Background: an optimization exercise with open tools, aiming at small area. Do not read the settings as production practice.
RTL that was checked went through simulation tests only; none was proved equivalent to the original.
Not every run is shown, and edits may drop behaviour that the tests do not exercise.
The RTL of runs 4 to 8 was laid out without a check of its function.

### flow/constraint.sdc
create_clock -name core_clock -period 20.0 [get_ports {CLOCK_50}]
set_input_delay 4.0000 -clock core_clock [delete_from_list [all_inputs] [get_ports {CLOCK_50}]]
set_output_delay 4.0000 -clock core_clock [all_outputs]
set_load 0.01 [all_outputs]
### flow/run.sh
#!/bin/bash
# synth_recipe.tcl (not shown) runs the flow's synth.tcl, then flattens the netlist and writes it again
# the make line also repeats each setting of config.mk as NAME=value (left out here)
make -C /OpenROAD-flow-scripts/flow DESIGN_CONFIG=/design/flow/config.mk WORK_HOME=/design/flow/orfs CLKGATE_MAP_FILE= SYNTH_SCRIPT=/design/flow/synth_recipe.tcl finish
### flow/config.mk
export PLATFORM = sky130hd
export DESIGN_NAME = Round
export DESIGN_NICKNAME = Round
export VERILOG_FILES = /design/flow/design.v
export SDC_FILE = /design/flow/constraint.sdc
export NUM_CORES = 8
export LEC_CHECK = 0
export CAP_MARGIN = 20
export CORE_MARGIN = 2
export CORE_UTILIZATION = 40
export SLEW_MARGIN = 20
### flow/design.v
module decode_2t4 (
    input en,
    input wire[1:0] a,
    output reg[3:0] b
);
always @(*) begin
    if(en==0) b <= 4'd0;
    else begin
        case (a)
            2'd0 : b <= 4'b0001;
            2'd1 : b <= 4'b0010;
            2'd2 : b <= 4'b0100;
            2'd3 : b <= 4'b1000;
        endcase
    end
end
endmodule
module decode_3t8 (
    input en,
    input wire[2:0] a,
    output reg[7:0] b
);
always @(*) begin
    if(en==0) b <= 8'd0;
    else begin
    case (a)
        3'd0 : b <= 8'b0000_0001;
        3'd1 : b <= 8'b0000_0010;
        3'd2 : b <= 8'b0000_0100;
        3'd3 : b <= 8'b0000_1000;
        3'd4 : b <= 8'b0001_0000;
        3'd5 : b <= 8'b0010_0000;
        3'd6 : b <= 8'b0100_0000;
        3'd7 : b <= 8'b1000_0000;
    endcase
    end
end
endmodule
module button_state (
    input key,             
    input CLOCK_50,
    input rst,             
    output reg[1:0] state
);
reg en;
reg[15:0] count;     
always @(posedge CLOCK_50) begin
    if(rst)
        en <= 0;
    else if(key == 0)
        en <= 1;
    else en <= 0;
end
always @(posedge CLOCK_50) begin
    if(rst) begin
        count <= 0;
        state <= 2'b00;
    end
    else if(!en) begin
        if(count > 16'd12207) begin      
            state <= 2'b10;
            count <= 0;
        end
        else if(count > 16'd244) begin    
            state <= 2'b01;
            count <= 0;
        end
        else begin
            count <= 0;
            state <= 2'b00;
        end 
    end
    else begin
        count <= count + 1;
        state <= 2'b00;
    end
end
endmodule
module control (
    input CLOCK_50,              
    input rst,                   
    input wire[6:0] keys,        
    output reg[7:0] leds,        
    output reg[3:0] enable       
);
wire[1:0] key0_state;
button_state button_u0(
    .CLOCK_50(CLOCK_50),
    .rst(rst),
    .key(keys[0]),
    .state(key0_state)
);
wire[1:0] key1_state;
button_state button_u1(
    .CLOCK_50(CLOCK_50),
    .rst(rst),
    .key(keys[1]),
    .state(key1_state)
);
wire[1:0] key2_state;
button_state button_u2(
    .CLOCK_50(CLOCK_50),
    .rst(rst),
    .key(keys[2]),
    .state(key2_state)
);
reg[1:0] which;  
wire[3:0] which_en;
decode_2t4 decode_2t4_u1(
    .en(1'b1),
    .a(which),
    .b(which_en)
);
always @(posedge CLOCK_50) begin
    if(rst) begin
        which <= 2'd0;
        enable <= 4'd0;
        end
    else if(key0_state[1]) begin      
        enable <= 4'd0;
        end
    else if(enable == 4'd0) begin
            if(key0_state[0]) begin  
                which <= which - 1;
            end
            else if(key1_state[0]) begin  
                which <= which + 1;
            end
            else if(key2_state[0]) begin  
                enable <= which_en;
            end
        end
    else enable <= enable;
end
reg[13:0] count;  
always @(posedge CLOCK_50) begin
    if(rst) count <= 0;
    else count <= count + 1;
end
always @(*) begin
    leds[7:4] <= 4'd0;       
    if(enable==4'd0) begin
        leds[3:0] <= which_en & {count[12],count[12],count[12],count[12]};
    end
    else leds[3:0] <= which_en;
end
endmodule
module utility_1 (
    input en,
    input wire[6:0] keys,
    output reg[4:0] row,
    output reg[6:0] column
);
always @(*) begin
    if(en)  begin
        column <= 7'b1111111;
        row <= {keys[0],keys[1],keys[2],keys[3],keys[4]};
    end
    else begin
        column <= 0;
        row <= 0;
    end
end
endmodule
module scanlight (
    input en,
    input CLOCK_50,
    input rst,       
    output reg[4:0] row,
    output reg[6:0] column
);
reg[13:0] count; 
wire[7:0] wire_column;
always @(*) begin
    column <= wire_column[6:0];
end
decode_3t8 decode_3t8_column(
    .en(en),
    .a(count[13:11]),
    .b(wire_column)
);
reg[3:0] count_row;  
wire[13:0] count_next = (en == 0) ? 14'd0 : count + 14'd1;
always @(posedge CLOCK_50) begin
    if(rst)
        count_row <= 4'd0;
    else if(count[13] && !count_next[13]) begin
        if(count_row > 4'd4)
            count_row <= 4'd0;
        else count_row <= count_row + 1;
    end
end
wire[7:0] wire_row;
decode_3t8 decode_3t8_row(
    .en(en),
    .a(count_row),
    .b(wire_row)
);
always @(*) begin
    row <= wire_row[4:0];
end
always @(posedge CLOCK_50) begin
    if(rst)
        count <= 0;
    else
        count <= count_next;
end
endmodule
module descan (
    input wire[2:0] num_row,
    input wire[2:0] num_column,
    output reg[34:0] ens
);
always @(*) begin
    if(num_row == 3'd0 && num_column == 3'd0)
        ens <= 35'b0000000_0000000_0000000_0000000_0000001;
    else if(num_row == 3'd0 && num_column == 3'd1)
        ens <= 35'b0000000_0000000_0000000_0000000_0000010;
    else if(num_row == 3'd0 && num_column == 3'd2)
        ens <= 35'b0000000_0000000_0000000_0000000_0000100;
    else if(num_row == 3'd0 && num_column == 3'd3)
        ens <= 35'b0000000_0000000_0000000_0000000_0001000;
    else if(num_row == 3'd0 && num_column == 3'd4)
        ens <= 35'b0000000_0000000_0000000_0000000_0010000;
    else if(num_row == 3'd0 && num_column == 3'd5)
        ens <= 35'b0000000_0000000_0000000_0000000_0100000;
    else if(num_row == 3'd0 && num_column == 3'd6)
        ens <= 35'b0000000_0000000_0000000_0000000_1000000;
    else if(num_row == 3'd1 && num_column == 3'd0)
        ens <= 35'b0000000_0000000_0000000_0000001_0000000;
    else if(num_row == 3'd1 && num_column == 3'd1)
        ens <= 35'b0000000_0000000_0000000_0000010_0000000;
    else if(num_row == 3'd1 && num_column == 3'd2)
        ens <= 35'b0000000_0000000_0000000_0000100_0000000;
    else if(num_row == 3'd1 && num_column == 3'd3)
        ens <= 35'b0000000_0000000_0000000_0001000_0000000;
    else if(num_row == 3'd1 && num_column == 3'd4)
        ens <= 35'b0000000_0000000_0000000_0010000_0000000;
    else if(num_row == 3'd1 && num_column == 3'd5)
        ens <= 35'b0000000_0000000_0000000_0100000_0000000;
    else if(num_row == 3'd1 && num_column == 3'd6)
        ens <= 35'b0000000_0000000_0000000_1000000_0000000;
    else if(num_row == 3'd2 && num_column == 3'd0)
        ens <= 35'b0000000_0000000_0000001_0000000_0000000;
    else if(num_row == 3'd2 && num_column == 3'd1)
        ens <= 35'b0000000_0000000_0000010_0000000_0000000;
    else if(num_row == 3'd2 && num_column == 3'd2)
        ens <= 35'b0000000_0000000_0000100_0000000_0000000;
    else if(num_row == 3'd2 && num_column == 3'd3)
        ens <= 35'b0000000_0000000_0001000_0000000_0000000;
    else if(num_row == 3'd2 && num_column == 3'd4)
        ens <= 35'b0000000_0000000_0010000_0000000_0000000;
    else if(num_row == 3'd2 && num_column == 3'd5)
        ens <= 35'b0000000_0000000_0100000_0000000_0000000;
    else if(num_row == 3'd2 && num_column == 3'd6)
        ens <= 35'b0000000_0000000_1000000_0000000_0000000;
    else if(num_row == 3'd3 && num_column == 3'd0)
        ens <= 35'b0000000_0000001_0000000_0000000_0000000;
    else if(num_row == 3'd3 && num_column == 3'd1)
        ens <= 35'b0000000_0000010_0000000_0000000_0000000;
    else if(num_row == 3'd3 && num_column == 3'd2)
        ens <= 35'b0000000_0000100_0000000_0000000_0000000;
    else if(num_row == 3'd3 && num_column == 3'd3)
        ens <= 35'b0000000_0001000_0000000_0000000_0000000;
    else if(num_row == 3'd3 && num_column == 3'd4)
        ens <= 35'b0000000_0010000_0000000_0000000_0000000;
    else if(num_row == 3'd3 && num_column == 3'd5)
        ens <= 35'b0000000_0100000_0000000_0000000_0000000;
    else if(num_row == 3'd3 && num_column == 3'd6)
        ens <= 35'b0000000_1000000_0000000_0000000_0000000;
    else if(num_row == 3'd4 && num_column == 3'd0)
        ens <= 35'b0000001_0000000_0000000_0000000_0000000;
    else if(num_row == 3'd4 && num_column == 3'd1)
        ens <= 35'b0000010_0000000_0000000_0000000_0000000;
    else if(num_row == 3'd4 && num_column == 3'd2)
        ens <= 35'b0000100_0000000_0000000_0000000_0000000;
    else if(num_row == 3'd4 && num_column == 3'd3)
        ens <= 35'b0001000_0000000_0000000_0000000_0000000;
    else if(num_row == 3'd4 && num_column == 3'd4)
        ens <= 35'b0010000_0000000_0000000_0000000_0000000;
    else if(num_row == 3'd4 && num_column == 3'd5)
        ens <= 35'b0100000_0000000_0000000_0000000_0000000;
    else if(num_row == 3'd4 && num_column == 3'd6)
        ens <= 35'b1000000_0000000_0000000_0000000_0000000;
    else ens <= 0;
end
endmodule
module scan_en (
    input CLOCK_50,
    input rst,       
    input wire[34:0] ens,
    output reg[4:0] row,
    output reg[6:0] column
);
reg[13:0] freq;   
wire[13:0] freq_next = freq + 14'd1;
always @(posedge CLOCK_50) begin
    if(rst) freq <= 0;
    else freq <= freq_next;
end
reg[5:0] count_35;   
always @(posedge CLOCK_50) begin
    if(rst)
        count_35 <= 0;
    else if(!freq[2] && freq_next[2]) begin
        if(count_35 > 6'd33)
            count_35 <= 0;
        else count_35 <= count_35 + 1;
    end
end
always @(*) begin
    case (count_35)
        6'd0 : begin
            row     <= {1'b0,1'b0,1'b0,1'b0,ens[0]};
            column  <= {1'b0,1'b0,1'b0,1'b0,1'b0,1'b0,ens[0]};
        end
        6'd1 : begin
            row     <= {1'b0,1'b0,1'b0,1'b0,ens[1]};
            column  <= {1'b0,1'b0,1'b0,1'b0,1'b0,ens[1],1'b0};
        end
        6'd2 : begin
            row     <= {1'b0,1'b0,1'b0,1'b0,ens[2]};
            column  <= {1'b0,1'b0,1'b0,1'b0,ens[2],1'b0,1'b0};
        end
        6'd3 : begin
            row     <= {1'b0,1'b0,1'b0,1'b0,ens[3]};
            column  <= {1'b0,1'b0,1'b0,ens[3],1'b0,1'b0,1'b0};
        end
        6'd4 : begin
            row     <= {1'b0,1'b0,1'b0,1'b0,ens[4]};
            column  <= {1'b0,1'b0,ens[4],1'b0,1'b0,1'b0,1'b0};
        end
        6'd5 : begin
            row     <= {1'b0,1'b0,1'b0,1'b0,ens[5]};
            column  <= {1'b0,ens[5],1'b0,1'b0,1'b0,1'b0,1'b0};
        end
        6'd6 : begin
            row     <= {1'b0,1'b0,1'b0,1'b0,ens[6]};
            column  <= {ens[6],1'b0,1'b0,1'b0,1'b0,1'b0,1'b0};
        end
        6'd7 : begin
            row     <= {1'b0,1'b0,1'b0,ens[7],1'b0};
            column  <= {1'b0,1'b0,1'b0,1'b0,1'b0,1'b0,ens[7]};
        end
        6'd8 : begin
            row     <= {1'b0,1'b0,1'b0,ens[8],1'b0};
            column  <= {1'b0,1'b0,1'b0,1'b0,1'b0,ens[8],1'b0};
        end
        6'd9 : begin
            row     <= {1'b0,1'b0,1'b0,ens[9],1'b0};
            column  <= {1'b0,1'b0,1'b0,1'b0,ens[9],1'b0,1'b0};
        end
        6'd10 : begin
            row     <= {1'b0,1'b0,1'b0,ens[10],1'b0};
            column  <= {1'b0,1'b0,1'b0,ens[10],1'b0,1'b0,1'b0};
        end
        6'd11 : begin
            row     <= {1'b0,1'b0,1'b0,ens[11],1'b0};
            column  <= {1'b0,1'b0,ens[11],1'b0,1'b0,1'b0,1'b0};
        end
        6'd12 : begin
            row     <= {1'b0,1'b0,1'b0,ens[12],1'b0};
            column  <= {1'b0,ens[12],1'b0,1'b0,1'b0,1'b0,1'b0};
        end
        6'd13 : begin
            row     <= {1'b0,1'b0,1'b0,ens[13],1'b0};
            column  <= {ens[13],1'b0,1'b0,1'b0,1'b0,1'b0,1'b0};
        end
        6'd14 : begin
            row     <= {1'b0,1'b0,ens[14],1'b0,1'b0};
            column  <= {1'b0,1'b0,1'b0,1'b0,1'b0,1'b0,ens[14]};
        end
        6'd15 : begin
            row     <= {1'b0,1'b0,ens[15],1'b0,1'b0};
            column  <= {1'b0,1'b0,1'b0,1'b0,1'b0,ens[15],1'b0};
        end
        6'd16 : begin
            row     <= {1'b0,1'b0,ens[16],1'b0,1'b0};
            column  <= {1'b0,1'b0,1'b0,1'b0,ens[16],1'b0,1'b0};
        end
        6'd17 : begin
            row     <= {1'b0,1'b0,ens[17],1'b0,1'b0};
            column  <= {1'b0,1'b0,1'b0,ens[17],1'b0,1'b0,1'b0};
        end
        6'd18 : begin
            row     <= {1'b0,1'b0,ens[18],1'b0,1'b0};
            column  <= {1'b0,1'b0,ens[18],1'b0,1'b0,1'b0,1'b0};
        end
        6'd19 : begin
            row     <= {1'b0,1'b0,ens[19],1'b0,1'b0};
            column  <= {1'b0,ens[19],1'b0,1'b0,1'b0,1'b0,1'b0};
        end
        6'd20 : begin
            row     <= {1'b0,1'b0,ens[20],1'b0,1'b0};
            column  <= {ens[20],1'b0,1'b0,1'b0,1'b0,1'b0,1'b0};
        end
        6'd21 : begin
            row     <= {1'b0,ens[21],1'b0,1'b0,1'b0};
            column  <= {1'b0,1'b0,1'b0,1'b0,1'b0,1'b0,ens[21]};
        end
        6'd22 : begin
            row     <= {1'b0,ens[22],1'b0,1'b0,1'b0};
            column  <= {1'b0,1'b0,1'b0,1'b0,1'b0,ens[22],1'b0};
        end
        6'd23 : begin
            row     <= {1'b0,ens[23],1'b0,1'b0,1'b0};
            column  <= {1'b0,1'b0,1'b0,1'b0,ens[23],1'b0,1'b0};
        end
        6'd24 : begin
            row     <= {1'b0,ens[24],1'b0,1'b0,1'b0};
            column  <= {1'b0,1'b0,1'b0,ens[24],1'b0,1'b0,1'b0};
        end
        6'd25 : begin
            row     <= {1'b0,ens[25],1'b0,1'b0,1'b0};
            column  <= {1'b0,1'b0,ens[25],1'b0,1'b0,1'b0,1'b0};
        end
        6'd26 : begin
            row     <= {1'b0,ens[26],1'b0,1'b0,1'b0};
            column  <= {1'b0,ens[26],1'b0,1'b0,1'b0,1'b0,1'b0};
        end
        6'd27 : begin
            row     <= {1'b0,ens[27],1'b0,1'b0,1'b0};
            column  <= {ens[27],1'b0,1'b0,1'b0,1'b0,1'b0,1'b0};
        end
        6'd28 : begin
            row     <= {ens[28],1'b0,1'b0,1'b0,1'b0};
            column  <= {1'b0,1'b0,1'b0,1'b0,1'b0,1'b0,ens[28]};
        end
        6'd29 : begin
            row     <= {ens[29],1'b0,1'b0,1'b0,1'b0};
            column  <= {1'b0,1'b0,1'b0,1'b0,1'b0,ens[29],1'b0};
        end
        6'd30 : begin
            row     <= {ens[30],1'b0,1'b0,1'b0,1'b0};
            column  <= {1'b0,1'b0,1'b0,1'b0,ens[30],1'b0,1'b0};
        end
        6'd31 : begin
            row     <= {ens[31],1'b0,1'b0,1'b0,1'b0};
            column  <= {1'b0,1'b0,1'b0,ens[31],1'b0,1'b0,1'b0};
        end
        6'd32 : begin
            row     <= {ens[32],1'b0,1'b0,1'b0,1'b0};
            column  <= {1'b0,1'b0,ens[32],1'b0,1'b0,1'b0,1'b0};
        end
        6'd33 : begin
            row     <= {ens[33],1'b0,1'b0,1'b0,1'b0};
            column  <= {1'b0,ens[33],1'b0,1'b0,1'b0,1'b0,1'b0};
        end
        6'd34 : begin
            row     <= {ens[34],1'b0,1'b0,1'b0,1'b0};
            column  <= {ens[34],1'b0,1'b0,1'b0,1'b0,1'b0,1'b0};
        end
        default : begin      
            row     <= 5'd0;
            column  <= 7'd0;
        end
    endcase
end
endmodule
module display_pic (
    input en,
    input CLOCK_50,
    input rst,       
    input edit,
    input wire[34:0] ens_storage,
    input wire[34:0] ens_cursor,
    output reg[4:0] row,
    output reg[6:0] column
);
wire[4:0] row_wire;
wire[6:0] column_wire;
reg[34:0] input_wire;
always @(*) begin
    row <= row_wire;
    column <= column_wire;
end
scan_en scan_en_u1(
    .CLOCK_50(CLOCK_50),
    .rst(rst),
    .ens(input_wire),
    .row(row_wire),
    .column(column_wire)
);
reg[13:0] count;     
always @(posedge CLOCK_50) begin
    if(rst) count <= 0;
    else count <= count + 1;
end
always @(*) begin
    if(!en) begin
        input_wire <= 0;
    end
    else if(!edit) begin
        input_wire <= ens_storage;
    end
    else begin
        input_wire <= ens_storage | (ens_cursor & {35{count[12]}});
    end
end
endmodule
module select_state (
    input en,            
    input CLOCK_50,
    input rst,           
    input wire[4:1] keys,
    output reg edit,
    output reg[34:0] ens_cursor,
    output reg place
);
wire[1:0] key1_state;
button_state picture_key1(
    .key(keys[1]),
    .CLOCK_50(CLOCK_50),
    .rst(rst),
    .state(key1_state)
);
wire[1:0] key2_state;
button_state picture_key2(
    .key(keys[2]),
    .CLOCK_50(CLOCK_50),
    .rst(rst),
    .state(key2_state)
);
wire[1:0] key3_state;
button_state picture_key3(
    .key(keys[3]),
    .CLOCK_50(CLOCK_50),
    .rst(rst),
    .state(key3_state)
);
wire[1:0] key4_state;
button_state picture_key4(
    .key(keys[4]),
    .CLOCK_50(CLOCK_50),
    .rst(rst),
    .state(key4_state)
);
always @(posedge CLOCK_50) begin
    if(rst) begin
        edit <= 0;
    end
    else if(!en) begin
        edit <= 0;
    end
    else begin
        if(key1_state[1])
            edit <= ~edit;
    end
end
reg[2:0] cursor_c; 
reg[2:0] cursor_r; 
wire[34:0] ens_cursor_wire;
always @(*) begin
    ens_cursor <= ens_cursor_wire;
end
descan descan_u1(
    .num_row(cursor_r),
    .num_column(cursor_c),
    .ens(ens_cursor_wire)
);
reg shift;
always @(posedge CLOCK_50) begin
    if(rst)
        shift <= 0;
    else if(en&&edit&&key1_state[0])
        shift <= ~shift;
end
always @(posedge CLOCK_50) begin
    if(rst) begin
        cursor_r <= 0;
        cursor_c <= 0;
    end
    else if(en&&edit&&shift&&key3_state[0]&&(cursor_r > 3'd3)) begin
        cursor_r <= 0;
    end
    else if(en&&edit&&(!shift)&&key3_state[0]&&(cursor_c == 3'd6)) begin
        cursor_c <= 0;
    end
    else if(en&&edit&&shift&&key2_state[0]&&(cursor_r == 0)) begin
        cursor_r <= 3'd4;
    end
    else if(en&&edit&&(!shift)&&key2_state[0]&&(cursor_c == 0)) begin
        cursor_c <= 3'd6;
    end
    else if(en&&edit&&shift&&key3_state[0]) begin
        cursor_r <= cursor_r + 1;
    end
    else if(en&&edit&&shift&&key2_state[0]) begin
        cursor_r <= cursor_r - 1;
    end
    else if(en&&edit&&(!shift)&&key3_state[0]) begin
        cursor_c <= cursor_c + 1;
    end
    else if(en&&edit&&(!shift)&&key2_state[0]) begin
        cursor_c <= cursor_c - 1;
    end
    else if(en&&edit) begin
        cursor_r <= cursor_r;
        cursor_c <= cursor_c;
    end
    else begin
        cursor_r <= 0;
        cursor_c <= 0;
    end
end
always @(posedge CLOCK_50) begin
    if(rst) begin
        place <= 0;
    end
    else if(en&&edit&&key4_state[0]) begin
        place <= 1;
    end
    else place <= 0;
end
endmodule
module picture_plus (
    input en,
    input CLOCK_50,
    input rst,       
    input wire[4:1] key,  
    output reg led_edit,
    output reg[4:0] row,
    output reg[6:0] column
);
reg[34:0] ens_storage;
wire edit;
wire[34:0] ens_cursor;
wire place;
select_state select_state_u1(
    .en(en),
    .CLOCK_50(CLOCK_50),
    .rst(rst),
    .keys(key),
    .edit(edit),
    .place(place),
    .ens_cursor(ens_cursor)
);
wire[4:0] row_wire;
wire[6:0] column_wire;
always @(*) begin
    row <= row_wire;
    column <= column_wire;
end
display_pic display_pic_u1(
    .en(en),
    .CLOCK_50(CLOCK_50),
    .rst(rst),
    .edit(edit),
    .ens_storage(ens_storage),
    .ens_cursor(ens_cursor),
    .row(row_wire),
    .column(column_wire)
);
always @(posedge CLOCK_50) begin
    if(rst)
        ens_storage <= 35'd0;
    else if(en&&edit&&place) begin
        if(ens_storage==(ens_storage|ens_cursor))
            ens_storage <= ens_storage - ens_cursor;
        else ens_storage <= ens_storage + ens_cursor;
    end
    else ens_storage <= ens_storage;
end
reg[13:0] countToLed;    
always @(posedge CLOCK_50) begin
    if(rst)
        countToLed <= 0;
    else if(en&&edit) 
        countToLed <= countToLed + 1;
    else countToLed <= 0;
end
always @(*) begin
    if(en&&edit)
        led_edit <= countToLed[12];
    else led_edit <= 0;
end
endmodule
module gif (
    input en,
    input CLOCK_50,
    input rst,       
    input wire[6:1] keys,
    output reg[7:4] leds,        
    output reg[4:0] row,
    output reg[6:0] column
);
reg[2:0] choice;
always @(*) begin
    if(en) leds[6:4] <= choice;
    else leds[6:4] <= 0;
end
wire[7:0] pic_en;
decode_3t8 decode_3t8_gifu1(
    .en(en),
    .a(choice),
    .b(pic_en)
);
wire[7:0] led_edit;
wire[4:0] row_wire_0,row_wire_1,row_wire_2,row_wire_3,row_wire_4,row_wire_5,row_wire_6,row_wire_7;
wire[6:0] column_wire_0,column_wire_1,column_wire_2,column_wire_3,column_wire_4,column_wire_5,column_wire_6,column_wire_7;
always @(*) begin
    leds[7] <= | led_edit;
    row <= row_wire_0|row_wire_1|row_wire_2|row_wire_3|row_wire_4|row_wire_5|row_wire_6|row_wire_7;
    column <= column_wire_0|column_wire_1|column_wire_2|column_wire_3|column_wire_4|column_wire_5|column_wire_6|column_wire_7;
end
picture_plus gif_pic_0(
    .en(pic_en[0]),
    .CLOCK_50(CLOCK_50),
    .rst(rst),
    .key(keys[4:1]),
    .led_edit(led_edit[0]),
    .row(row_wire_0),
    .column(column_wire_0)
);
picture_plus gif_pic_1(
    .en(pic_en[1]),
    .CLOCK_50(CLOCK_50),
    .rst(rst),
    .key(keys[4:1]),
    .led_edit(led_edit[1]),
    .row(row_wire_1),
    .column(column_wire_1)
);
picture_plus gif_pic_2(
    .en(pic_en[2]),
    .CLOCK_50(CLOCK_50),
    .rst(rst),
    .key(keys[4:1]),
    .led_edit(led_edit[2]),
    .row(row_wire_2),
    .column(column_wire_2)
);
picture_plus gif_pic_3(
    .en(pic_en[3]),
    .CLOCK_50(CLOCK_50),
    .rst(rst),
    .key(keys[4:1]),
    .led_edit(led_edit[3]),
    .row(row_wire_3),
    .column(column_wire_3)
);
picture_plus gif_pic_4(
    .en(pic_en[4]),
    .CLOCK_50(CLOCK_50),
    .rst(rst),
    .key(keys[4:1]),
    .led_edit(led_edit[4]),
    .row(row_wire_4),
    .column(column_wire_4)
);
picture_plus gif_pic_5(
    .en(pic_en[5]),
    .CLOCK_50(CLOCK_50),
    .rst(rst),
    .key(keys[4:1]),
    .led_edit(led_edit[5]),
    .row(row_wire_5),
    .column(column_wire_5)
);
picture_plus gif_pic_6(
    .en(pic_en[6]),
    .CLOCK_50(CLOCK_50),
    .rst(rst),
    .key(keys[4:1]),
    .led_edit(led_edit[6]),
    .row(row_wire_6),
    .column(column_wire_6)
);
picture_plus gif_pic_7(
    .en(pic_en[7]),
    .CLOCK_50(CLOCK_50),
    .rst(rst),
    .key(keys[4:1]),
    .led_edit(led_edit[7]),
    .row(row_wire_7),
    .column(column_wire_7)
);
wire[1:0] k5_state,k6_state;
button_state gif_button_k5(
    .key(keys[5]),
    .CLOCK_50(CLOCK_50),
    .rst(rst),
    .state(k5_state)
);
button_state gif_button_k6(
    .key(keys[6]),
    .CLOCK_50(CLOCK_50),
    .rst(rst),
    .state(k6_state)
);
reg[13:0] count_gif;     
reg run; 
reg add,sub,clr;
reg drive;
always @(*) begin
    if(run) begin
        drive <= count_gif[10];
    end
    else drive <= add || sub || clr;
end
wire[13:0] count_gif_next = run ? count_gif + 14'd1 : 14'd0;
reg run_next, add_next, sub_next, clr_next;
always @(*) begin
    run_next = run;
    add_next = add;
    sub_next = sub;
    clr_next = clr;
    if(en&&k5_state[1]) begin    
        clr_next = 1;
        run_next = 0;
    end
    else if(en&&k6_state[1]) begin   
        run_next = 1;
    end
    else if(!run&&en&&k6_state[0]) begin  
        add_next = 1;
        sub_next = 0;
        clr_next = 0;
    end
    else if(!run&&en&&k5_state[0]) begin  
        add_next = 0;
        sub_next = 1;
        clr_next = 0;
    end
    else if(run&&en) begin
        run_next = 1;
        add_next = 0;
        sub_next = 0;
        clr_next = 0;
    end
    else begin
        run_next = 0;
        add_next = 0;
        sub_next = 0;
        clr_next = 0;
    end
end
wire drive_next = run_next ? count_gif_next[10] : (add_next || sub_next || clr_next);
always @(posedge CLOCK_50) begin
    if(rst) begin
        count_gif <= 0;
        run <= 0;
        add <= 0;
        sub <= 0;
        clr <= 0;
    end
    else begin
        count_gif <= count_gif_next;
        run <= run_next;
        add <= add_next;
        sub <= sub_next;
        clr <= clr_next;
    end
end
always @(posedge CLOCK_50) begin
    if(rst) begin
        choice <= 0;
    end
    else if(!drive && drive_next) begin
        if(run_next) begin
            choice <= choice + 1;
        end
        else if(clr_next) begin
            choice <= 0;
        end
        else if(add_next) begin
            choice <= choice + 1;
        end
        else if(sub_next) begin
            choice <= choice - 1;
        end
    end
end
endmodule
module Round (
    input CLOCK_50,
    input rst,                   
    input wire[6:0] keys,
    output reg[7:0] leds,
    output reg[4:0] row,
    output reg[6:0] column
);
wire[7:0] led_wire;
wire[3:0] en_wire;
always @(*) begin
    leds <= {led7_pic||led_wire[7]||leds_gif[7],led_wire[6:4]|leds_gif[6:4],led_wire[3:0]};
end
control control_u(
    .CLOCK_50(CLOCK_50),
    .rst(rst),
    .keys(keys),
    .leds(led_wire),
    .enable(en_wire)
);
wire[4:0] row_wire;
wire[6:0] column_wire;
always @(*) begin
    if(en_wire[0]) begin
        row <= row_wire;
        column <= column_wire;
    end
    else if(en_wire[1]) begin
        row <= row_wire_scan;
        column <= column_wire_scan;
    end
    else if(en_wire[2]) begin
        row <= row_wire_pic;
        column <= column_wire_pic;
    end
    else if(en_wire[3]) begin
        row <= row_wire_gif;
        column <= column_wire_gif;
    end
    else begin
        row <= 5'd0;
        column <= 7'd0;
    end
end
utility_1 utility_1_1(
    .en(en_wire[0]),
    .keys(keys),
    .row(row_wire),
    .column(column_wire)
);
wire[4:0] row_wire_scan;
wire[6:0] column_wire_scan;
scanlight scanlight_uti(
    .en(en_wire[1]),
    .CLOCK_50(CLOCK_50),
    .rst(rst),
    .row(row_wire_scan),
    .column(column_wire_scan)
);
wire[4:0] row_wire_pic;
wire[6:0] column_wire_pic;
wire led7_pic;
picture_plus picture_uti(
    .en(en_wire[2]),
    .CLOCK_50(CLOCK_50),
    .rst(rst),
    .key(keys[4:1]),
    .led_edit(led7_pic),
    .row(row_wire_pic),
    .column(column_wire_pic)
);
wire[4:0] row_wire_gif;
wire[6:0] column_wire_gif;
wire[7:4] leds_gif;
gif gif_last(
    .en(en_wire[3]),
    .CLOCK_50(CLOCK_50),
    .rst(rst),
    .keys(keys[6:1]),
    .leds(leds_gif),
    .row(row_wire_gif),
    .column(column_wire_gif)
);
endmodule
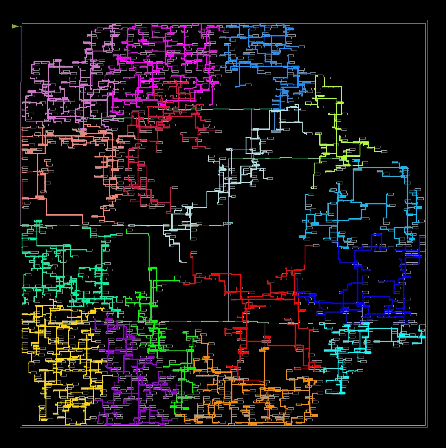
(run_1/cts.png)
H-tree Lvls: 4
CTS Sinks: 1,495
sequential cell count: 1,495
TritonCTS buffer count: 175
root buf cell: clkbuf_16

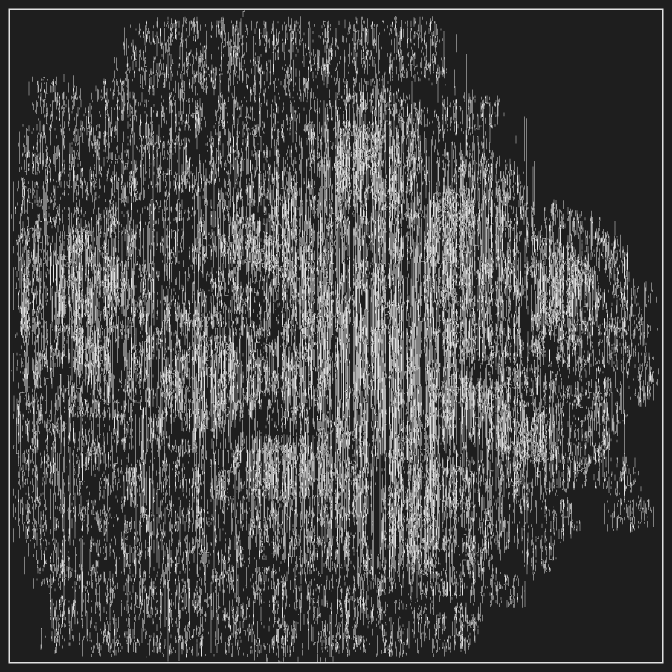
(run_1/m2.png)
- main direction: vertical
- longest straight run: 208 µm
- share of all routed wire: 42%
- nets with wire on the layer: 10,462

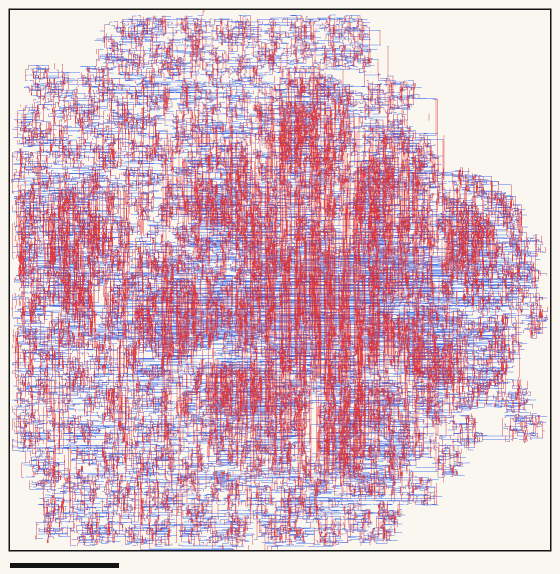
(run_1/layers.png)
Scale bar: 100 µm. Only two layers are drawn.
- M1: blue (wire length 150 mm)
- M2: red (wire length 141 mm)
gr usage total: 25.91%
drt wl/cell: 20.70 µm
routed wire length: 331,100 µm
vias: 92,896

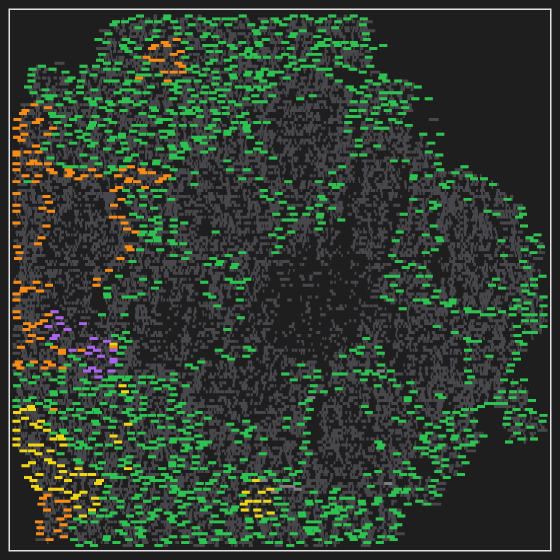
(run_1/blocks.png)
Other sequential cells in the stronger gray, the rest of the logic in the fainter gray.
- scanlight_uti: purple (sequential cells 23)
- picture_uti: orange (sequential cells 148)
- gif_last: green (sequential cells 1,244; where all over the die)
- control_u: yellow (sequential cells 72)
- not colored: 8

-- run 1: layout make-up --
| cell class | instances | area, µm² | area share (%) |
|---|---|---|---|
| clock inverter | 76 | 1245 | 1.172 |
| inverter | 481 | 1810 | 1.704 |
| antenna | 16 | 40.04 | 0.03768 |
| multi-input combinational | 10374 | 63190 | 59.47 |
| tap | 3185 | 3985 | 3.751 |
| sequential | 1495 | 29930 | 28.17 |
| clock buffer | 239 | 4991 | 4.697 |
| timing repair buffer | 131 | 1062 | 0.9998 |
-- run 1: synth_stat cells, types with 27 or more instances --
cell type	number	share of area [%]
o21a_1	80	0.62
o21bai_1	55	0.43
inv_1	478	1.9
nand3b_1	41	0.32
a22oi_1	39	0.30
nand3_1	610	3.1
xnor2_1	406	3.7
and4_1	31	0.28
mux2i_1	27	0.28
and2_1	132	0.85
o21ai_0	566	2.9
a21boi_0	44	0.34
nor3_1	432	2.2
a31oi_1	111	0.72
nor3b_1	55	0.43
dfxtp_1	1495	31
and3_1	226	1.5
nor2b_1	165	1.1
nand4b_1	28	0.25
ha_1	597	7.7
nor4b_1	29	0.26
or4_1	74	0.57
clkbuf_1	484	1.9
nor2_1	1650	6.4
o211ai_1	104	0.81
o22ai_1	69	0.45
o31ai_1	42	0.33
o221ai_1	32	0.29
nand2_1	1342	5.2
a211oi_1	107	0.83
or2_2	64	0.41
nand2b_1	159	1.0
o2111ai_1	31	0.28
buf_1	47	0.18
a21o_1	147	1.1
nor4_1	135	0.87
or3_1	303	2.0
a2111oi_0	39	0.35
nand4_1	206	1.3
xor2_1	518	4.7
a21oi_1	1197	6.2
-- run 1: worst reg2reg max path, stage by stage (launching register included) --
cell	delay, ns
dfxtp_1	0.36
inv_1	0.13
ha_1	0.46
nor2b_1	0.84
a22oi_1	0.41
nand4_1	0.39
o22ai_1	0.13
nor4_1	0.56
o211ai_1	0.21
nor4_1	0.53
nand2_1	0.71
a21oi_1	0.58
ha_1	0.36
o21ai_0	0.20
nor2_1	0.10
o21ai_0	0.48
o211ai_1	0.40
a2111oi_0	0.69
o31a_1	0.27
o31ai_1	0.12
a31oi_1	0.20
o21ba_2	0.19
mux4_2	0.31
o2111ai_2	0.07
-- run 1: registers in the layout, indices dropped and copies added, names as in the netlist, 35 cells and up, named ones only --
register                        cells
gif_last.gif_pic_2.ens_storage     35
gif_last.gif_pic_6.ens_storage     35
picture_uti.ens_storage            35
gif_last.gif_pic_3.ens_storage     35
gif_last.gif_pic_0.ens_storage     35
gif_last.gif_pic_1.ens_storage     35
gif_last.gif_pic_4.ens_storage     35
gif_last.gif_pic_5.ens_storage     35
gif_last.gif_pic_7.ens_storage     35
-- run 1: worst min-delay path by stage --
stage | slack [ns] | cells after the start | start | to
final | 0.41 | 1 | flop | flop
after global routing | 0.43 | 1 | flop | flop
after CTS | 0.41 | 1 | flop | flop
after detailed placement | 0.40 | 1 | flop | flop
after global placement | 0.40 | 1 | flop | flop
after floorplan | 0.39 | 1 | flop | flop
-- run 1: cell families after synthesis --
family                   count (synthesis)  share of synthesized area [%]
AND/OR/NAND/NOR                       5777                          29.01
XOR/XNOR                               924                          8.345
flip-flops                            1495                          30.86
AO/OA/AOI/OAI                         3033                          19.48
multiplexers                            34                         0.3716
buffers and inverters                 1034                          4.047
adder cells (fa/ha/maj)                606                          7.888
-- run 1: metrics by stage --
step                utilization, %  worst slack [ns]  hold WS (ns)
global placement             41.52             9.857        0.3985
detailed placement           41.52             9.878        0.4036
finish                       44.13             8.777        0.4122
global route                 44.13             8.501        0.4293
floorplan                        -             11.69        0.3896
CTS                          44.11             8.903        0.4143
-- run 1: layer usage --
metal | vias up | global-route usage (%)
met3 | 713 | 4.402
met4 | 14 | 11.77
li1 | 45464 | -
met1 | 43634 | 35.62
met5 | - | 0
met2 | 3071 | 39.49
==> results.cfg, run 1 <==
[sta]
clock.fmax_mhz = 89.10
maxSlewViolCount = 0
post-route-min-period_ns = 11.22
worst_pin_slew_ns = 1.186
finalSetupViolCount = 0
clock_skew_ns = 0.1034
slew_headroom_pct = 18.88
rsz0062_at_grt = no
fin_crit_sh_pct = 56.11
fin_setup_tns_ns = 0
hold_viol = 0

[clock_tree]
path_clk_slew_ns = 0.06
cts_hold_buf = 0
postCtsResizedCells = 0
cts_setup_buffers = 0
cts_tree = built
clockBufferDepth = 3

[setup_path]
critPathSlowestCell = dfxtp_1
crit_fanout = 32
cp-end-kind = primary output
cp-startpoint = gif_last.gif_pic_6.select_state_u1.cursor_c[2]$_SDFFE_PP0P_
critPathMaxStageDelay_ns = 0.98
cp_top_family = simple AND/OR/NAND/NOR gates
endpoint = column[3]
path_cells = inv_1 > ha_1 > or4_1 > a22oi_1 > nand2_1 > nor2_1 > and3_1 > a21oi_1 > nor3_1 > a2111oi_0 > o311ai_0 > nor2_1 > o21ai_0 > clkdlybuf4s50_1
rr_startpoint = gif_last.gif_pic_2.select_state_u1.cursor_r[0]$_SDFFE_PP0P_
cpMostUsedCell = nor2_1
cp.buffers_inverters = 2
crit_type = flop to primary output
reg2reg_to = gif_last.gif_pic_2.ens_storage[34]$_SDFFE_PP0P_
start_kind = flop
worst-path-stages = 14
critPathRequiredTime_ns = 16.00
critPathArrivalTime_ns = 7.22

[global_routing]
antenna_found_initial = 21
grt_pass1_vias = 84661
grt.overflow.total = 0
grt_first_pass_wirelength_um = 507800

[min_path]
hp-class = flop to flop

[synth]
syn_nets = 13518
syn_area_per_cell_um2 = 7.516
syn_area_um2 = 96980
synth-main-ff-cell = dfxtp_1
yosysUniqueCellTypes = 106
synth-edff-count = 0
ys_ff_latch = 1495
syn_inst = 12903
yosys_warnings = 14
ys_async_sr_fraction_pct = 0
seq_area_frac_synth_pct = 30.86

[place]
post-dp-hpwl_um = 250200
postPlaceCellArea_um2 = 99960
io_buffers = 28
placed_cells = 15666
routabilityCongestion = 1.070

[finish]
final_cell_mix = nor2_1, dfxtp_1, nand2_1
drive_gt1_share_pct = 4.197
fin_cells = 15997
fillers = 24431
finalInstanceArea_um2 = 106200
nets = 13273
syn_to_final_growth_pct = 9.561

[die]
die_h_um = 496.4
row_count = 180
core_area_um2 = 240800
ios = 29
initial_core_util_pct = 40.28
die-area_um2 = 246400
die_w_um = 496.4

[route]
drt_iter0_markers = 9012
wl_met3_um = 23900
top_layer_used = met5
via_per_inst = 5.807
drc = 0
first_pass_iters = 8
dr_wl_met2_um = 140500
drtAntennaViolNets = 0

[run_status]
status = timing/DRC/antenna clean

[job]
maxCapViolations = 0
## Run 2: files that changed since run 1, shown whole
==> flow/design.v <==
module button_state (
    input key,             
    input CLOCK_50,
    input rst,             
    output reg[1:0] state
);
reg en;
reg[15:0] count;     
always @(posedge CLOCK_50) begin
    if(rst)
        en <= 0;
    else if(key == 0)
        en <= 1;
    else en <= 0;
end
always @(posedge CLOCK_50) begin
    if(rst) begin
        count <= 0;
        state <= 2'b00;
    end
    else if(!en) begin
        if(count > 16'd12207) begin      
            state <= 2'b10;
            count <= 0;
        end
        else if(count > 16'd244) begin    
            state <= 2'b01;
            count <= 0;
        end
        else begin
            count <= 0;
            state <= 2'b00;
        end 
    end
    else begin
        count <= count + 1;
        state <= 2'b00;
    end
end
endmodule
module Round (
    input CLOCK_50,
    input rst,
    input wire[6:0] keys,
    output reg[7:0] leds,
    output reg[4:0] row,
    output reg[6:0] column
);
wire clk = CLOCK_50;
wire[1:0] s0, s1, s2, s3, s4, s5, s6;
button_state b0(.key(keys[0]), .CLOCK_50(clk), .rst(rst), .state(s0));
button_state b1(.key(keys[1]), .CLOCK_50(clk), .rst(rst), .state(s1));
button_state b2(.key(keys[2]), .CLOCK_50(clk), .rst(rst), .state(s2));
button_state b3(.key(keys[3]), .CLOCK_50(clk), .rst(rst), .state(s3));
button_state b4(.key(keys[4]), .CLOCK_50(clk), .rst(rst), .state(s4));
button_state b5(.key(keys[5]), .CLOCK_50(clk), .rst(rst), .state(s5));
button_state b6(.key(keys[6]), .CLOCK_50(clk), .rst(rst), .state(s6));
reg[12:0] G;
always @(posedge clk) G <= rst ? 13'd0 : G + 13'd1;
reg[1:0] which;
reg act;
always @(posedge clk) begin
    if(rst) begin which <= 0; act <= 0; end
    else if(s0[1]) act <= 0;
    else if(!act) begin
        if(s0[0]) which <= which - 1;
        else if(s1[0]) which <= which + 1;
        else if(s2[0]) act <= 1;
    end
end
wire[3:0] which_en = 4'b0001 << which;
wire en0 = act & (which == 2'd0);
wire en1 = act & (which == 2'd1);
wire en3 = act & (which == 2'd3);
wire A = act & which[1];           
reg[10:0] cg;
reg run, add, sub, clr;
reg[2:0] choice;
wire drive = run ? cg[10] : (add | sub | clr);
wire[10:0] cg_next = run ? cg + 11'd1 : 11'd0;
reg run_n, add_n, sub_n, clr_n;
always @(*) begin
    run_n = run; add_n = add; sub_n = sub; clr_n = clr;
    if(en3 & s5[1]) begin clr_n = 1; run_n = 0; end
    else if(en3 & s6[1]) run_n = 1;
    else if(!run & en3 & s6[0]) begin add_n = 1; sub_n = 0; clr_n = 0; end
    else if(!run & en3 & s5[0]) begin add_n = 0; sub_n = 1; clr_n = 0; end
    else if(run & en3) begin run_n = 1; add_n = 0; sub_n = 0; clr_n = 0; end
    else begin run_n = 0; add_n = 0; sub_n = 0; clr_n = 0; end
end
wire drive_n = run_n ? cg_next[10] : (add_n | sub_n | clr_n);
reg[2:0] choice_n;
always @(*) begin
    choice_n = choice;
    if(!drive & drive_n) begin
        if(run_n) choice_n = choice + 1;
        else if(clr_n) choice_n = 0;
        else if(add_n) choice_n = choice + 1;
        else if(sub_n) choice_n = choice - 1;
    end
end
always @(posedge clk) begin
    if(rst) begin
        cg <= 0; run <= 0; add <= 0; sub <= 0; clr <= 0; choice <= 0;
    end
    else begin
        cg <= cg_next; run <= run_n; add <= add_n; sub <= sub_n; clr <= clr_n;
        choice <= choice_n;
    end
end
wire same = (choice_n == choice);
reg E, P;
reg[2:0] cr, cc;
reg[8:0] sh;
wire[3:0] a = which[0] ? {1'b0, choice} : 4'd8;
wire sha = sh[a];
wire k2s = s2[0], k3s = s3[0];
always @(posedge clk) begin
    if(rst) begin E <= 0; P <= 0; end
    else begin
        E <= (A & same) ? (E ^ s1[1]) : 1'b0;
        P <= A & E & s4[0];
    end
end
always @(posedge clk) begin
    if(rst) sh <= 0;
    else if(A & E & s1[0]) sh[a] <= ~sh[a];
end
always @(posedge clk) begin
    if(rst) begin cr <= 0; cc <= 0; end
    else if(A & E) begin
        if(sha & k3s & (cr > 3'd3)) cr <= 0;
        else if(!sha & k3s & (cc == 3'd6)) cc <= 0;
        else if(sha & k2s & (cr == 3'd0)) cr <= 3'd4;
        else if(!sha & k2s & (cc == 3'd0)) cc <= 3'd6;
        else if(sha & k3s) cr <= cr + 1;
        else if(sha & k2s) cr <= cr - 1;
        else if(!sha & k3s) cc <= cc + 1;
        else if(!sha & k2s) cc <= cc - 1;
    end
    else begin cr <= 0; cc <= 0; end
end
reg[13:0] S;
wire[13:0] S_next = (en1 | (A & E)) ? S + 14'd1 : 14'd0;
always @(posedge clk) S <= rst ? 14'd0 : S_next;
reg[2:0] crow;
always @(posedge clk) begin
    if(rst) crow <= 0;
    else if((which == 2'd1) & S[13] & !S_next[13]) crow <= (crow > 3'd4) ? 3'd0 : crow + 3'd1;
end
reg[2:0] kr, kc;
always @(posedge clk) begin
    if(rst) begin kr <= 0; kc <= 0; end
    else if(G[2:0] == 3'd3) begin
        if(kc == 3'd6) begin
            kc <= 0;
            kr <= (kr == 3'd4) ? 3'd0 : kr + 3'd1;
        end
        else kc <= kc + 3'd1;
    end
end
wire[2:0] j = G[2:0] ^ 3'b100;
reg[279:0] R;
reg[34:0] M;
reg rdone;
reg pend, tm;
reg[2:0] tr, tc, tf;
wire tgl = A & E & P;
wire match_k = (tr == kr) & (tc == kc);
wire[3:0] tc3 = tc + 3'd3 + tf[2];
wire cy = tc3 >= 4'd7;
wire[2:0] tcx = cy ? tc3 - 4'd7 : tc3[2:0];
wire[3:0] tr2 = tr + 3'd2 + cy;
wire[2:0] trx = (tr2 >= 4'd5) ? tr2 - 4'd5 : tr2[2:0];
wire hit0 = pend & match_k & (j == tf);
wire hit140 = pend & (j == (tf ^ 3'b100)) & (trx == kr) & (tcx == kc);
wire hit = hit0 | hit140;
always @(posedge clk) begin
    if(rst) begin rdone <= 0; pend <= 0; end
    else begin
        rdone <= rdone | (G[7] & G[4]);
        if(tgl) pend <= 1;
        else if(hit) pend <= 0;
    end
end
always @(posedge clk) begin
    if(tgl) begin
        tr <= cr; tc <= cc;
        tf <= which[0] ? choice : 3'd0;
        tm <= !which[0];
    end
end
always @(posedge clk) begin
    R <= {rdone & (R[0] ^ (hit0 & !tm)), R[279:141], rdone & (R[140] ^ (hit140 & !tm)), R[139:1]};
    M <= {rdone & (M[0] ^ (hit & tm)), M[34:1]};
end
wire[14:0] rtap = {R[7:0], R[279:273]};
wire[3:0] ridx = {1'b0, choice} + {1'b0, ~j};
wire[7:0] mtap = {M[28], M[29], M[30], M[31], M[32], M[33], M[34], M[0]};
wire dot_v = which[0] ? rtap[ridx] : mtap[j];
wire corr = pend & match_k & (which[0] ? (!tm & (tf == choice)) : tm);
wire[5:0] pcur = cr * 7 + cc;
wire[5:0] k = kr * 7 + kc;
wire dot = A & ((dot_v ^ corr) | (E & (cr == kr) & (cc == kc) & G[12]));
wire[4:0] rowp = dot ? (5'b00001 << kr) : 5'd0;
wire[6:0] colp = dot ? (7'b0000001 << kc) : 7'd0;
always @(*) begin
    leds[7] = A & E & S[12];
    leds[6:4] = en3 ? choice : 3'd0;
    leds[3:0] = act ? which_en : (which_en & {4{G[12]}});
    if(en0) begin
        row = {keys[0], keys[1], keys[2], keys[3], keys[4]};
        column = 7'h7f;
    end
    else if(en1) begin
        row = (crow > 3'd4) ? 5'd0 : (5'b00001 << crow);
        column = (8'b00000001 << S[13:11]);
    end
    else begin
        row = rowp;
        column = colp;
    end
end
endmodule
==> flow/config.mk <==
export PLATFORM = sky130hd
export DESIGN_NAME = Round
export DESIGN_NICKNAME = Round
export VERILOG_FILES = /design/flow/design.v
export SDC_FILE = /design/flow/constraint.sdc
export NUM_CORES = 8
export LEC_CHECK = 0
export ABC_AREA = 1
export CAP_MARGIN = 20
export CORE_MARGIN = 2
export CORE_UTILIZATION = 40
export SLEW_MARGIN = 20
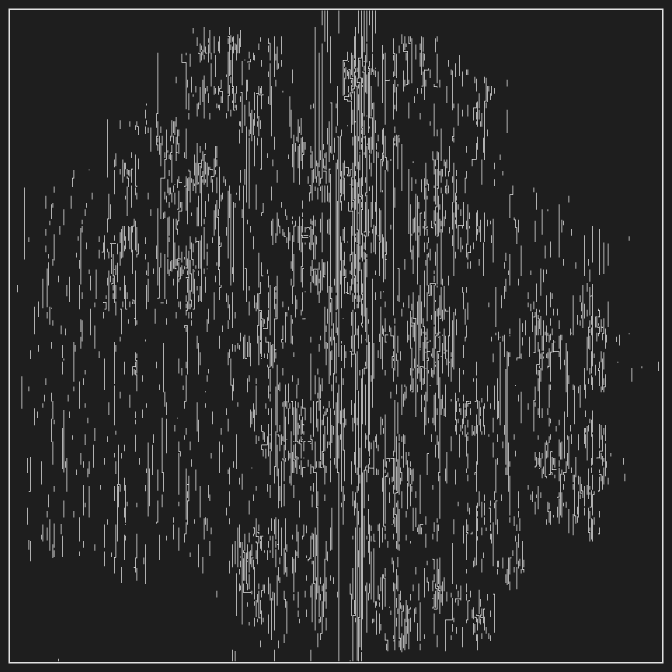
(run_2/m2.png)
- main direction: vertical
- nets with wire on the layer: 1,658
- share of all routed wire: 43%
- longest straight run: 89.1 µm
vias: 12,254
met2 GRT Util: 22.56%
routed wire length: 31,520 µm

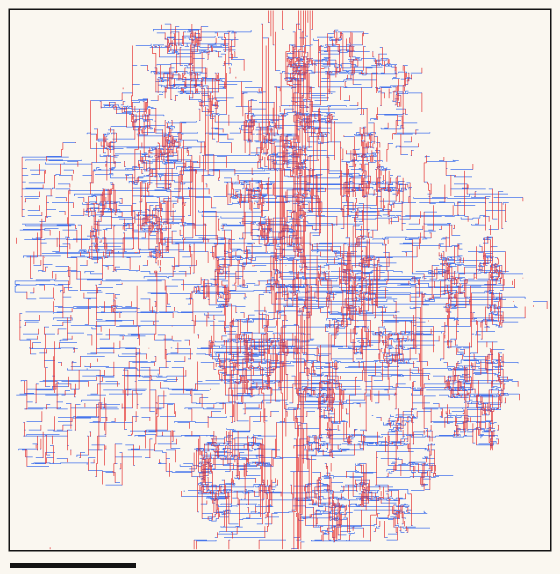
(run_2/layers.png)
Scale bar: 50 µm. Only two layers are drawn.
- M2: red (wire length 13,600 µm)
- M1: blue (wire length 15,500 µm)

==> run 2 against run 1 <==
Highest routed layer is now met4. Critical path depth is 10 lower. Area after synthesis is 82% lower. Flip-flop and latch count is 964 lower. Design area is 81% lower. Setup slack better by 1.6 ns.
==> results.cfg, run 2 <==
[route]
via_per_inst = 4.686
drtAntennaViolNets = 0
routedWlPerCell_um = 12.05
drt_iter0_markers = 732

[synth]
synth-main-ff-cell = dfxtp_1
syn_inst = 1925
synth.most_common_cell = dfxtp_1
synth-edff-count = 10
yosysUniqueCellTypes = 55
synthTopCellsByCount = dfxtp_1, nand2_1, nor2_1
syn_area_um2 = 17620
ys_ff_latch = 531
syn_nets = 1986
synth_top_area_cell = dfxtp_1

[setup_path]
crit_fanout = 2
start_kind = input port
reg2reg_to = R[139]$_DFF_P_
critPathRequiredTime_ns = 16.00
cp-end-kind = primary output
rr_startpoint = tf[2]$_SDFFCE_PN0P_

[global_routing]
grt_first_pass_wirelength_um = 53540
antenna_found_initial = 0
grt_pass1_vias = 11464
grt.overflow.total = 0

[die]
ios = 29
die_w_um = 213.9
row_count = 76
core_area_um2 = 43270
initial_core_util_pct = 40.72
die-area_um2 = 45740

[clock_tree]
cts_setup_buffers = 0
clock-sinks = 531
cts_tree = built
h-tree-depth = 2
cts_root_buf = clkbuf_16
path_clk_slew_ns = 0.07
cts_hold_buf = 0
clockBufferDepth = 3

[min_path]
min_to = R[90]$_DFF_P_
hp-class = flop to flop
hold-path-cell-count = 0
hp-start = R[91]$_DFF_P_

[sta]
fin_setup_tns_ns = 0
clock_skew_ns = 0.03280
holdWs_ns = 0.3178
fin_crit_sh_pct = 48.14
rsz0062_at_grt = no
maxSlewViolCount = 0
worst_pin_slew_ns = 0.5622
hold_viol = 0

[finish]
final_cell_mix = dfxtp_1, nand2_1, nor2_1
largestRegisters = R x280, M x35
fillers = 4039
final_util_pct = 46.86
largest_reg_flops = 280
syn_to_final_growth_pct = 15.09
drive_gt1_share_pct = 6.700
multi_input_area_um2 = 5887
insertedDiodeCount = 0

[job]
maxCapViolations = 0

[place]
routabilityCongestion = 0.8367
io_buffers = 28

[run_status]
status = timing/DRC/antenna clean
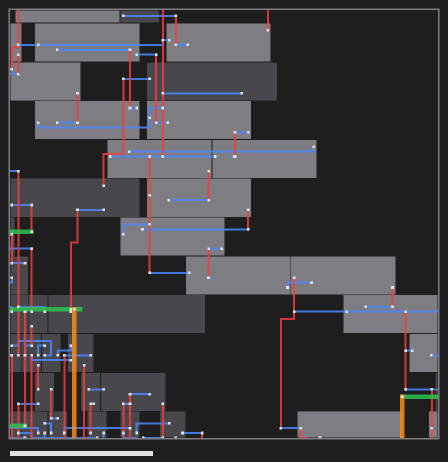
(run_2/closeup.png)
Scale bar: 10 µm. Region (145, 145) to (175, 175) µm. Cells in gray, sequential cells in the stronger gray; small squares are vias.
- M4: orange
- M1: blue
- M2: red
- M3: green
- sequential cells in the window: 13
- most frequent: dfxtp_1 (13), nand2_1 (7), nor2_1 (3)
- netlist names of flops here include: R (11)
- cells with their middle in the window: 31

run 2: cell types whose count changed in the layout (fill, tap and decap cells not counted), moves of 247 or more:
cell,before,now
o21ai_0,566,87
nor2_1,1650,237
xor2_1,518,17
nor3_1,430,54
a21oi_1,1197,129
ha_1,597,49
inv_1,477,230
xnor2_1,406,10
dfxtp_1,1494,521
or3_1,303,1
nand2_1,1338,301
nand3_1,610,98
run 2: cells by family after synthesis:
kind of cell	share of synthesized area [%]
adder cells (fa/ha/maj)	3.821
AND/OR/NAND/NOR	19.19
flip-flops	60.91
AO/OA/AOI/OAI	9.063
buffers and inverters	5.675
XOR/XNOR	1.342
run 2: final cells by class:
class | count | share of cell area, %
clock inverters | 27 | 1.672
clock buffers | 66 | 6.825
inverters | 242 | 4.505
repair buffers | 30 | 1.432
well taps | 585 | 3.610
flip-flops and latches | 531 | 52.92
multi-input cells | 1134 | 29.03
run 2: worst max-delay path: stages:
cell and delay [ns]:
clkdlybuf4s50_1 0.58, nor2_1 0.08, a21oi_1 0.34, clkdlybuf4s50_1 0.63
run 2: routing by layer:
layer  share of wire [%]  vias to the layer above  GRT usage (%)
li1                    -                     6385              -
met1                  49                     5577          19.22
met2                  43                      222          22.56
met3                 4.1                       70          2.665
met4                 3.3                        0          6.561
met5                   0                        -              0
run 2: worst max-delay path by stage:
stage | end | slack [ns] | depth (start not counted) | startpoint
6_report | row[3] | 10.37 | 4 | keys[1]
5_1_grt | row[3] | 10.39 | 4 | keys[1]
3_3_place_gp | row[3] | 10.37 | 4 | keys[1]
2_1_floorplan | row[0] | 11.77 | 2 | keys[4]
3_5_place_dp | row[3] | 10.40 | 4 | keys[1]
4_1_cts | row[3] | 10.39 | 4 | keys[1]
run 2: through the flow:
| stage | setup slack, ns | cell area [µm²] | instances |
|---|---|---|---|
| detailed placement | 10.40 | 18550 | 2522 |
| finish | 10.37 | 20280 | 2615 |
| CTS | 10.39 | 20280 | 2615 |
| floorplan | 11.77 | 17620 | 1925 |
| global placement | 10.37 | 18550 | 2522 |
| global route | 10.39 | 20280 | 2615 |
==> run 2 -> run 3 <==
--- a/flow/config.mk
+++ b/flow/config.mk
@@ -5,7 +5,6 @@
 export SDC_FILE = /design/flow/constraint.sdc
 export NUM_CORES = 8
 export LEC_CHECK = 0
-export ABC_AREA = 1
 export CAP_MARGIN = 20
 export CORE_MARGIN = 2
 export CORE_UTILIZATION = 40
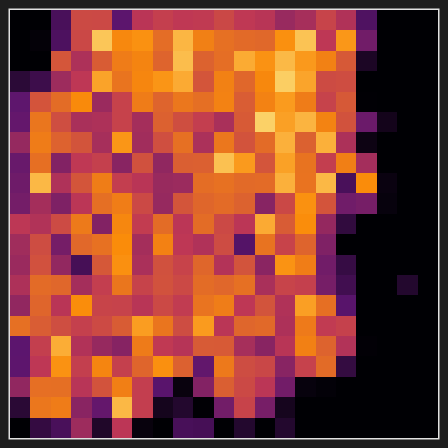
(run_3/util_map.png)
The die is cut into 21 by 21 equal tiles; black is low, pale yellow is high, 0 to 100% covered.
- densest ninth of the die: top middle
- fullest tile: 90%
- tiles over 75% full: 9.5%
- nearly empty tiles: 21%
- emptiest ninth of the die: bottom right

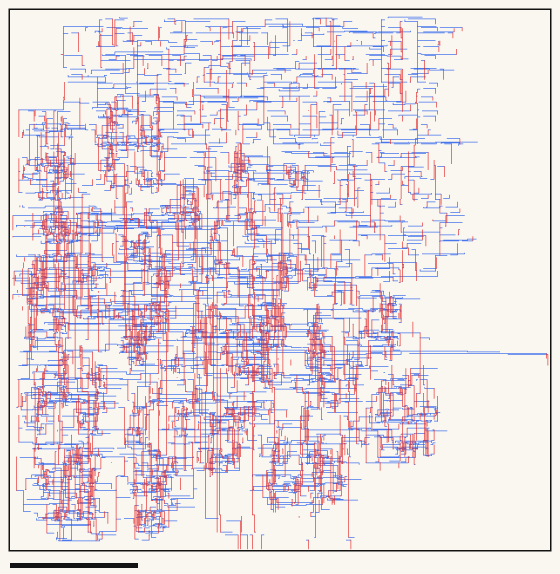
(run_3/layers.png)
Scale bar: 50 µm. Only two layers are drawn.
- M2: red (wire length 12,700 µm)
- M1: blue (wire length 14,400 µm)

==> run 3 against run 2 <==
Wire length decreased by 8.2%. Hold slack better by 0.0010 ns. Still clean. Global-route usage fell by 1.1 points. Register-to-register slack lost 0.53 ns. Clock skew decreased by 0.018 ns. Synthesized cell count fell by 16%.
==> results.cfg, run 3 <==
[setup_path]
path_cells = clkdlybuf4s50_1 > o211ai_1 > o22ai_1 > clkdlybuf4s50_1
start_kind = input port
cp-end-kind = primary output
critPathMaxStageDelay_ns = 0.58
crit_fanout = 3
endpoint = row[1]
cpMostUsedCell = clkdlybuf4s50_1
cp-startpoint = keys[3]
cp.buffers_inverters = 2
cp_top_family = buffers and inverters
critPathSlowestCell = clkdlybuf4s50_1
critPathArrivalTime_ns = 5.43
rr_startpoint = tf[2]$_SDFFCE_PN0P_
reg2reg_to = M[34]$_DFF_P_
worst-path-stages = 4

[place]
post-dp-hpwl_um = 18710
routabilityCongestion = 0.8327
io_buffers = 28
placed_cells = 2155

[die]
initial_core_util_pct = 40.34
ios = 29
die_h_um = 211.7
core_area_um2 = 42790
die-area_um2 = 44830

[route]
drtAntennaViolNets = 0
wirelength_um = 28920
vias = 10918
drt_iter0_markers = 511
drc = 0
first_pass_iters = 5
via_per_inst = 4.868

[finish]
insertedDiodeCount = 0
largest_register = R
seqCellArea_um2 = 10730
fin_cells = 2243
syn_to_final_growth_pct = 14.06
final_cell_mix = dfxtp_1, nor2_1, nand2_1
fillers = 3972
largest_reg_flops = 280
nets = 1722
drive_gt1_share_pct = 5.716

[sta]
fin_crit_sh_pct = 47.17
worst_pin_slew_ns = 0.9745
hold_viol = 0
clock_skew_ns = 0.01524
finalSetupViolCount = 0
fin_setup_tns_ns = 0
slew_headroom_pct = 34.96
clock.fmax_mhz = 106.0
rsz0062_at_grt = no

[clock_tree]
path_clk_slew_ns = 0.06
clock-sinks = 531
cts_setup_buffers = 0
postCtsResizedCells = 0
cts_tree = built
clockBufferDepth = 3
h-tree-depth = 2
numCtsBuffers = 49
cts_root_buf = clkbuf_16
cts_hold_buf = 0

[synth]
yosys_warnings = 2
synth_top_family_by_area = simple AND/OR/NAND/NOR gates
synth-main-ff-cell = dfxtp_1
syn_area_per_cell_um2 = 10.68
muxShareOfSynthArea_pct = 1.537
synth-edff-count = 10
seq_area_frac_synth_pct = 62.16
syn_area_um2 = 17260
ys_ff_latch = 531
synth-xor-area-share_pct = 6.646
synth_fa_ha_area_share_pct = 3.899
syn_nets = 1678
yosys.area_share.simple_pct = 16.40
synth_area_leaders = dfxtp_1, nor2_1, ha_1
synth_compound_area_share_pct = 7.009
synth_top_area_cell = dfxtp_1
yosysUniqueCellTypes = 64

[min_path]
hp-class = flop to flop
hold-path-cell-count = 0

[global_routing]
grt.overflow.total = 0
antenna_found_initial = 0
grt_first_pass_wirelength_um = 49780
grt_pass1_vias = 10510

[run_status]
status = timing/DRC/antenna clean
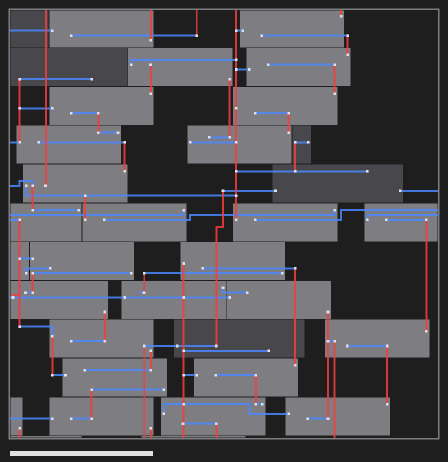
(run_3/closeup.png)
Scale bar: 10 µm. Region (144, 144) to (174, 174) µm. Cells in gray, sequential cells in the stronger gray; small squares are vias.
- M2: red
- M1: blue
- cells with their middle in the window: 30
- most frequent: dfxtp_1 (25), clkbuf_16 (3)
- netlist names of flops here include: R (25)
- sequential cells in the window: 25

==> run 3: cell count changes after synthesis, moves of 34 or more <==
cell,previous run,this run
xor2_1,17,69
nor2_1,237,190
a21oi_1,129,71
nand2_1,301,106
nand3_1,98,64
or3_1,1,38
inv_1,230,70
xnor2_1,10,62
==> run 3: worst min-delay path by stage <==
| stage | slack (ns) | endpoint | start |
|---|---|---|---|
| final | 0.32 | M[12]$_DFF_P_ | M[13]$_DFF_P_ |
| after global routing | 0.33 | R[153]$_DFF_P_ | R[154]$_DFF_P_ |
| after CTS | 0.33 | R[43]$_DFF_P_ | R[44]$_DFF_P_ |
| after detailed placement | 0.31 | M[19]$_DFF_P_ | M[20]$_DFF_P_ |
| after global placement | 0.31 | R[113]$_DFF_P_ | R[114]$_DFF_P_ |
| after floorplan | 0.31 | M[0]$_DFF_P_ | M[1]$_DFF_P_ |
==> run 3: kinds of logic after synthesis <==
family | count (synthesis)
AO/OA/AOI/OAI | 196
adder cells (fa/ha/maj) | 52
multiplexers | 20
AND/OR/NAND/NOR | 580
XOR/XNOR | 131
buffers and inverters | 107
flip-flops | 531
==> run 3: metal layers <==
layer | track usage (%) | share of wire (%)
met2 | 21.23 | 44
met5 | 0 | 0
met3 | 2.537 | 3.9
met4 | 4.250 | 2.4
met1 | 18.00 | 50
==> run 3: per-stage QoR <==
step / setup slack (ns) / cell area [µm²] / hold WS (ns) / util, %
2_1_floorplan: 11.57 / 17260 / 0.3096 / -
3_3_place_gp: 10.61 / 18090 / 0.3114 / 42.27
3_5_place_dp: 10.58 / 18090 / 0.3121 / 42.27
4_1_cts: 10.57 / 19680 / 0.3254 / 46.00
5_1_grt: 10.49 / 19690 / 0.3267 / 46.01
6_report: 10.57 / 19690 / 0.3188 / 46.01
==> run 3: layout make-up <==
| class | count | area share [%] |
|---|---|---|
| Clock buffer | 70 | 7.289 |
| Sequential cell | 531 | 54.50 |
| Inverter | 70 | 1.334 |
| Timing Repair Buffer | 30 | 1.474 |
| Tap cell | 546 | 3.470 |
| Multi-Input combinational cell | 979 | 31.12 |
| Clock inverter | 17 | 0.8197 |
==> run 3 -> run 4 <==
--- a/flow/design.v
+++ b/flow/design.v
@@ -2,40 +2,24 @@
     input key,             
     input CLOCK_50,
     input rst,             
-    output reg[1:0] state
+    output reg[1:0] state  
 );
 reg en;
-reg[15:0] count;     
+reg[15:0] y;           
+reg fs, fl;            
+wire[15:0] x = y ^ 16'haaaa;
+wire z = (x[14:0] == 15'd0);
+wire fb = x[15] ^ x[13] ^ x[8] ^ x[0] ^ z;
+wire wrap = z & x[15];                   
+wire at244 = !y[1] & !y[3] & y[4] & y[6] & !y[15];
+wire at12207 = y[0] & y[1] & y[2] & !y[3] & y[4] & !y[5] & !y[6] & !y[7] & !y[12] & !y[13] & !y[15];
 always @(posedge CLOCK_50) begin
-    if(rst)
-        en <= 0;
-    else if(key == 0)
-        en <= 1;
-    else en <= 0;
-end
-always @(posedge CLOCK_50) begin
-    if(rst) begin
-        count <= 0;
-        state <= 2'b00;
-    end
-    else if(!en) begin
-        if(count > 16'd12207) begin      
-            state <= 2'b10;
-            count <= 0;
-        end
-        else if(count > 16'd244) begin    
-            state <= 2'b01;
-            count <= 0;
-        end
-        else begin
-            count <= 0;
-            state <= 2'b00;
-        end 
-    end
-    else begin
-        count <= count + 1;
-        state <= 2'b00;
-    end
+    en <= !rst & !key;
+    y <= en ? ({x[14:0], fb} ^ 16'haaaa) : 16'haaaa;
+    fs <= !rst & en & !wrap & (fs | at244);
+    fl <= !rst & en & !wrap & (fl | at12207);
+    if(rst) state <= 2'b00;
+    else state <= en ? 2'b00 : {fl, fs & !fl};
 end
 endmodule
 module Round (
--- a/flow/config.mk
+++ b/flow/config.mk
@@ -7,5 +7,8 @@
 export LEC_CHECK = 0
 export CAP_MARGIN = 20
 export CORE_MARGIN = 2
-export CORE_UTILIZATION = 40
+export CORE_UTILIZATION = 60
+export CTS_BUF_LIST = sky130_fd_sc_hd__clkbuf_8 sky130_fd_sc_hd__clkbuf_16
+export CTS_CLUSTER_DIAMETER = 50
+export CTS_CLUSTER_SIZE = 20
 export SLEW_MARGIN = 20
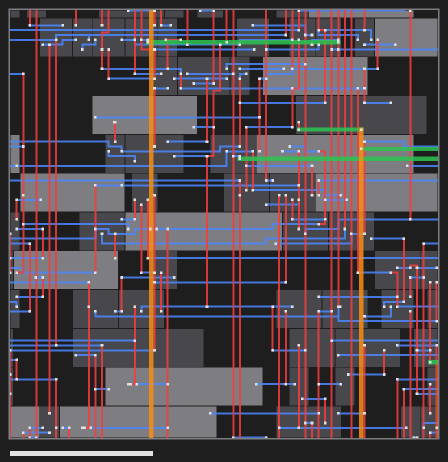
(run_4/closeup.png)
Scale bar: 10 µm. Region (112, 112) to (142, 142) µm. Cells in gray, sequential cells in the stronger gray; small squares are vias.
- M3: green
- M1: blue
- M2: red
- M4: orange
- cells with their middle in the window: 50
- most frequent: xnor2_1 (8), dfxtp_1 (5), edfxtp_1 (5)
- sequential cells in the window: 10
- netlist names of flops here include: kc (3), tr (3), cr (2)

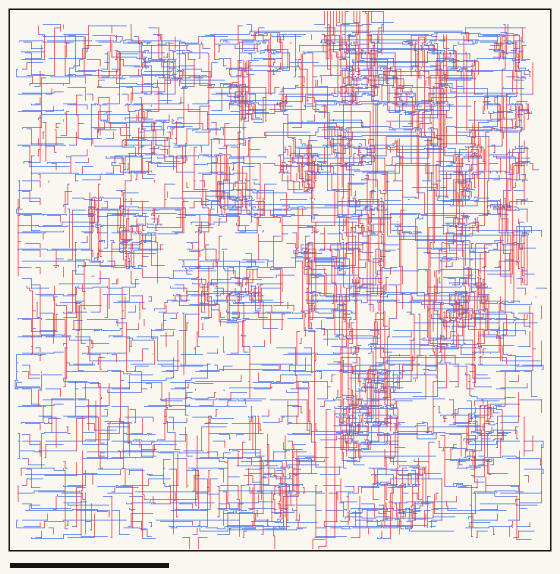
(run_4/layers.png)
Scale bar: 50 µm. Only two layers are drawn.
- M2: red (wire length 11,000 µm)
- M1: blue (wire length 13,400 µm)
drt wl/cell: 14.25 µm
routed wire length: 26,050 µm
vias: 9,399
gr usage total: 18.76%

==> run 4 against run 3 <==
Still clean on timing, DRC and antenna. Register-to-register slack better by 0.05 ns. Maximum frequency decreased by 4.3%. First-iteration DRC count decreased by 5.1%. Hold slack improved by 0.0019 ns. Wire length down 9.9%. Critical path depth is the same. Largest cell class unchanged.
==> results.cfg, run 4 <==
[finish]
fillers = 2020
nets = 1513
multi_input_area_um2 = 5019
fin_cells = 1828
insertedDiodeCount = 0
syn_to_final_growth_pct = 11.54
drive_gt1_share_pct = 5.918
largest_register = R
largestRegisters = R x280, M x35
seqCellArea_um2 = 11010
final_common_cell = dfxtp_1
largest_reg_flops = 280
final_cell_mix = dfxtp_1, nand2_1, nor2_1

[setup_path]
critPathArrivalTime_ns = 5.86
cp-end-kind = primary output
r2r_cells = 19
reg2reg_to = R[139]$_DFF_P_
rr_startpoint = tf[2]$_SDFFCE_PN0P_
start_kind = input port
crit_type = input port to primary output
cp-startpoint = keys[3]
endpoint = row[1]
ff2ff_setup_slack_ns = 15.80
critPathRequiredTime_ns = 16.00
crit_fanout = 3

[synth]
ys_async_sr_fraction_pct = 0
syn_inst = 1439
synthTopCellsByCount = dfxtp_1, nand2_1, nor2_1
yosys_warnings = 2
synth_top_area_share_pct = 65.29
synth-main-ff-cell = dfxtp_1
synth_area_leaders = dfxtp_1, nand2_1, ha_1
syn_area_per_cell_um2 = 11.40
syn_nets = 1486
synth.most_common_cell = dfxtp_1
syn_area_um2 = 16400
ys_ff_latch = 545
synth-edff-count = 10
seq_area_frac_synth_pct = 67.12
synth_top_area_cell = dfxtp_1
yosysUniqueCellTypes = 66

[die]
die_h_um = 169.3
core_area_um2 = 26880
die_w_um = 169.3
initial_core_util_pct = 61.03
row_count = 60
ios = 29
die-area_um2 = 28680

[global_routing]
antenna_found_initial = 0
grt_max_degree = 76
grt_first_pass_wirelength_um = 44130
grt.overflow.total = 0
grt_pass1_vias = 8995

[clock_tree]
path_clk_slew_ns = 0.08
postCtsResizedCells = 0
cts_root_buf = clkbuf_16
clockBufferDepth = 3
cts_setup_buffers = 0
cts_hold_buf = 0
cts_tree = built
worst_skew_pair.late_latency_ns = 0.54

[sta]
fin_ws_ns = 10.14
fin_crit_sh_pct = 49.31
post-route-min-period_ns = 9.862
clock_skew_ns = 0.02753
hold_viol = 0
fin_setup_tns_ns = 0
maxSlewViolCount = 0
holdWs_ns = 0.3207
slew_headroom_pct = 29.43
worst_pin_slew_ns = 1.045
rsz0062_at_grt = no
clock.fmax_mhz = 101.4
finalSetupViolCount = 0

[job]
maxCapViolations = 0

[min_path]
hp-class = flop to flop
hp-start = R[147]$_DFF_P_

[place]
dpl_worst_slack_ns = 10.10
io_buffers = 28
routabilityCongestion = 0.8026
post-dp-hpwl_um = 16440
placed_cells = 1764

[route]
drc = 0
drt_iter0_markers = 485
first_pass_iters = 5
drtAntennaViolNets = 0
via_per_inst = 5.142

[run_status]
status = timing/DRC/antenna clean
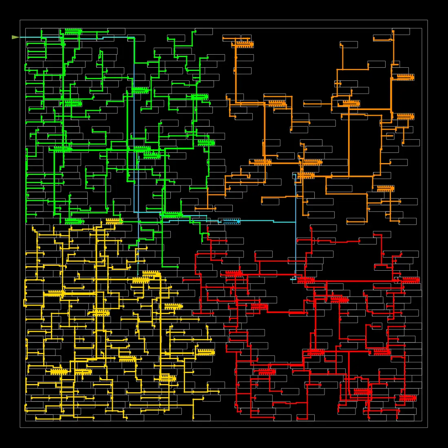
(run_4/cts.png)
H-tree Lvls: 2
sequential cell count: 545
CTS Sinks: 545
TritonCTS buffer count: 41

run 4: changes by cell type in the layout (fill, tap and decap cells not counted), sizes merged, moves of 15 or more:
cell	change
nor2	-77
nor2b	+56
xor2	-37
a21oi	-31
or3	-26
nand4	-25
nand2	+23
and3	-21
clkbuf	-21
nand3	-21
inv	-15
xnor2	-15
run 4: final cells by class:
class | instances | share of cell area (%)
Sequential cell | 545 | 60.18
Multi-Input combinational cell | 798 | 27.43
Clock buffer | 49 | 6.579
Tap cell | 341 | 2.332
Timing Repair Buffer | 30 | 1.587
Inverter | 50 | 1.026
Clock inverter | 15 | 0.8685
run 4: worst max-delay path: stages:
cell and delay, ns:
clkdlybuf4s50_1 0.50, o21ai_0 0.09, o41ai_1 0.59, clkdlybuf4s50_1 0.67
run 4: logic make-up (layout without fill, tap and decap cells):
kind of cell / count (synthesis) / count (layout) / synth area share (%)
DFF: 545 / 545 / 67.12
AOI/OAI and AO/OA: 159 / 159 / 6.079
muxes: 21 / 21 / 1.808
xor gates and xnor gates: 79 / 79 / 4.218
adders and majority gates: 38 / 38 / 3.036
and+or+nand+nor: 501 / 501 / 15.45
buffers and inverters: 96 / 144 / 2.281
run 4: through the flow:
stage	cell area, µm²	utilization, %
floorplan	16400	-
global placement	16930	63.01
detailed placement	16930	63.01
CTS	18300	68.08
global route	18300	68.08
finish	18300	68.08
run 4: worst min path at each step:
stage | end | slack [ns] | depth (start not counted)
2_1_floorplan | M[0]$_DFF_P_ | 0.31 | 0
3_3_place_gp | R[140]$_DFF_P_ | 0.31 | 0
3_5_place_dp | M[8]$_DFF_P_ | 0.31 | 0
4_1_cts | R[265]$_DFF_P_ | 0.33 | 0
5_1_grt | R[265]$_DFF_P_ | 0.33 | 0
6_report | R[146]$_DFF_P_ | 0.32 | 0
run 4: routing by layer:
| layer | up-vias | wire (µm) | GRT usage (%) |
|---|---|---|---|
| li1 | 4868 | - | - |
| met1 | 4347 | 13440 | 27.51 |
| met2 | 132 | 11010 | 28.59 |
| met3 | 52 | 894 | 2.752 |
| met4 | 0 | 704 | 6.503 |
| met5 | - | 0 | 0 |
==> run 4 -> run 5 <==
--- a/flow/config.mk
+++ b/flow/config.mk
@@ -8,7 +8,4 @@
 export CAP_MARGIN = 20
 export CORE_MARGIN = 2
 export CORE_UTILIZATION = 60
-export CTS_BUF_LIST = sky130_fd_sc_hd__clkbuf_8 sky130_fd_sc_hd__clkbuf_16
-export CTS_CLUSTER_DIAMETER = 50
-export CTS_CLUSTER_SIZE = 20
 export SLEW_MARGIN = 20
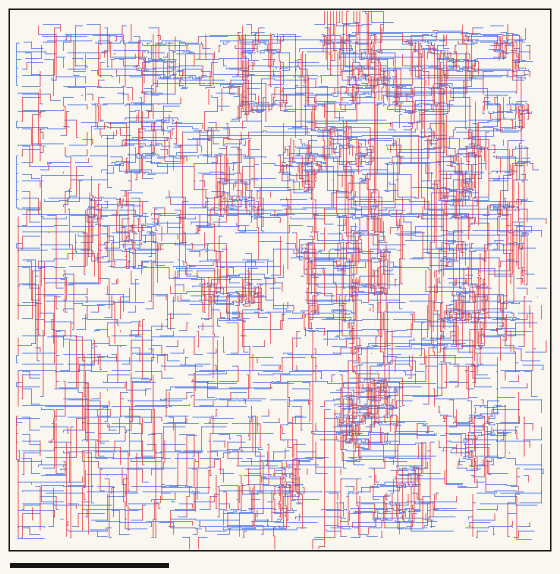
(run_5/layers.png)
Scale bar: 50 µm. Only two layers are drawn.
- M2: red (wire length 11,900 µm)
- M1: blue (wire length 13,500 µm)

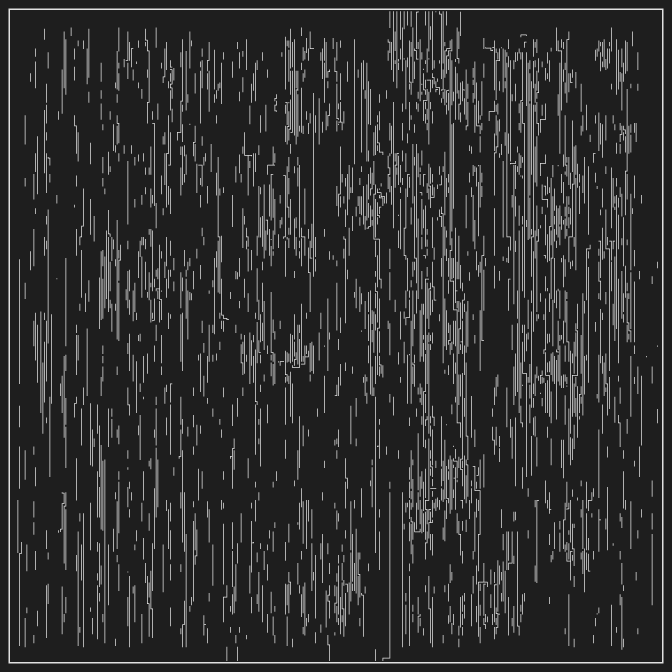
(run_5/m2.png)
- nets with wire on the layer: 1,262
- share of all routed wire: 44%
- main direction: vertical

==> run 5 against run 4 <==
Clock skew decreased by 0.0079 ns. Hold slack improved by 0.00079 ns. First-iteration DRC count decreased by 10%. Count of clock-buffer cells in the layout increased by 25. Critical path depth unchanged. Non-clock buffer count unchanged. Largest cell class unchanged.
==> results.cfg, run 5 <==
[finish]
largest_reg_flops = 280
drive_gt1_share_pct = 6.940
final_cell_mix = dfxtp_1, nand2_1, nor2_1
largest_register = R
final_common_cell = dfxtp_1
largestRegisters = R x280, M x35

[job]
maxCapViolations = 0

[sta]
post-route-min-period_ns = 9.843
worst_pin_slew_ns = 0.9919
maxSlewViolCount = 0
holdWs_ns = 0.3215
fin_ws_ns = 10.16
fin_setup_tns_ns = 0
rsz0062_at_grt = no
fin_crit_sh_pct = 49.21
hold_viol = 0
slew_headroom_pct = 33.00

[synth]
syn_area_um2 = 16400
yosys_warnings = 2
ys_async_sr_fraction_pct = 0
synth_area_leaders = dfxtp_1, nand2_1, ha_1
syn_area_per_cell_um2 = 11.40
seq_area_frac_synth_pct = 67.12
synth-edff-count = 10

[place]
placed_cells = 1764
post-dp-hpwl_um = 16440
io_buffers = 28
routabilityCongestion = 0.8026

[setup_path]
reg2reg_to = R[139]$_DFF_P_
critPathArrivalTime_ns = 5.84
r2r_cells = 19
crit_fanout = 3
rr_startpoint = tf[2]$_SDFFCE_PN0P_
cp-startpoint = keys[4]
crit_type = input port to primary output
endpoint = row[0]

[clock_tree]
postCtsResizedCells = 0
cts_hold_buf = 0
numCtsBuffers = 49
clockBufferDepth = 3
path_clk_slew_ns = 0.06
cts_root_buf = clkbuf_16
worst_skew_pair.late_latency_ns = 0.57
cts_tree = built

[global_routing]
grt_use_met1_pct = 28.14
grt.busiest_layer = met2
grt_max_degree = 76
track_usage_pct = 19.57
grtUsageMet2_pct = 30.61
grt.overflow.total = 0
grt_first_pass_wirelength_um = 46000

[route]
via_per_inst = 5.152
first_pass_iters = 5
drc = 0
wirelength_um = 26940
drt_iter0_markers = 435
vias = 9551

[min_path]
hold-path-cell-count = 0
hp-class = flop to flop

[run_status]
status = timing/DRC/antenna clean
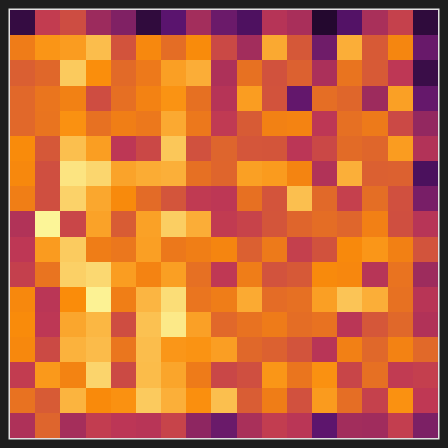
(run_5/util_map.png)
The die is cut into 17 by 17 equal tiles; black is low, pale yellow is high, 0 to 100% covered.
- tiles over 75% full: 26%
- mean over tiles: 64%
- fullest tile: 98%
Final Core Density: 69.51%
Initial Util: 61.03%
core area: 26,880 µm²

[run 5: how the worst min path moves through the flow]
stage / endpoint / slack, ns
2_1_floorplan: M[0]$_DFF_P_ / 0.31
3_3_place_gp: R[140]$_DFF_P_ / 0.31
3_5_place_dp: M[8]$_DFF_P_ / 0.31
4_1_cts: R[145]$_DFF_P_ / 0.32
5_1_grt: R[145]$_DFF_P_ / 0.32
6_report: R[145]$_DFF_P_ / 0.32
[run 5: worst max-delay path, cell delays in order]
cell and delay (ns):
clkdlybuf4s50_1 0.51, o21ai_0 0.10, o41ai_1 0.55, clkdlybuf4s50_1 0.68
[run 5: final cells by class]
type / instances / area [µm²] / area share, %
clock buffer: 74 / 1515 / 8.111
clock inverter: 16 / 232.7 / 1.246
inverter: 50 / 187.7 / 1.005
multi-input combinational: 798 / 5019 / 26.86
sequential: 545 / 11010 / 58.94
tap: 341 / 426.7 / 2.284
timing repair buffer: 30 / 290.3 / 1.554
[run 5: metal layers]
layer  vias up  share of wire, %  wire, µm
met3        52               3.8      1016
met5         -                 0         0
li1       4904                 -         -
met2       147                44     11890
met1      4448                50     13490
met4         0               2.0       552
[run 5: logic make-up (layout without fill, tap and decap cells)]
logic type                 Yosys count  in the layout  synth area share [%]
adders and majority gates           38             38                 3.036
muxes                               21             21                 1.808
AOI/OAI and AO/OA                  159            159                 6.079
and+or+nand+nor                    501            501                 15.45
buffers and inverters               96            170                 2.281
DFF                                545            545                 67.12
xor gates and xnor gates            79             79                 4.218
[run 5: per-stage QoR]
step	util, %	cell area, µm²
floorplan	-	16400
global placement	63.01	16930
detailed placement	63.01	16930
CTS	69.51	18680
global route	69.51	18680
finish	69.51	18680
==> run 5 -> run 6 <==
--- a/flow/config.mk
+++ b/flow/config.mk
@@ -7,5 +7,5 @@
 export LEC_CHECK = 0
 export CAP_MARGIN = 20
 export CORE_MARGIN = 2
-export CORE_UTILIZATION = 60
+export CORE_UTILIZATION = 40
 export SLEW_MARGIN = 20
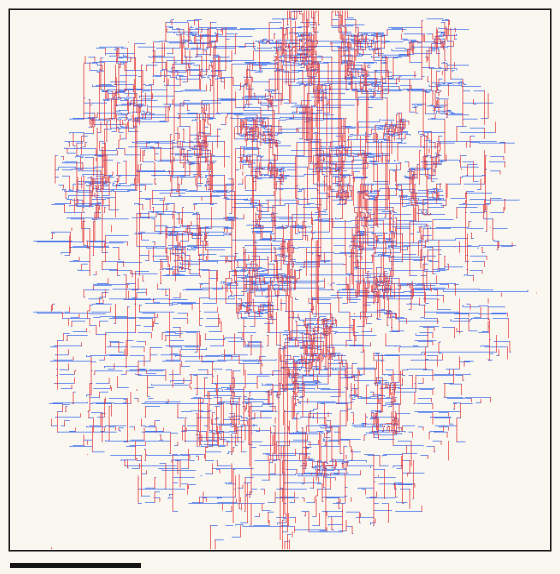
(run_6/layers.png)
Scale bar: 50 µm. Only two layers are drawn.
- M2: red (wire length 11,500 µm)
- M1: blue (wire length 12,800 µm)
gr usage total: 12.47%
drt wl/cell: 12.54 µm
vias: 9,601

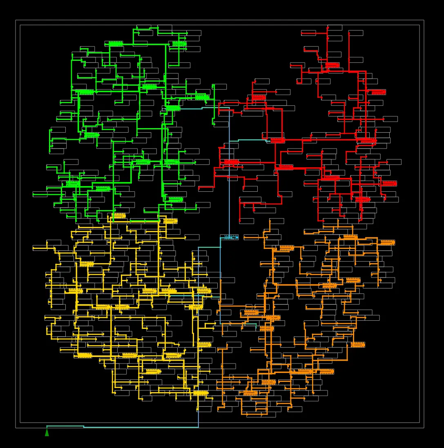
(run_6/cts.png)
TritonCTS buffer count: 52

==> run 6 against run 5 <==
Design area is 1.6% higher. Wire length is 4.4% lower. Synthesized cell count stayed put. Final cell count is 11% higher. Critical path type unchanged. Hold slack better by 0.00071 ns. Clock skew is 0.0014 ns higher. Die area is 49% higher.
==> results.cfg, run 6 <==
[sta]
slew_headroom_pct = 29.39
post-route-min-period_ns = 9.514
clock.fmax_mhz = 105.1
fin_setup_tns_ns = 0
finalSetupViolCount = 0
rsz0062_at_grt = no
holdWs_ns = 0.3222
fin_crit_sh_pct = 47.57
hold_viol = 0
maxSlewViolCount = 0
clock_skew_ns = 0.02107
fin_ws_ns = 10.49
worst_pin_slew_ns = 1.045

[finish]
largest_register = R
largest_reg_flops = 280
final_cell_mix = dfxtp_1, nand2_1, nor2_1
syn_to_final_growth_pct = 15.74
insertedDiodeCount = 0
nets = 1524
final_util_pct = 46.71
fillers = 3654
final_common_cell = dfxtp_1
largestRegisters = R x280, M x35
finalInstanceArea_um2 = 18990
drive_gt1_share_pct = 7.303

[setup_path]
critPathRequiredTime_ns = 16.00
critPathMaxStageDelay_ns = 0.60
cpMostUsedCell = clkdlybuf4s50_1
start_kind = input port
cp.buffers_inverters = 2
crit_fanout = 3
crit_type = input port to primary output
critPathSlowestCell = clkdlybuf4s50_1
cp-end-kind = primary output
path_cells = clkdlybuf4s50_1 > o21ai_0 > o41ai_1 > clkdlybuf4s50_1
cp_top_family = buffers and inverters
critPathArrivalTime_ns = 5.51

[synth]
synth-main-ff-cell = dfxtp_1
synth.most_common_cell = dfxtp_1
ys_ff_latch = 545
seq_area_frac_synth_pct = 67.12
syn_inst = 1439
ys_async_sr_fraction_pct = 0
syn_area_per_cell_um2 = 11.40
synth_top_area_cell = dfxtp_1
yosys_warnings = 2
synth_top_area_share_pct = 65.29
syn_area_um2 = 16400
syn_nets = 1486
synthTopCellsByCount = dfxtp_1, nand2_1, nor2_1
synth_area_leaders = dfxtp_1, nand2_1, ha_1
yosysUniqueCellTypes = 66
synth-edff-count = 10

[clock_tree]
postCtsResizedCells = 0
cts_setup_buffers = 0
clock-sinks = 545
cts_hold_buf = 0
cts_root_buf = clkbuf_16
clockBufferDepth = 3
path_clk_slew_ns = 0.06
worst_skew_pair.late_latency_ns = 0.58
cts_tree = built
h-tree-depth = 2

[min_path]
hp-class = flop to flop

[global_routing]
grt_max_degree = 45
grt.overflow.total = 0
grt_pass1_vias = 9297
grt_first_pass_wirelength_um = 43930
antenna_found_initial = 0

[route]
wirelength_um = 25740
drt_iter0_markers = 480
drc = 0
first_pass_iters = 5
via_per_inst = 4.679
drtAntennaViolNets = 0

[die]
ios = 29
die-area_um2 = 42640
initial_core_util_pct = 40.36
row_count = 74
die_w_um = 206.5
die_h_um = 206.5
core_area_um2 = 40650

[place]
post-dp-hpwl_um = 16690
dpl_worst_slack_ns = 10.50
io_buffers = 28
postPlaceCellArea_um2 = 17170
routabilityCongestion = 0.7778

[job]
maxCapViolations = 0

[run_status]
status = timing/DRC/antenna clean
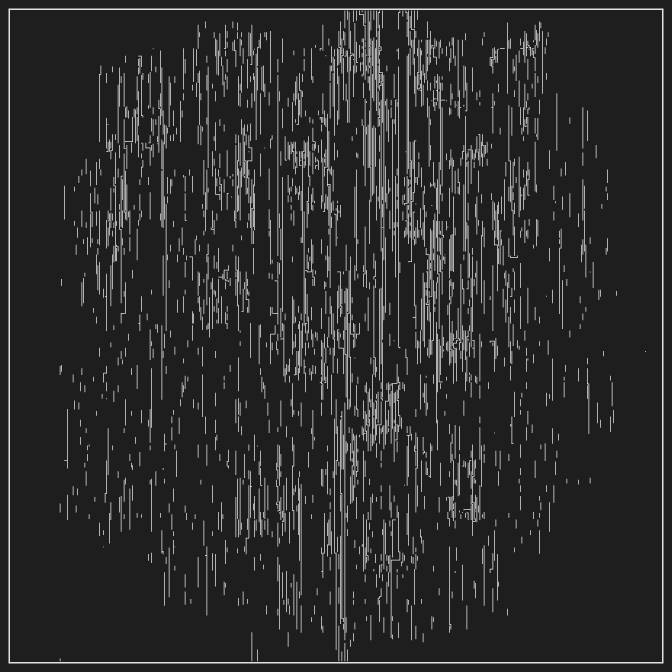
(run_6/m2.png)
- share of all routed wire: 44%
- wire length on this layer: 11,500 µm
- nets with wire on the layer: 1,299
- main direction: vertical
- longest straight run: 88.9 µm

## run 6: metal layers
metal / global-route usage [%] / vias to the layer above / part of all wire (%)
met3: 2.712 / 46 / 3.7
met5: 0 / - / 0
met4: 4.643 / 0 / 2.2
li1: - / 4898 / -
met1: 16.96 / 4535 / 50
met2: 19.48 / 122 / 44
## run 6: cells by family (layout without fill, tap and decap cells)
group / after synthesis / after routing / synth area share [%]
fa+ha+maj: 38 / 38 / 3.036
flops: 545 / 545 / 67.12
buf+inv: 96 / 177 / 2.281
xor+xnor: 79 / 79 / 4.218
mux: 21 / 21 / 1.808
simple gates: 501 / 501 / 15.45
compound gates: 159 / 159 / 6.079
## run 6: metrics by stage
| stage | std cells |
|---|---|
| floorplan | 1439 |
| global placement | 1955 |
| detailed placement | 1955 |
| CTS | 2052 |
| global route | 2052 |
| finish | 2052 |
## run 6: worst paths after layout
check / start / endpoint / slack [ns] / cells after the start
worst max-delay path: keys[4] / row[0] / 10.49 / 4
worst min-delay path: R[246]$_DFF_P_ / R[245]$_DFF_P_ / 0.32 / 0
worst max register to register: tf[2]$_SDFFCE_PN0P_ / R[139]$_DFF_P_ / 15.90 / 19
worst min register to register: R[246]$_DFF_P_ / R[245]$_DFF_P_ / 0.32 / 0
## run 6: area by class of cell
class                   count  area [µm²]  share of cell area, %
flip-flops and latches    545       11010                  57.99
repair buffers             30       290.3                  1.529
inverters                  50       187.7                 0.9885
multi-input cells         798        5019                  26.43
clock inverters            21       291.5                  1.536
well taps                 532       665.6                  3.506
clock buffers              76        1521                  8.014
## run 6: worst reg2reg max path: cells and delay by family (launching register included)
| kind | cells | cell delay [ns] |
|---|---|---|
| AOI/OAI and AO/OA | 3 | 0.52 |
| DFF | 1 | 0.41 |
| and+or+nand+nor | 5 | 1.14 |
| buffers and inverters | 3 | 0.19 |
| muxes | 2 | 0.40 |
| adders and majority gates | 6 | 1.33 |
==> run 6 -> run 7 <==
--- a/flow/config.mk
+++ b/flow/config.mk
@@ -7,5 +7,8 @@
 export LEC_CHECK = 0
 export CAP_MARGIN = 20
 export CORE_MARGIN = 2
-export CORE_UTILIZATION = 40
+export CORE_UTILIZATION = 60
+export CTS_BUF_LIST = sky130_fd_sc_hd__clkbuf_16
+export CTS_CLUSTER_DIAMETER = 60
+export CTS_CLUSTER_SIZE = 30
 export SLEW_MARGIN = 20
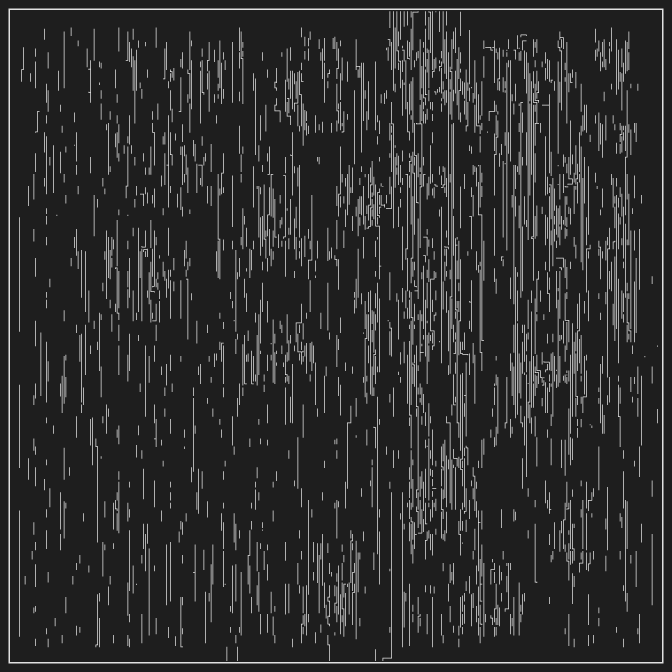
(run_7/m2.png)
- share of all routed wire: 42%
- nets with wire on the layer: 1,242
routed wire length: 25,310 µm
met2 GRT Util: 27.84%
vias: 9,337

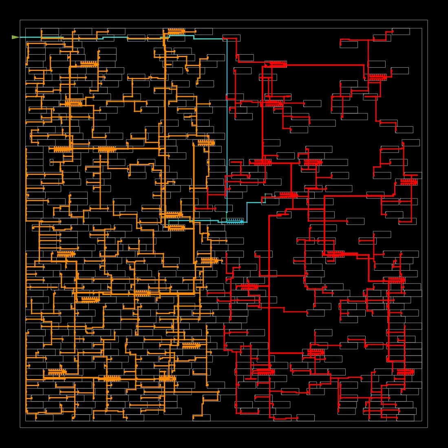
(run_7/cts.png)
H-tree Lvls: 1
TritonCTS buffer count: 30

==> run 7 against run 6 <==
Core utilization grew 20 points. Sequential share of layout area rose by 3.2 points. Global-route usage is 5.7 points higher. Hold slack about the same. Critical path depth unchanged. Critical endpoint unchanged. Highest routed layer unchanged.
==> results.cfg, run 7 <==
[finish]
insertedDiodeCount = 0
largest_reg_flops = 280
multi_input_area_um2 = 5019
largest_register = R
nets = 1502
drive_gt1_share_pct = 5.213
seqCellArea_um2 = 11010
largestRegisters = R x280, M x35
fin_cells = 1818
fillers = 2070
final_common_cell = dfxtp_1
finalInstanceArea_um2 = 17990
syn_to_final_growth_pct = 9.664
final_cell_mix = dfxtp_1, nand2_1, nor2_1

[sta]
maxSlewViolCount = 0
worst_pin_slew_ns = 1.060
slew_headroom_pct = 28.41
post-route-min-period_ns = 9.833
rsz0062_at_grt = no
fin_crit_sh_pct = 49.17
finalSetupViolCount = 0
clock_skew_ns = 0.01954
hold_viol = 0
clock.fmax_mhz = 101.7
fin_setup_tns_ns = 0

[setup_path]
cp-startpoint = keys[4]
cp-end-kind = primary output
critPathArrivalTime_ns = 5.83
ff2ff_setup_slack_ns = 15.75
critPathRequiredTime_ns = 16.00
crit_type = input port to primary output
endpoint = row[0]
crit_fanout = 3
start_kind = input port
r2r_cells = 19
reg2reg_to = R[139]$_DFF_P_
rr_startpoint = tf[2]$_SDFFCE_PN0P_

[run_status]
status = timing/DRC/antenna clean

[synth]
synth-main-ff-cell = dfxtp_1
ys_async_sr_fraction_pct = 0
seq_area_frac_synth_pct = 67.12
synth_top_area_share_pct = 65.29
syn_area_um2 = 16400
yosys_warnings = 2
yosysUniqueCellTypes = 66
synth_top_area_cell = dfxtp_1
ys_ff_latch = 545
synth-edff-count = 10
syn_area_per_cell_um2 = 11.40
synthTopCellsByCount = dfxtp_1, nand2_1, nor2_1
syn_nets = 1486
syn_inst = 1439
synth_area_leaders = dfxtp_1, nand2_1, ha_1
synth.most_common_cell = dfxtp_1

[clock_tree]
path_clk_slew_ns = 0.10
cts_setup_buffers = 0
cts_hold_buf = 0
postCtsResizedCells = 0
cts_tree = built
worst_skew_pair.late_latency_ns = 0.59
clock-sinks = 545
cts_root_buf = clkbuf_16
clockBufferDepth = 3

[die]
ios = 29
row_count = 60
initial_core_util_pct = 61.03
die_w_um = 169.3
core_area_um2 = 26880
die-area_um2 = 28680
die_h_um = 169.3

[global_routing]
grt.overflow.total = 0
grt_first_pass_wirelength_um = 43290
grt_pass1_vias = 8864
antenna_found_initial = 0
grt_max_degree = 76

[place]
postPlaceCellArea_um2 = 16930
post-dp-hpwl_um = 16440
placed_cells = 1764
routabilityCongestion = 0.8026
io_buffers = 28

[route]
drtAntennaViolNets = 0
via_per_inst = 5.136
drt_iter0_markers = 450
first_pass_iters = 5
drc = 0

[job]
maxCapViolations = 0

[min_path]
hp-class = flop to flop
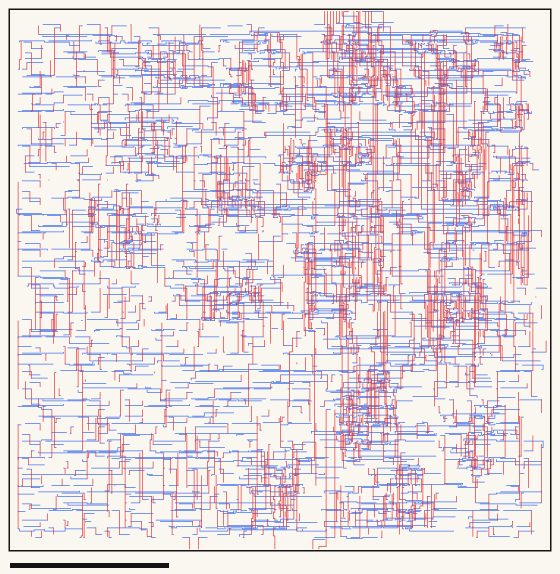
(run_7/layers.png)
Scale bar: 50 µm. Only two layers are drawn.
- M2: red (wire length 10,600 µm)
- M1: blue (wire length 13,300 µm)
gr usage total: 18.18%
drt wl/cell: 13.92 µm

[run 7: cell counts after synthesis]
Identical to the previous run, type by type.
[run 7: area by class of cell]
| cell class | count | area share (%) |
|---|---|---|
| repair buffers | 30 | 1.614 |
| clock buffers | 30 | 4.173 |
| multi-input cells | 798 | 27.90 |
| inverters | 50 | 1.043 |
| flip-flops and latches | 545 | 61.21 |
| well taps | 341 | 2.372 |
| clock inverters | 24 | 1.690 |
[run 7: worst min-delay path by stage]
stage                               from              to  slack, ns  cells past startpoint
after floorplan             M[1]$_DFF_P_    M[0]$_DFF_P_       0.31                      0
after CTS                 R[157]$_DFF_P_  R[156]$_DFF_P_       0.33                      0
after global routing      R[271]$_DFF_P_  R[270]$_DFF_P_       0.32                      0
after detailed placement    M[9]$_DFF_P_    M[8]$_DFF_P_       0.31                      0
after global placement    R[141]$_DFF_P_  R[140]$_DFF_P_       0.31                      0
final                     R[157]$_DFF_P_  R[156]$_DFF_P_       0.32                      0
[run 7: cell families after synthesis]
| logic type | count (synthesis) | synth area share (%) |
|---|---|---|
| flops | 545 | 67.12 |
| mux | 21 | 1.808 |
| buf+inv | 96 | 2.281 |
| compound gates | 159 | 6.079 |
| xor+xnor | 79 | 4.218 |
| simple gates | 501 | 15.45 |
| fa+ha+maj | 38 | 3.036 |
[run 7: through the flow]
stage	utilization, %	setup WS, ns	hold slack, ns
2_1_floorplan	-	11.50	0.3096
3_3_place_gp	63.01	10.09	0.3108
3_5_place_dp	63.01	10.10	0.3121
6_report	66.93	10.17	0.3225
4_1_cts	66.93	10.10	0.3262
5_1_grt	66.93	10.11	0.3242
[run 7: routing by layer]
layer	GRT usage, %	up-vias	share of wire [%]
met5	0	-	0
met4	4.682	0	2.4
met3	2.682	45	3.3
met1	27.19	4324	52
met2	27.84	122	42
li1	-	4846	-
[run 7: critical path: stages]
cell and delay, ns:
clkdlybuf4s50_1 0.51, o21ai_0 0.10, o41ai_1 0.54, clkdlybuf4s50_1 0.67
==> run 7 -> run 8 <==
--- a/flow/design.v
+++ b/flow/design.v
@@ -147,44 +147,40 @@
 reg[279:0] R;
 reg[34:0] M;
 reg rdone;
-reg pend, tm;
-reg[2:0] tr, tc, tf;
+reg pend;
+reg[2:0] tr, tc;
+reg[3:0] ts;                   
 wire tgl = A & E & P;
-wire match_k = (tr == kr) & (tc == kc);
-wire[3:0] tc3 = tc + 3'd3 + tf[2];
-wire cy = tc3 >= 4'd7;
-wire[2:0] tcx = cy ? tc3 - 4'd7 : tc3[2:0];
-wire[3:0] tr2 = tr + 3'd2 + cy;
-wire[2:0] trx = (tr2 >= 4'd5) ? tr2 - 4'd5 : tr2[2:0];
-wire hit0 = pend & match_k & (j == tf);
-wire hit140 = pend & (j == (tf ^ 3'b100)) & (trx == kr) & (tcx == kc);
-wire hit = hit0 | hit140;
+wire rowm = (tr == kr);
+wire colm = (tc == kc);
+wire[2:0] tr3 = (tr == 3'd0) ? 3'd3 : (tr == 3'd1) ? 3'd4 : (tr == 3'd2) ? 3'd0 :
+                (tr == 3'd3) ? 3'd1 : 3'd2;
+wire eqc = pend & colm & (j == (ts[3] ? 3'd0 : ts[2:0]));
+wire hit0 = eqc & rowm;
+wire hit1 = eqc & (tr3 == kr);
 always @(posedge clk) begin
     if(rst) begin rdone <= 0; pend <= 0; end
     else begin
-        rdone <= rdone | (G[7] & G[4]);
+        rdone <= rdone | (G[7] & G[5] & G[4]);
         if(tgl) pend <= 1;
-        else if(hit) pend <= 0;
+        else if(hit0 | hit1) pend <= 0;
     end
 end
 always @(posedge clk) begin
     if(tgl) begin
-        tr <= cr; tc <= cc;
-        tf <= which[0] ? choice : 3'd0;
-        tm <= !which[0];
-    end
-end
-always @(posedge clk) begin
-    R <= {rdone & (R[0] ^ (hit0 & !tm)), R[279:141], rdone & (R[140] ^ (hit140 & !tm)), R[139:1]};
-    M <= {rdone & (M[0] ^ (hit & tm)), M[34:1]};
+        tr <= cr; tc <= cc; ts <= a;
+    end
+end
+wire wr = !ts[3];
+always @(posedge clk) begin
+    R <= {rdone & (R[0] ^ (hit0 & wr)), R[279:113], rdone & (R[112] ^ (hit1 & wr)), R[111:1]};
+    M <= {rdone & (M[0] ^ (hit0 & !wr)), M[34:8], rdone & (M[7] ^ (hit1 & !wr)), M[6:1]};
 end
 wire[14:0] rtap = {R[7:0], R[279:273]};
 wire[3:0] ridx = {1'b0, choice} + {1'b0, ~j};
 wire[7:0] mtap = {M[28], M[29], M[30], M[31], M[32], M[33], M[34], M[0]};
 wire dot_v = which[0] ? rtap[ridx] : mtap[j];
-wire corr = pend & match_k & (which[0] ? (!tm & (tf == choice)) : tm);
-wire[5:0] pcur = cr * 7 + cc;
-wire[5:0] k = kr * 7 + kc;
+wire corr = pend & rowm & colm & (ts == a);
 wire dot = A & ((dot_v ^ corr) | (E & (cr == kr) & (cc == kc) & G[12]));
 wire[4:0] rowp = dot ? (5'b00001 << kr) : 5'd0;
 wire[6:0] colp = dot ? (7'b0000001 << kc) : 7'd0;
--- a/flow/config.mk
+++ b/flow/config.mk
@@ -8,7 +8,7 @@
 export CAP_MARGIN = 20
 export CORE_MARGIN = 2
 export CORE_UTILIZATION = 60
-export CTS_BUF_LIST = sky130_fd_sc_hd__clkbuf_16
-export CTS_CLUSTER_DIAMETER = 60
-export CTS_CLUSTER_SIZE = 30
+export CTS_BUF_LIST = sky130_fd_sc_hd__clkbuf_2 sky130_fd_sc_hd__clkbuf_4
+export CTS_CLUSTER_DIAMETER = 40
+export CTS_CLUSTER_SIZE = 10
 export SLEW_MARGIN = 20
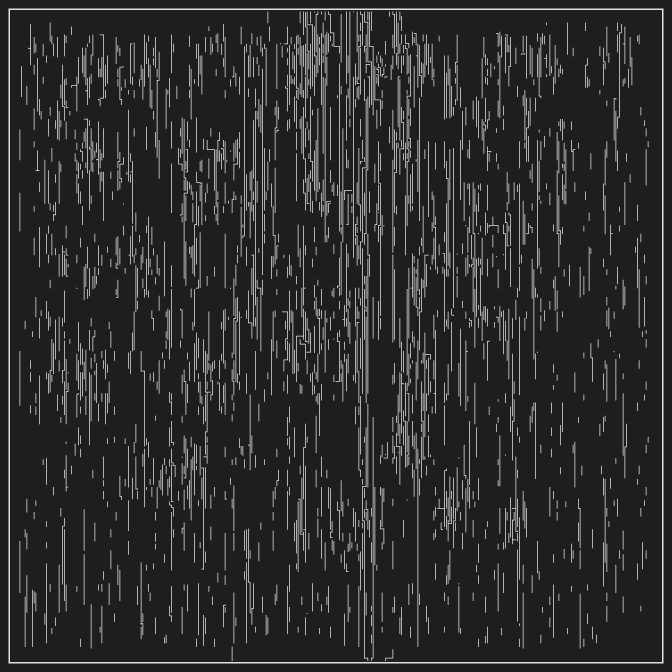
(run_8/m2.png)
- longest straight run: 62.0 µm
- nets with wire on the layer: 1,226
vias: 9,184
routed wire length: 24,490 µm
met2 GRT Util: 27.52%

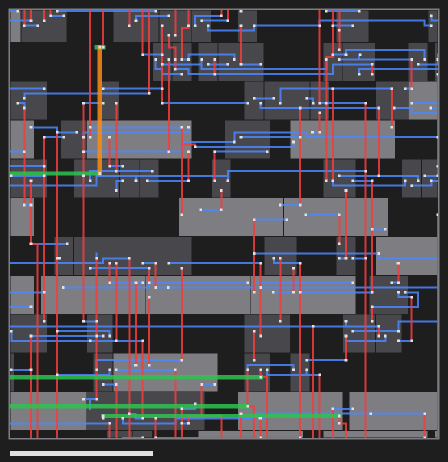
(run_8/closeup.png)
Scale bar: 10 µm. Region (111, 111) to (141, 141) µm. Cells in gray, sequential cells in the stronger gray; small squares are vias.
- M2: red
- M3: green
- M4: orange
- M1: blue
- netlist names of flops here include: M (7), G (4)
- cells with their middle in the window: 55
- most frequent: dfxtp_1 (12), nand2_1 (8), nor2_1 (8)
- sequential cells in the window: 12

==> run 8 against run 7 <==
Still clean on timing, DRC and antenna. Global-route usage shrank 0.097 points. Synthesized cell count shrank 2.7%. Design area shrank 3.2%. Final cell count shrank 0.33%. Hold slack lost 0.022 ns. Non-clock buffer count is the same. Setup slack gained 0.36 ns. Sequential share of layout area grew 2.0 points. Core utilization shrank 1.6 points. Critical path depth is the same. Flip-flop and latch count is the same. Critical path type unchanged. Highest routed layer unchanged.
==> results.cfg, run 8 <==
[die]
row_count = 60
die_h_um = 168.1
core_area_um2 = 26650
die-area_um2 = 28240
ios = 29
die_w_um = 168.1
initial_core_util_pct = 60.59

[clock_tree]
cts_setup_buffers = 0
clockBufferDepth = 3
path_clk_slew_ns = 0.09
cts_tree = built
h-tree-depth = 3
numCtsBuffers = 67
postCtsResizedCells = 0
cts_root_buf = clkbuf_4
worst_skew_pair.late_latency_ns = 0.69
clock-sinks = 545
cts_hold_buf = 0

[finish]
largestRegisters = R x280, M x35
multi_input_area_um2 = 4787
seqCellArea_um2 = 11010
nets = 1493
largest_register = R
syn_to_final_growth_pct = 7.795
fillers = 2199
fin_cells = 1812
largest_reg_flops = 280
drive_gt1_share_pct = 7.075
final_common_cell = dfxtp_1
final_cell_mix = dfxtp_1, nand2_1, nor2_1
final_util_pct = 65.31

[synth]
yosys_warnings = 2
synth_area_leaders = dfxtp_1, nand2_1, nor2_1
syn_area_um2 = 16150
synth.most_common_cell = dfxtp_1
yosysUniqueCellTypes = 68
syn_area_per_cell_um2 = 11.53
synth-edff-count = 10
syn_inst = 1400
syn_nets = 1440
synth_top_area_cell = dfxtp_1
synthTopCellsByCount = dfxtp_1, nand2_1, nor2_1
ys_async_sr_fraction_pct = 0
synth-main-ff-cell = dfxtp_1
ys_ff_latch = 545
synth_top_area_share_pct = 66.33
seq_area_frac_synth_pct = 68.19

[route]
drc = 0
drtAntennaViolNets = 0
drt_iter0_markers = 434
first_pass_iters = 4
via_per_inst = 5.068

[sta]
fin_crit_sh_pct = 47.35
clock_skew_ns = 0.06960
rsz0062_at_grt = no
maxSlewViolCount = 0
post-route-min-period_ns = 9.469
hold_viol = 0
clock.fmax_mhz = 105.6
slew_headroom_pct = 44.35
worst_pin_slew_ns = 0.8348
finalSetupViolCount = 0
fin_setup_tns_ns = 0

[setup_path]
cp-end-kind = primary output
r2r_cells = 12
critPathRequiredTime_ns = 16.00
crit_fanout = 3
cp-startpoint = keys[3]
ff2ff_setup_slack_ns = 16.66
critPathArrivalTime_ns = 5.47
crit_type = input port to primary output
endpoint = row[1]
start_kind = input port
reg2reg_to = cr[2]$_SDFFE_PP0P_
rr_startpoint = which[0]$_SDFFE_PP0P_

[global_routing]
grt_first_pass_wirelength_um = 42540
antenna_found_initial = 1
grt_pass1_vias = 9062
grt_max_degree = 74
grt.overflow.total = 0

[place]
io_buffers = 28
placed_cells = 1725
post-dp-hpwl_um = 15500
routabilityCongestion = 0.7889

[min_path]
hp-class = flop to flop

[run_status]
status = timing/DRC/antenna clean

[job]
maxCapViolations = 0
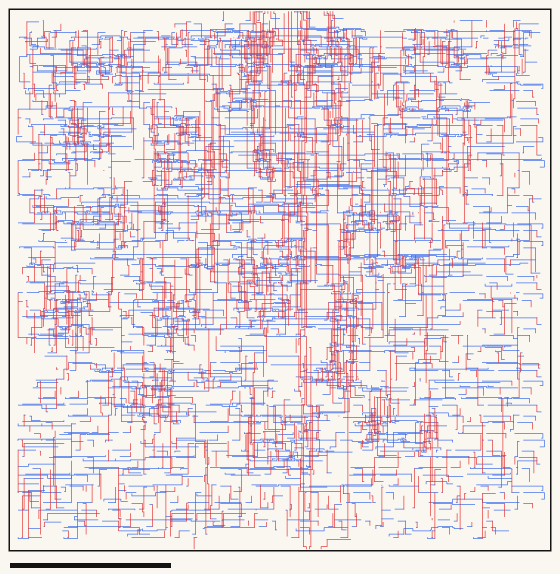
(run_8/layers.png)
Scale bar: 50 µm. Only two layers are drawn.
- M1: blue (wire length 12,800 µm)
- M2: red (wire length 10,400 µm)
drt wl/cell: 13.52 µm
gr usage total: 18.08%

[run 8: worst min-delay path by stage]
stage,from,end,cells after the start
finish,R[156]$_DFF_P_,R[155]$_DFF_P_,0
global route,R[158]$_DFF_P_,R[157]$_DFF_P_,0
CTS,R[156]$_DFF_P_,R[155]$_DFF_P_,0
detailed placement,R[210]$_DFF_P_,R[209]$_DFF_P_,0
global placement,R[79]$_DFF_P_,R[78]$_DFF_P_,0
floorplan,M[1]$_DFF_P_,M[0]$_DFF_P_,0
[run 8: metal layers]
layer  GRT usage, %  routed length (µm)  vias up
met5              0                   0        -
met4          6.447                 489        0
met3          3.691                 821       42
met2          27.52               10350      114
met1          25.84               12830     4249
li1               -                   -     4779
[run 8: logic make-up (layout without fill, tap and decap cells)]
family / count (synthesis) / in the layout / synth area share, %
simple gates: 506 / 506 / 15.81
other cells: 0 / 1 / 0
flops: 545 / 545 / 68.19
xor+xnor: 71 / 71 / 3.851
compound gates: 144 / 144 / 5.804
mux: 18 / 18 / 1.643
buf+inv: 85 / 155 / 2.169
fa+ha+maj: 31 / 31 / 2.541
[run 8: area by class of cell]
class	instances	share of cell area, %
clock buffers	71	3.062
multi-input cells	770	27.50
clock inverters	15	1.200
well taps	341	2.451
diodes	1	0.01438
inverters	39	0.8482
flip-flops and latches	545	63.25
repair buffers	30	1.668
[run 8: critical path: stages]
cell and delay, ns:
clkdlybuf4s50_1 0.52, o21ai_0 0.13, o41ai_2 0.22, clkdlybuf4s50_1 0.61
[run 8: stage by stage]
stage	area, µm²	setup slack, ns	hold WS [ns]
2_1_floorplan	16150	11.61	0.3096
4_1_cts	17400	10.54	0.3014
3_5_place_dp	16660	10.54	0.3121
5_1_grt	17410	10.45	0.3174
6_report	17410	10.53	0.3010
3_3_place_gp	16660	10.61	0.3100

==> gallery <==
Placement density heat map.
Plate I
The die is cut into 17 by 17 equal tiles; black is low, pale yellow is high, 0 to 100% covered.
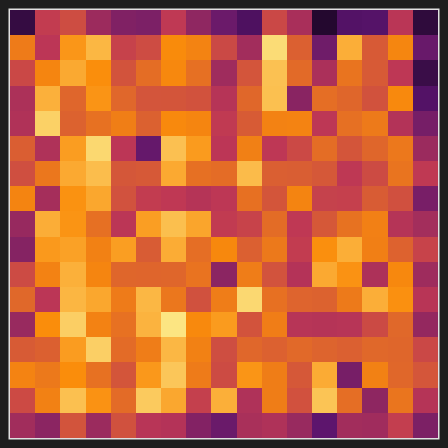
Plate II
The die is cut into 17 by 17 equal tiles; black is low, pale yellow is high, 0 to 100% covered.
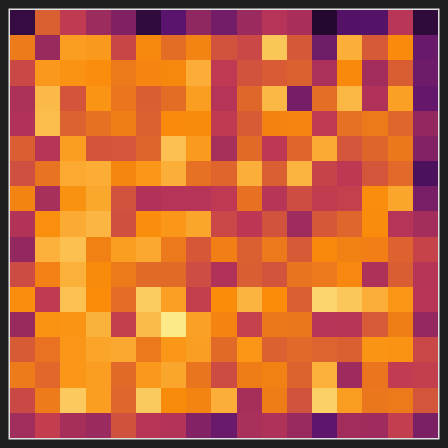
Plate III
The die is cut into 17 by 17 equal tiles; black is low, pale yellow is high, 0 to 100% covered.
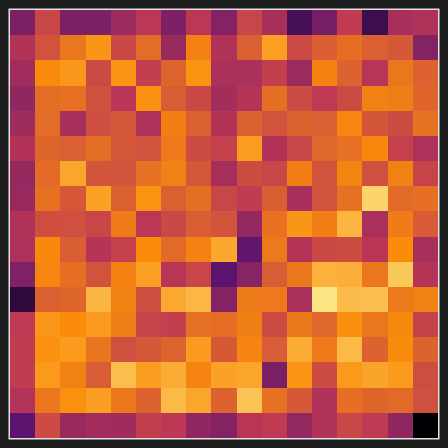
Plate IV
The die is cut into 21 by 21 equal tiles; black is low, pale yellow is high, 0 to 100% covered.
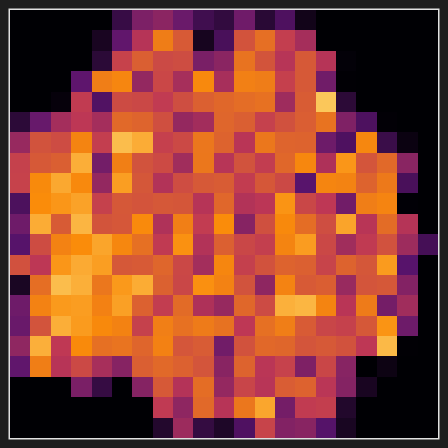
Plate V
The die is cut into 25 by 25 equal tiles; black is low, pale yellow is high, 0 to 100% covered.
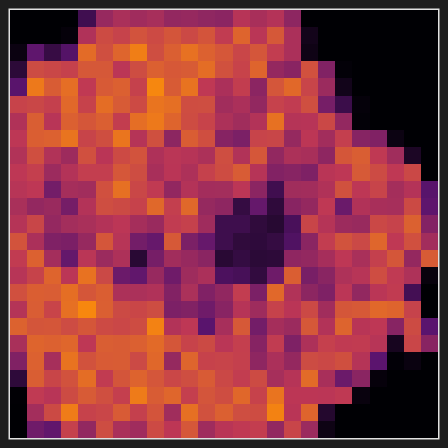
Plate VI
The die is cut into 21 by 21 equal tiles; black is low, pale yellow is high, 0 to 100% covered.
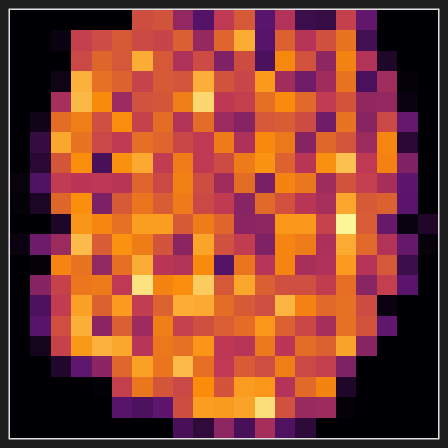
run 7 -> Plate I
run 8 -> Plate III
run 4 -> Plate II
run 6 -> Plate VI
run 1 -> Plate V
run 2 -> Plate IV


==> notes/layouts.md <==
Pictures saved along the way, in no particular order.

CTS result over the die.
image #1
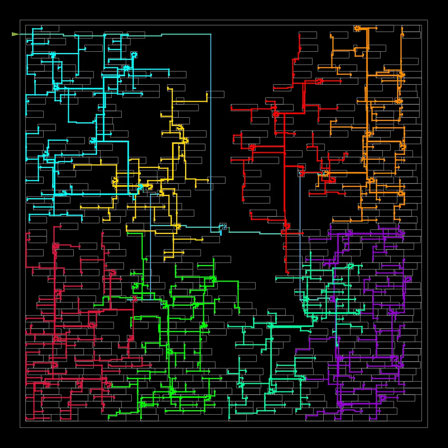
image #2
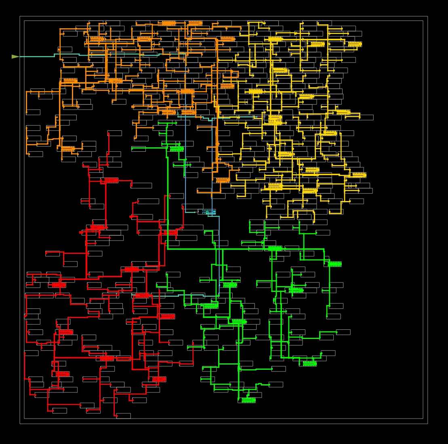
image #3
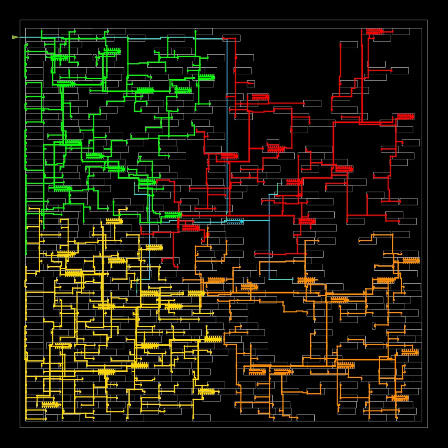
image #4
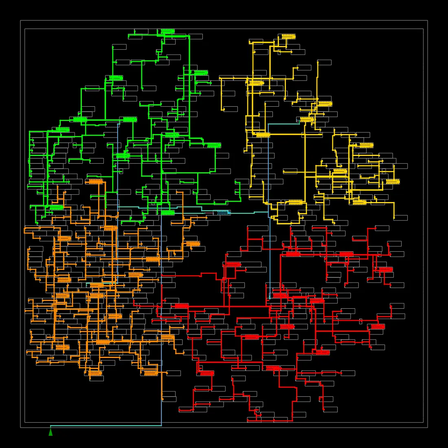
run 2 -> image #4
run 5 -> image #3
run 3 -> image #2
run 8 -> image #1

-- afterwards: timing with drivers on the ports --
How much do the figures lean on ideal ports? The routed layouts below were timed once more, with nothing changed but the port constraints. Step 1 (the two cells are an assumption about what drives the block):
set clk [get_ports {CLOCK_50}]
set_driving_cell -lib_cell sky130_fd_sc_hd__clkbuf_16 $clk
set_driving_cell -lib_cell sky130_fd_sc_hd__buf_2 [delete_from_list [all_inputs] $clk]
Step 2, shift: input delay + t, output delay - t, t = (earliest + latest rising clock arrival at the registers) / 2. This alone moves slack from input paths to output paths. Three values: no drivers, after step 1, after step 2; two values: the first two.
run	t (ns)	setup WS [ns]	worst setup path after step 2	clock arrival spread, ns	worst register clock-pin slew, ns
run 1	0.926	8.777 / 8.682 / 9.608	register to output	0.109 / 0.110	0.07 / 0.07
run 2	0.635	10.372 / 10.344 / 10.344	input to output	0.033 / 0.033	0.07 / 0.07
run 3	0.620	10.566 / 10.544 / 10.544	input to output	0.020 / 0.020	0.06 / 0.06
run 4	0.572	10.138 / 10.107 / 10.107	input to output	0.028 / 0.029	0.08 / 0.08
run 5	0.611	10.157 / 10.126 / 10.126	input to output	0.027 / 0.027	0.07 / 0.07
run 6	0.618	10.486 / 10.463 / 10.463	input to output	0.023 / 0.024	0.06 / 0.06
run 7	0.627	10.167 / 10.135 / 10.135	input to output	0.022 / 0.023	0.10 / 0.10
run 8	0.699	10.531 / 10.499 / 10.499	input to output	0.070 / 0.070	0.11 / 0.11
After both steps every run listed still meets setup and hold.
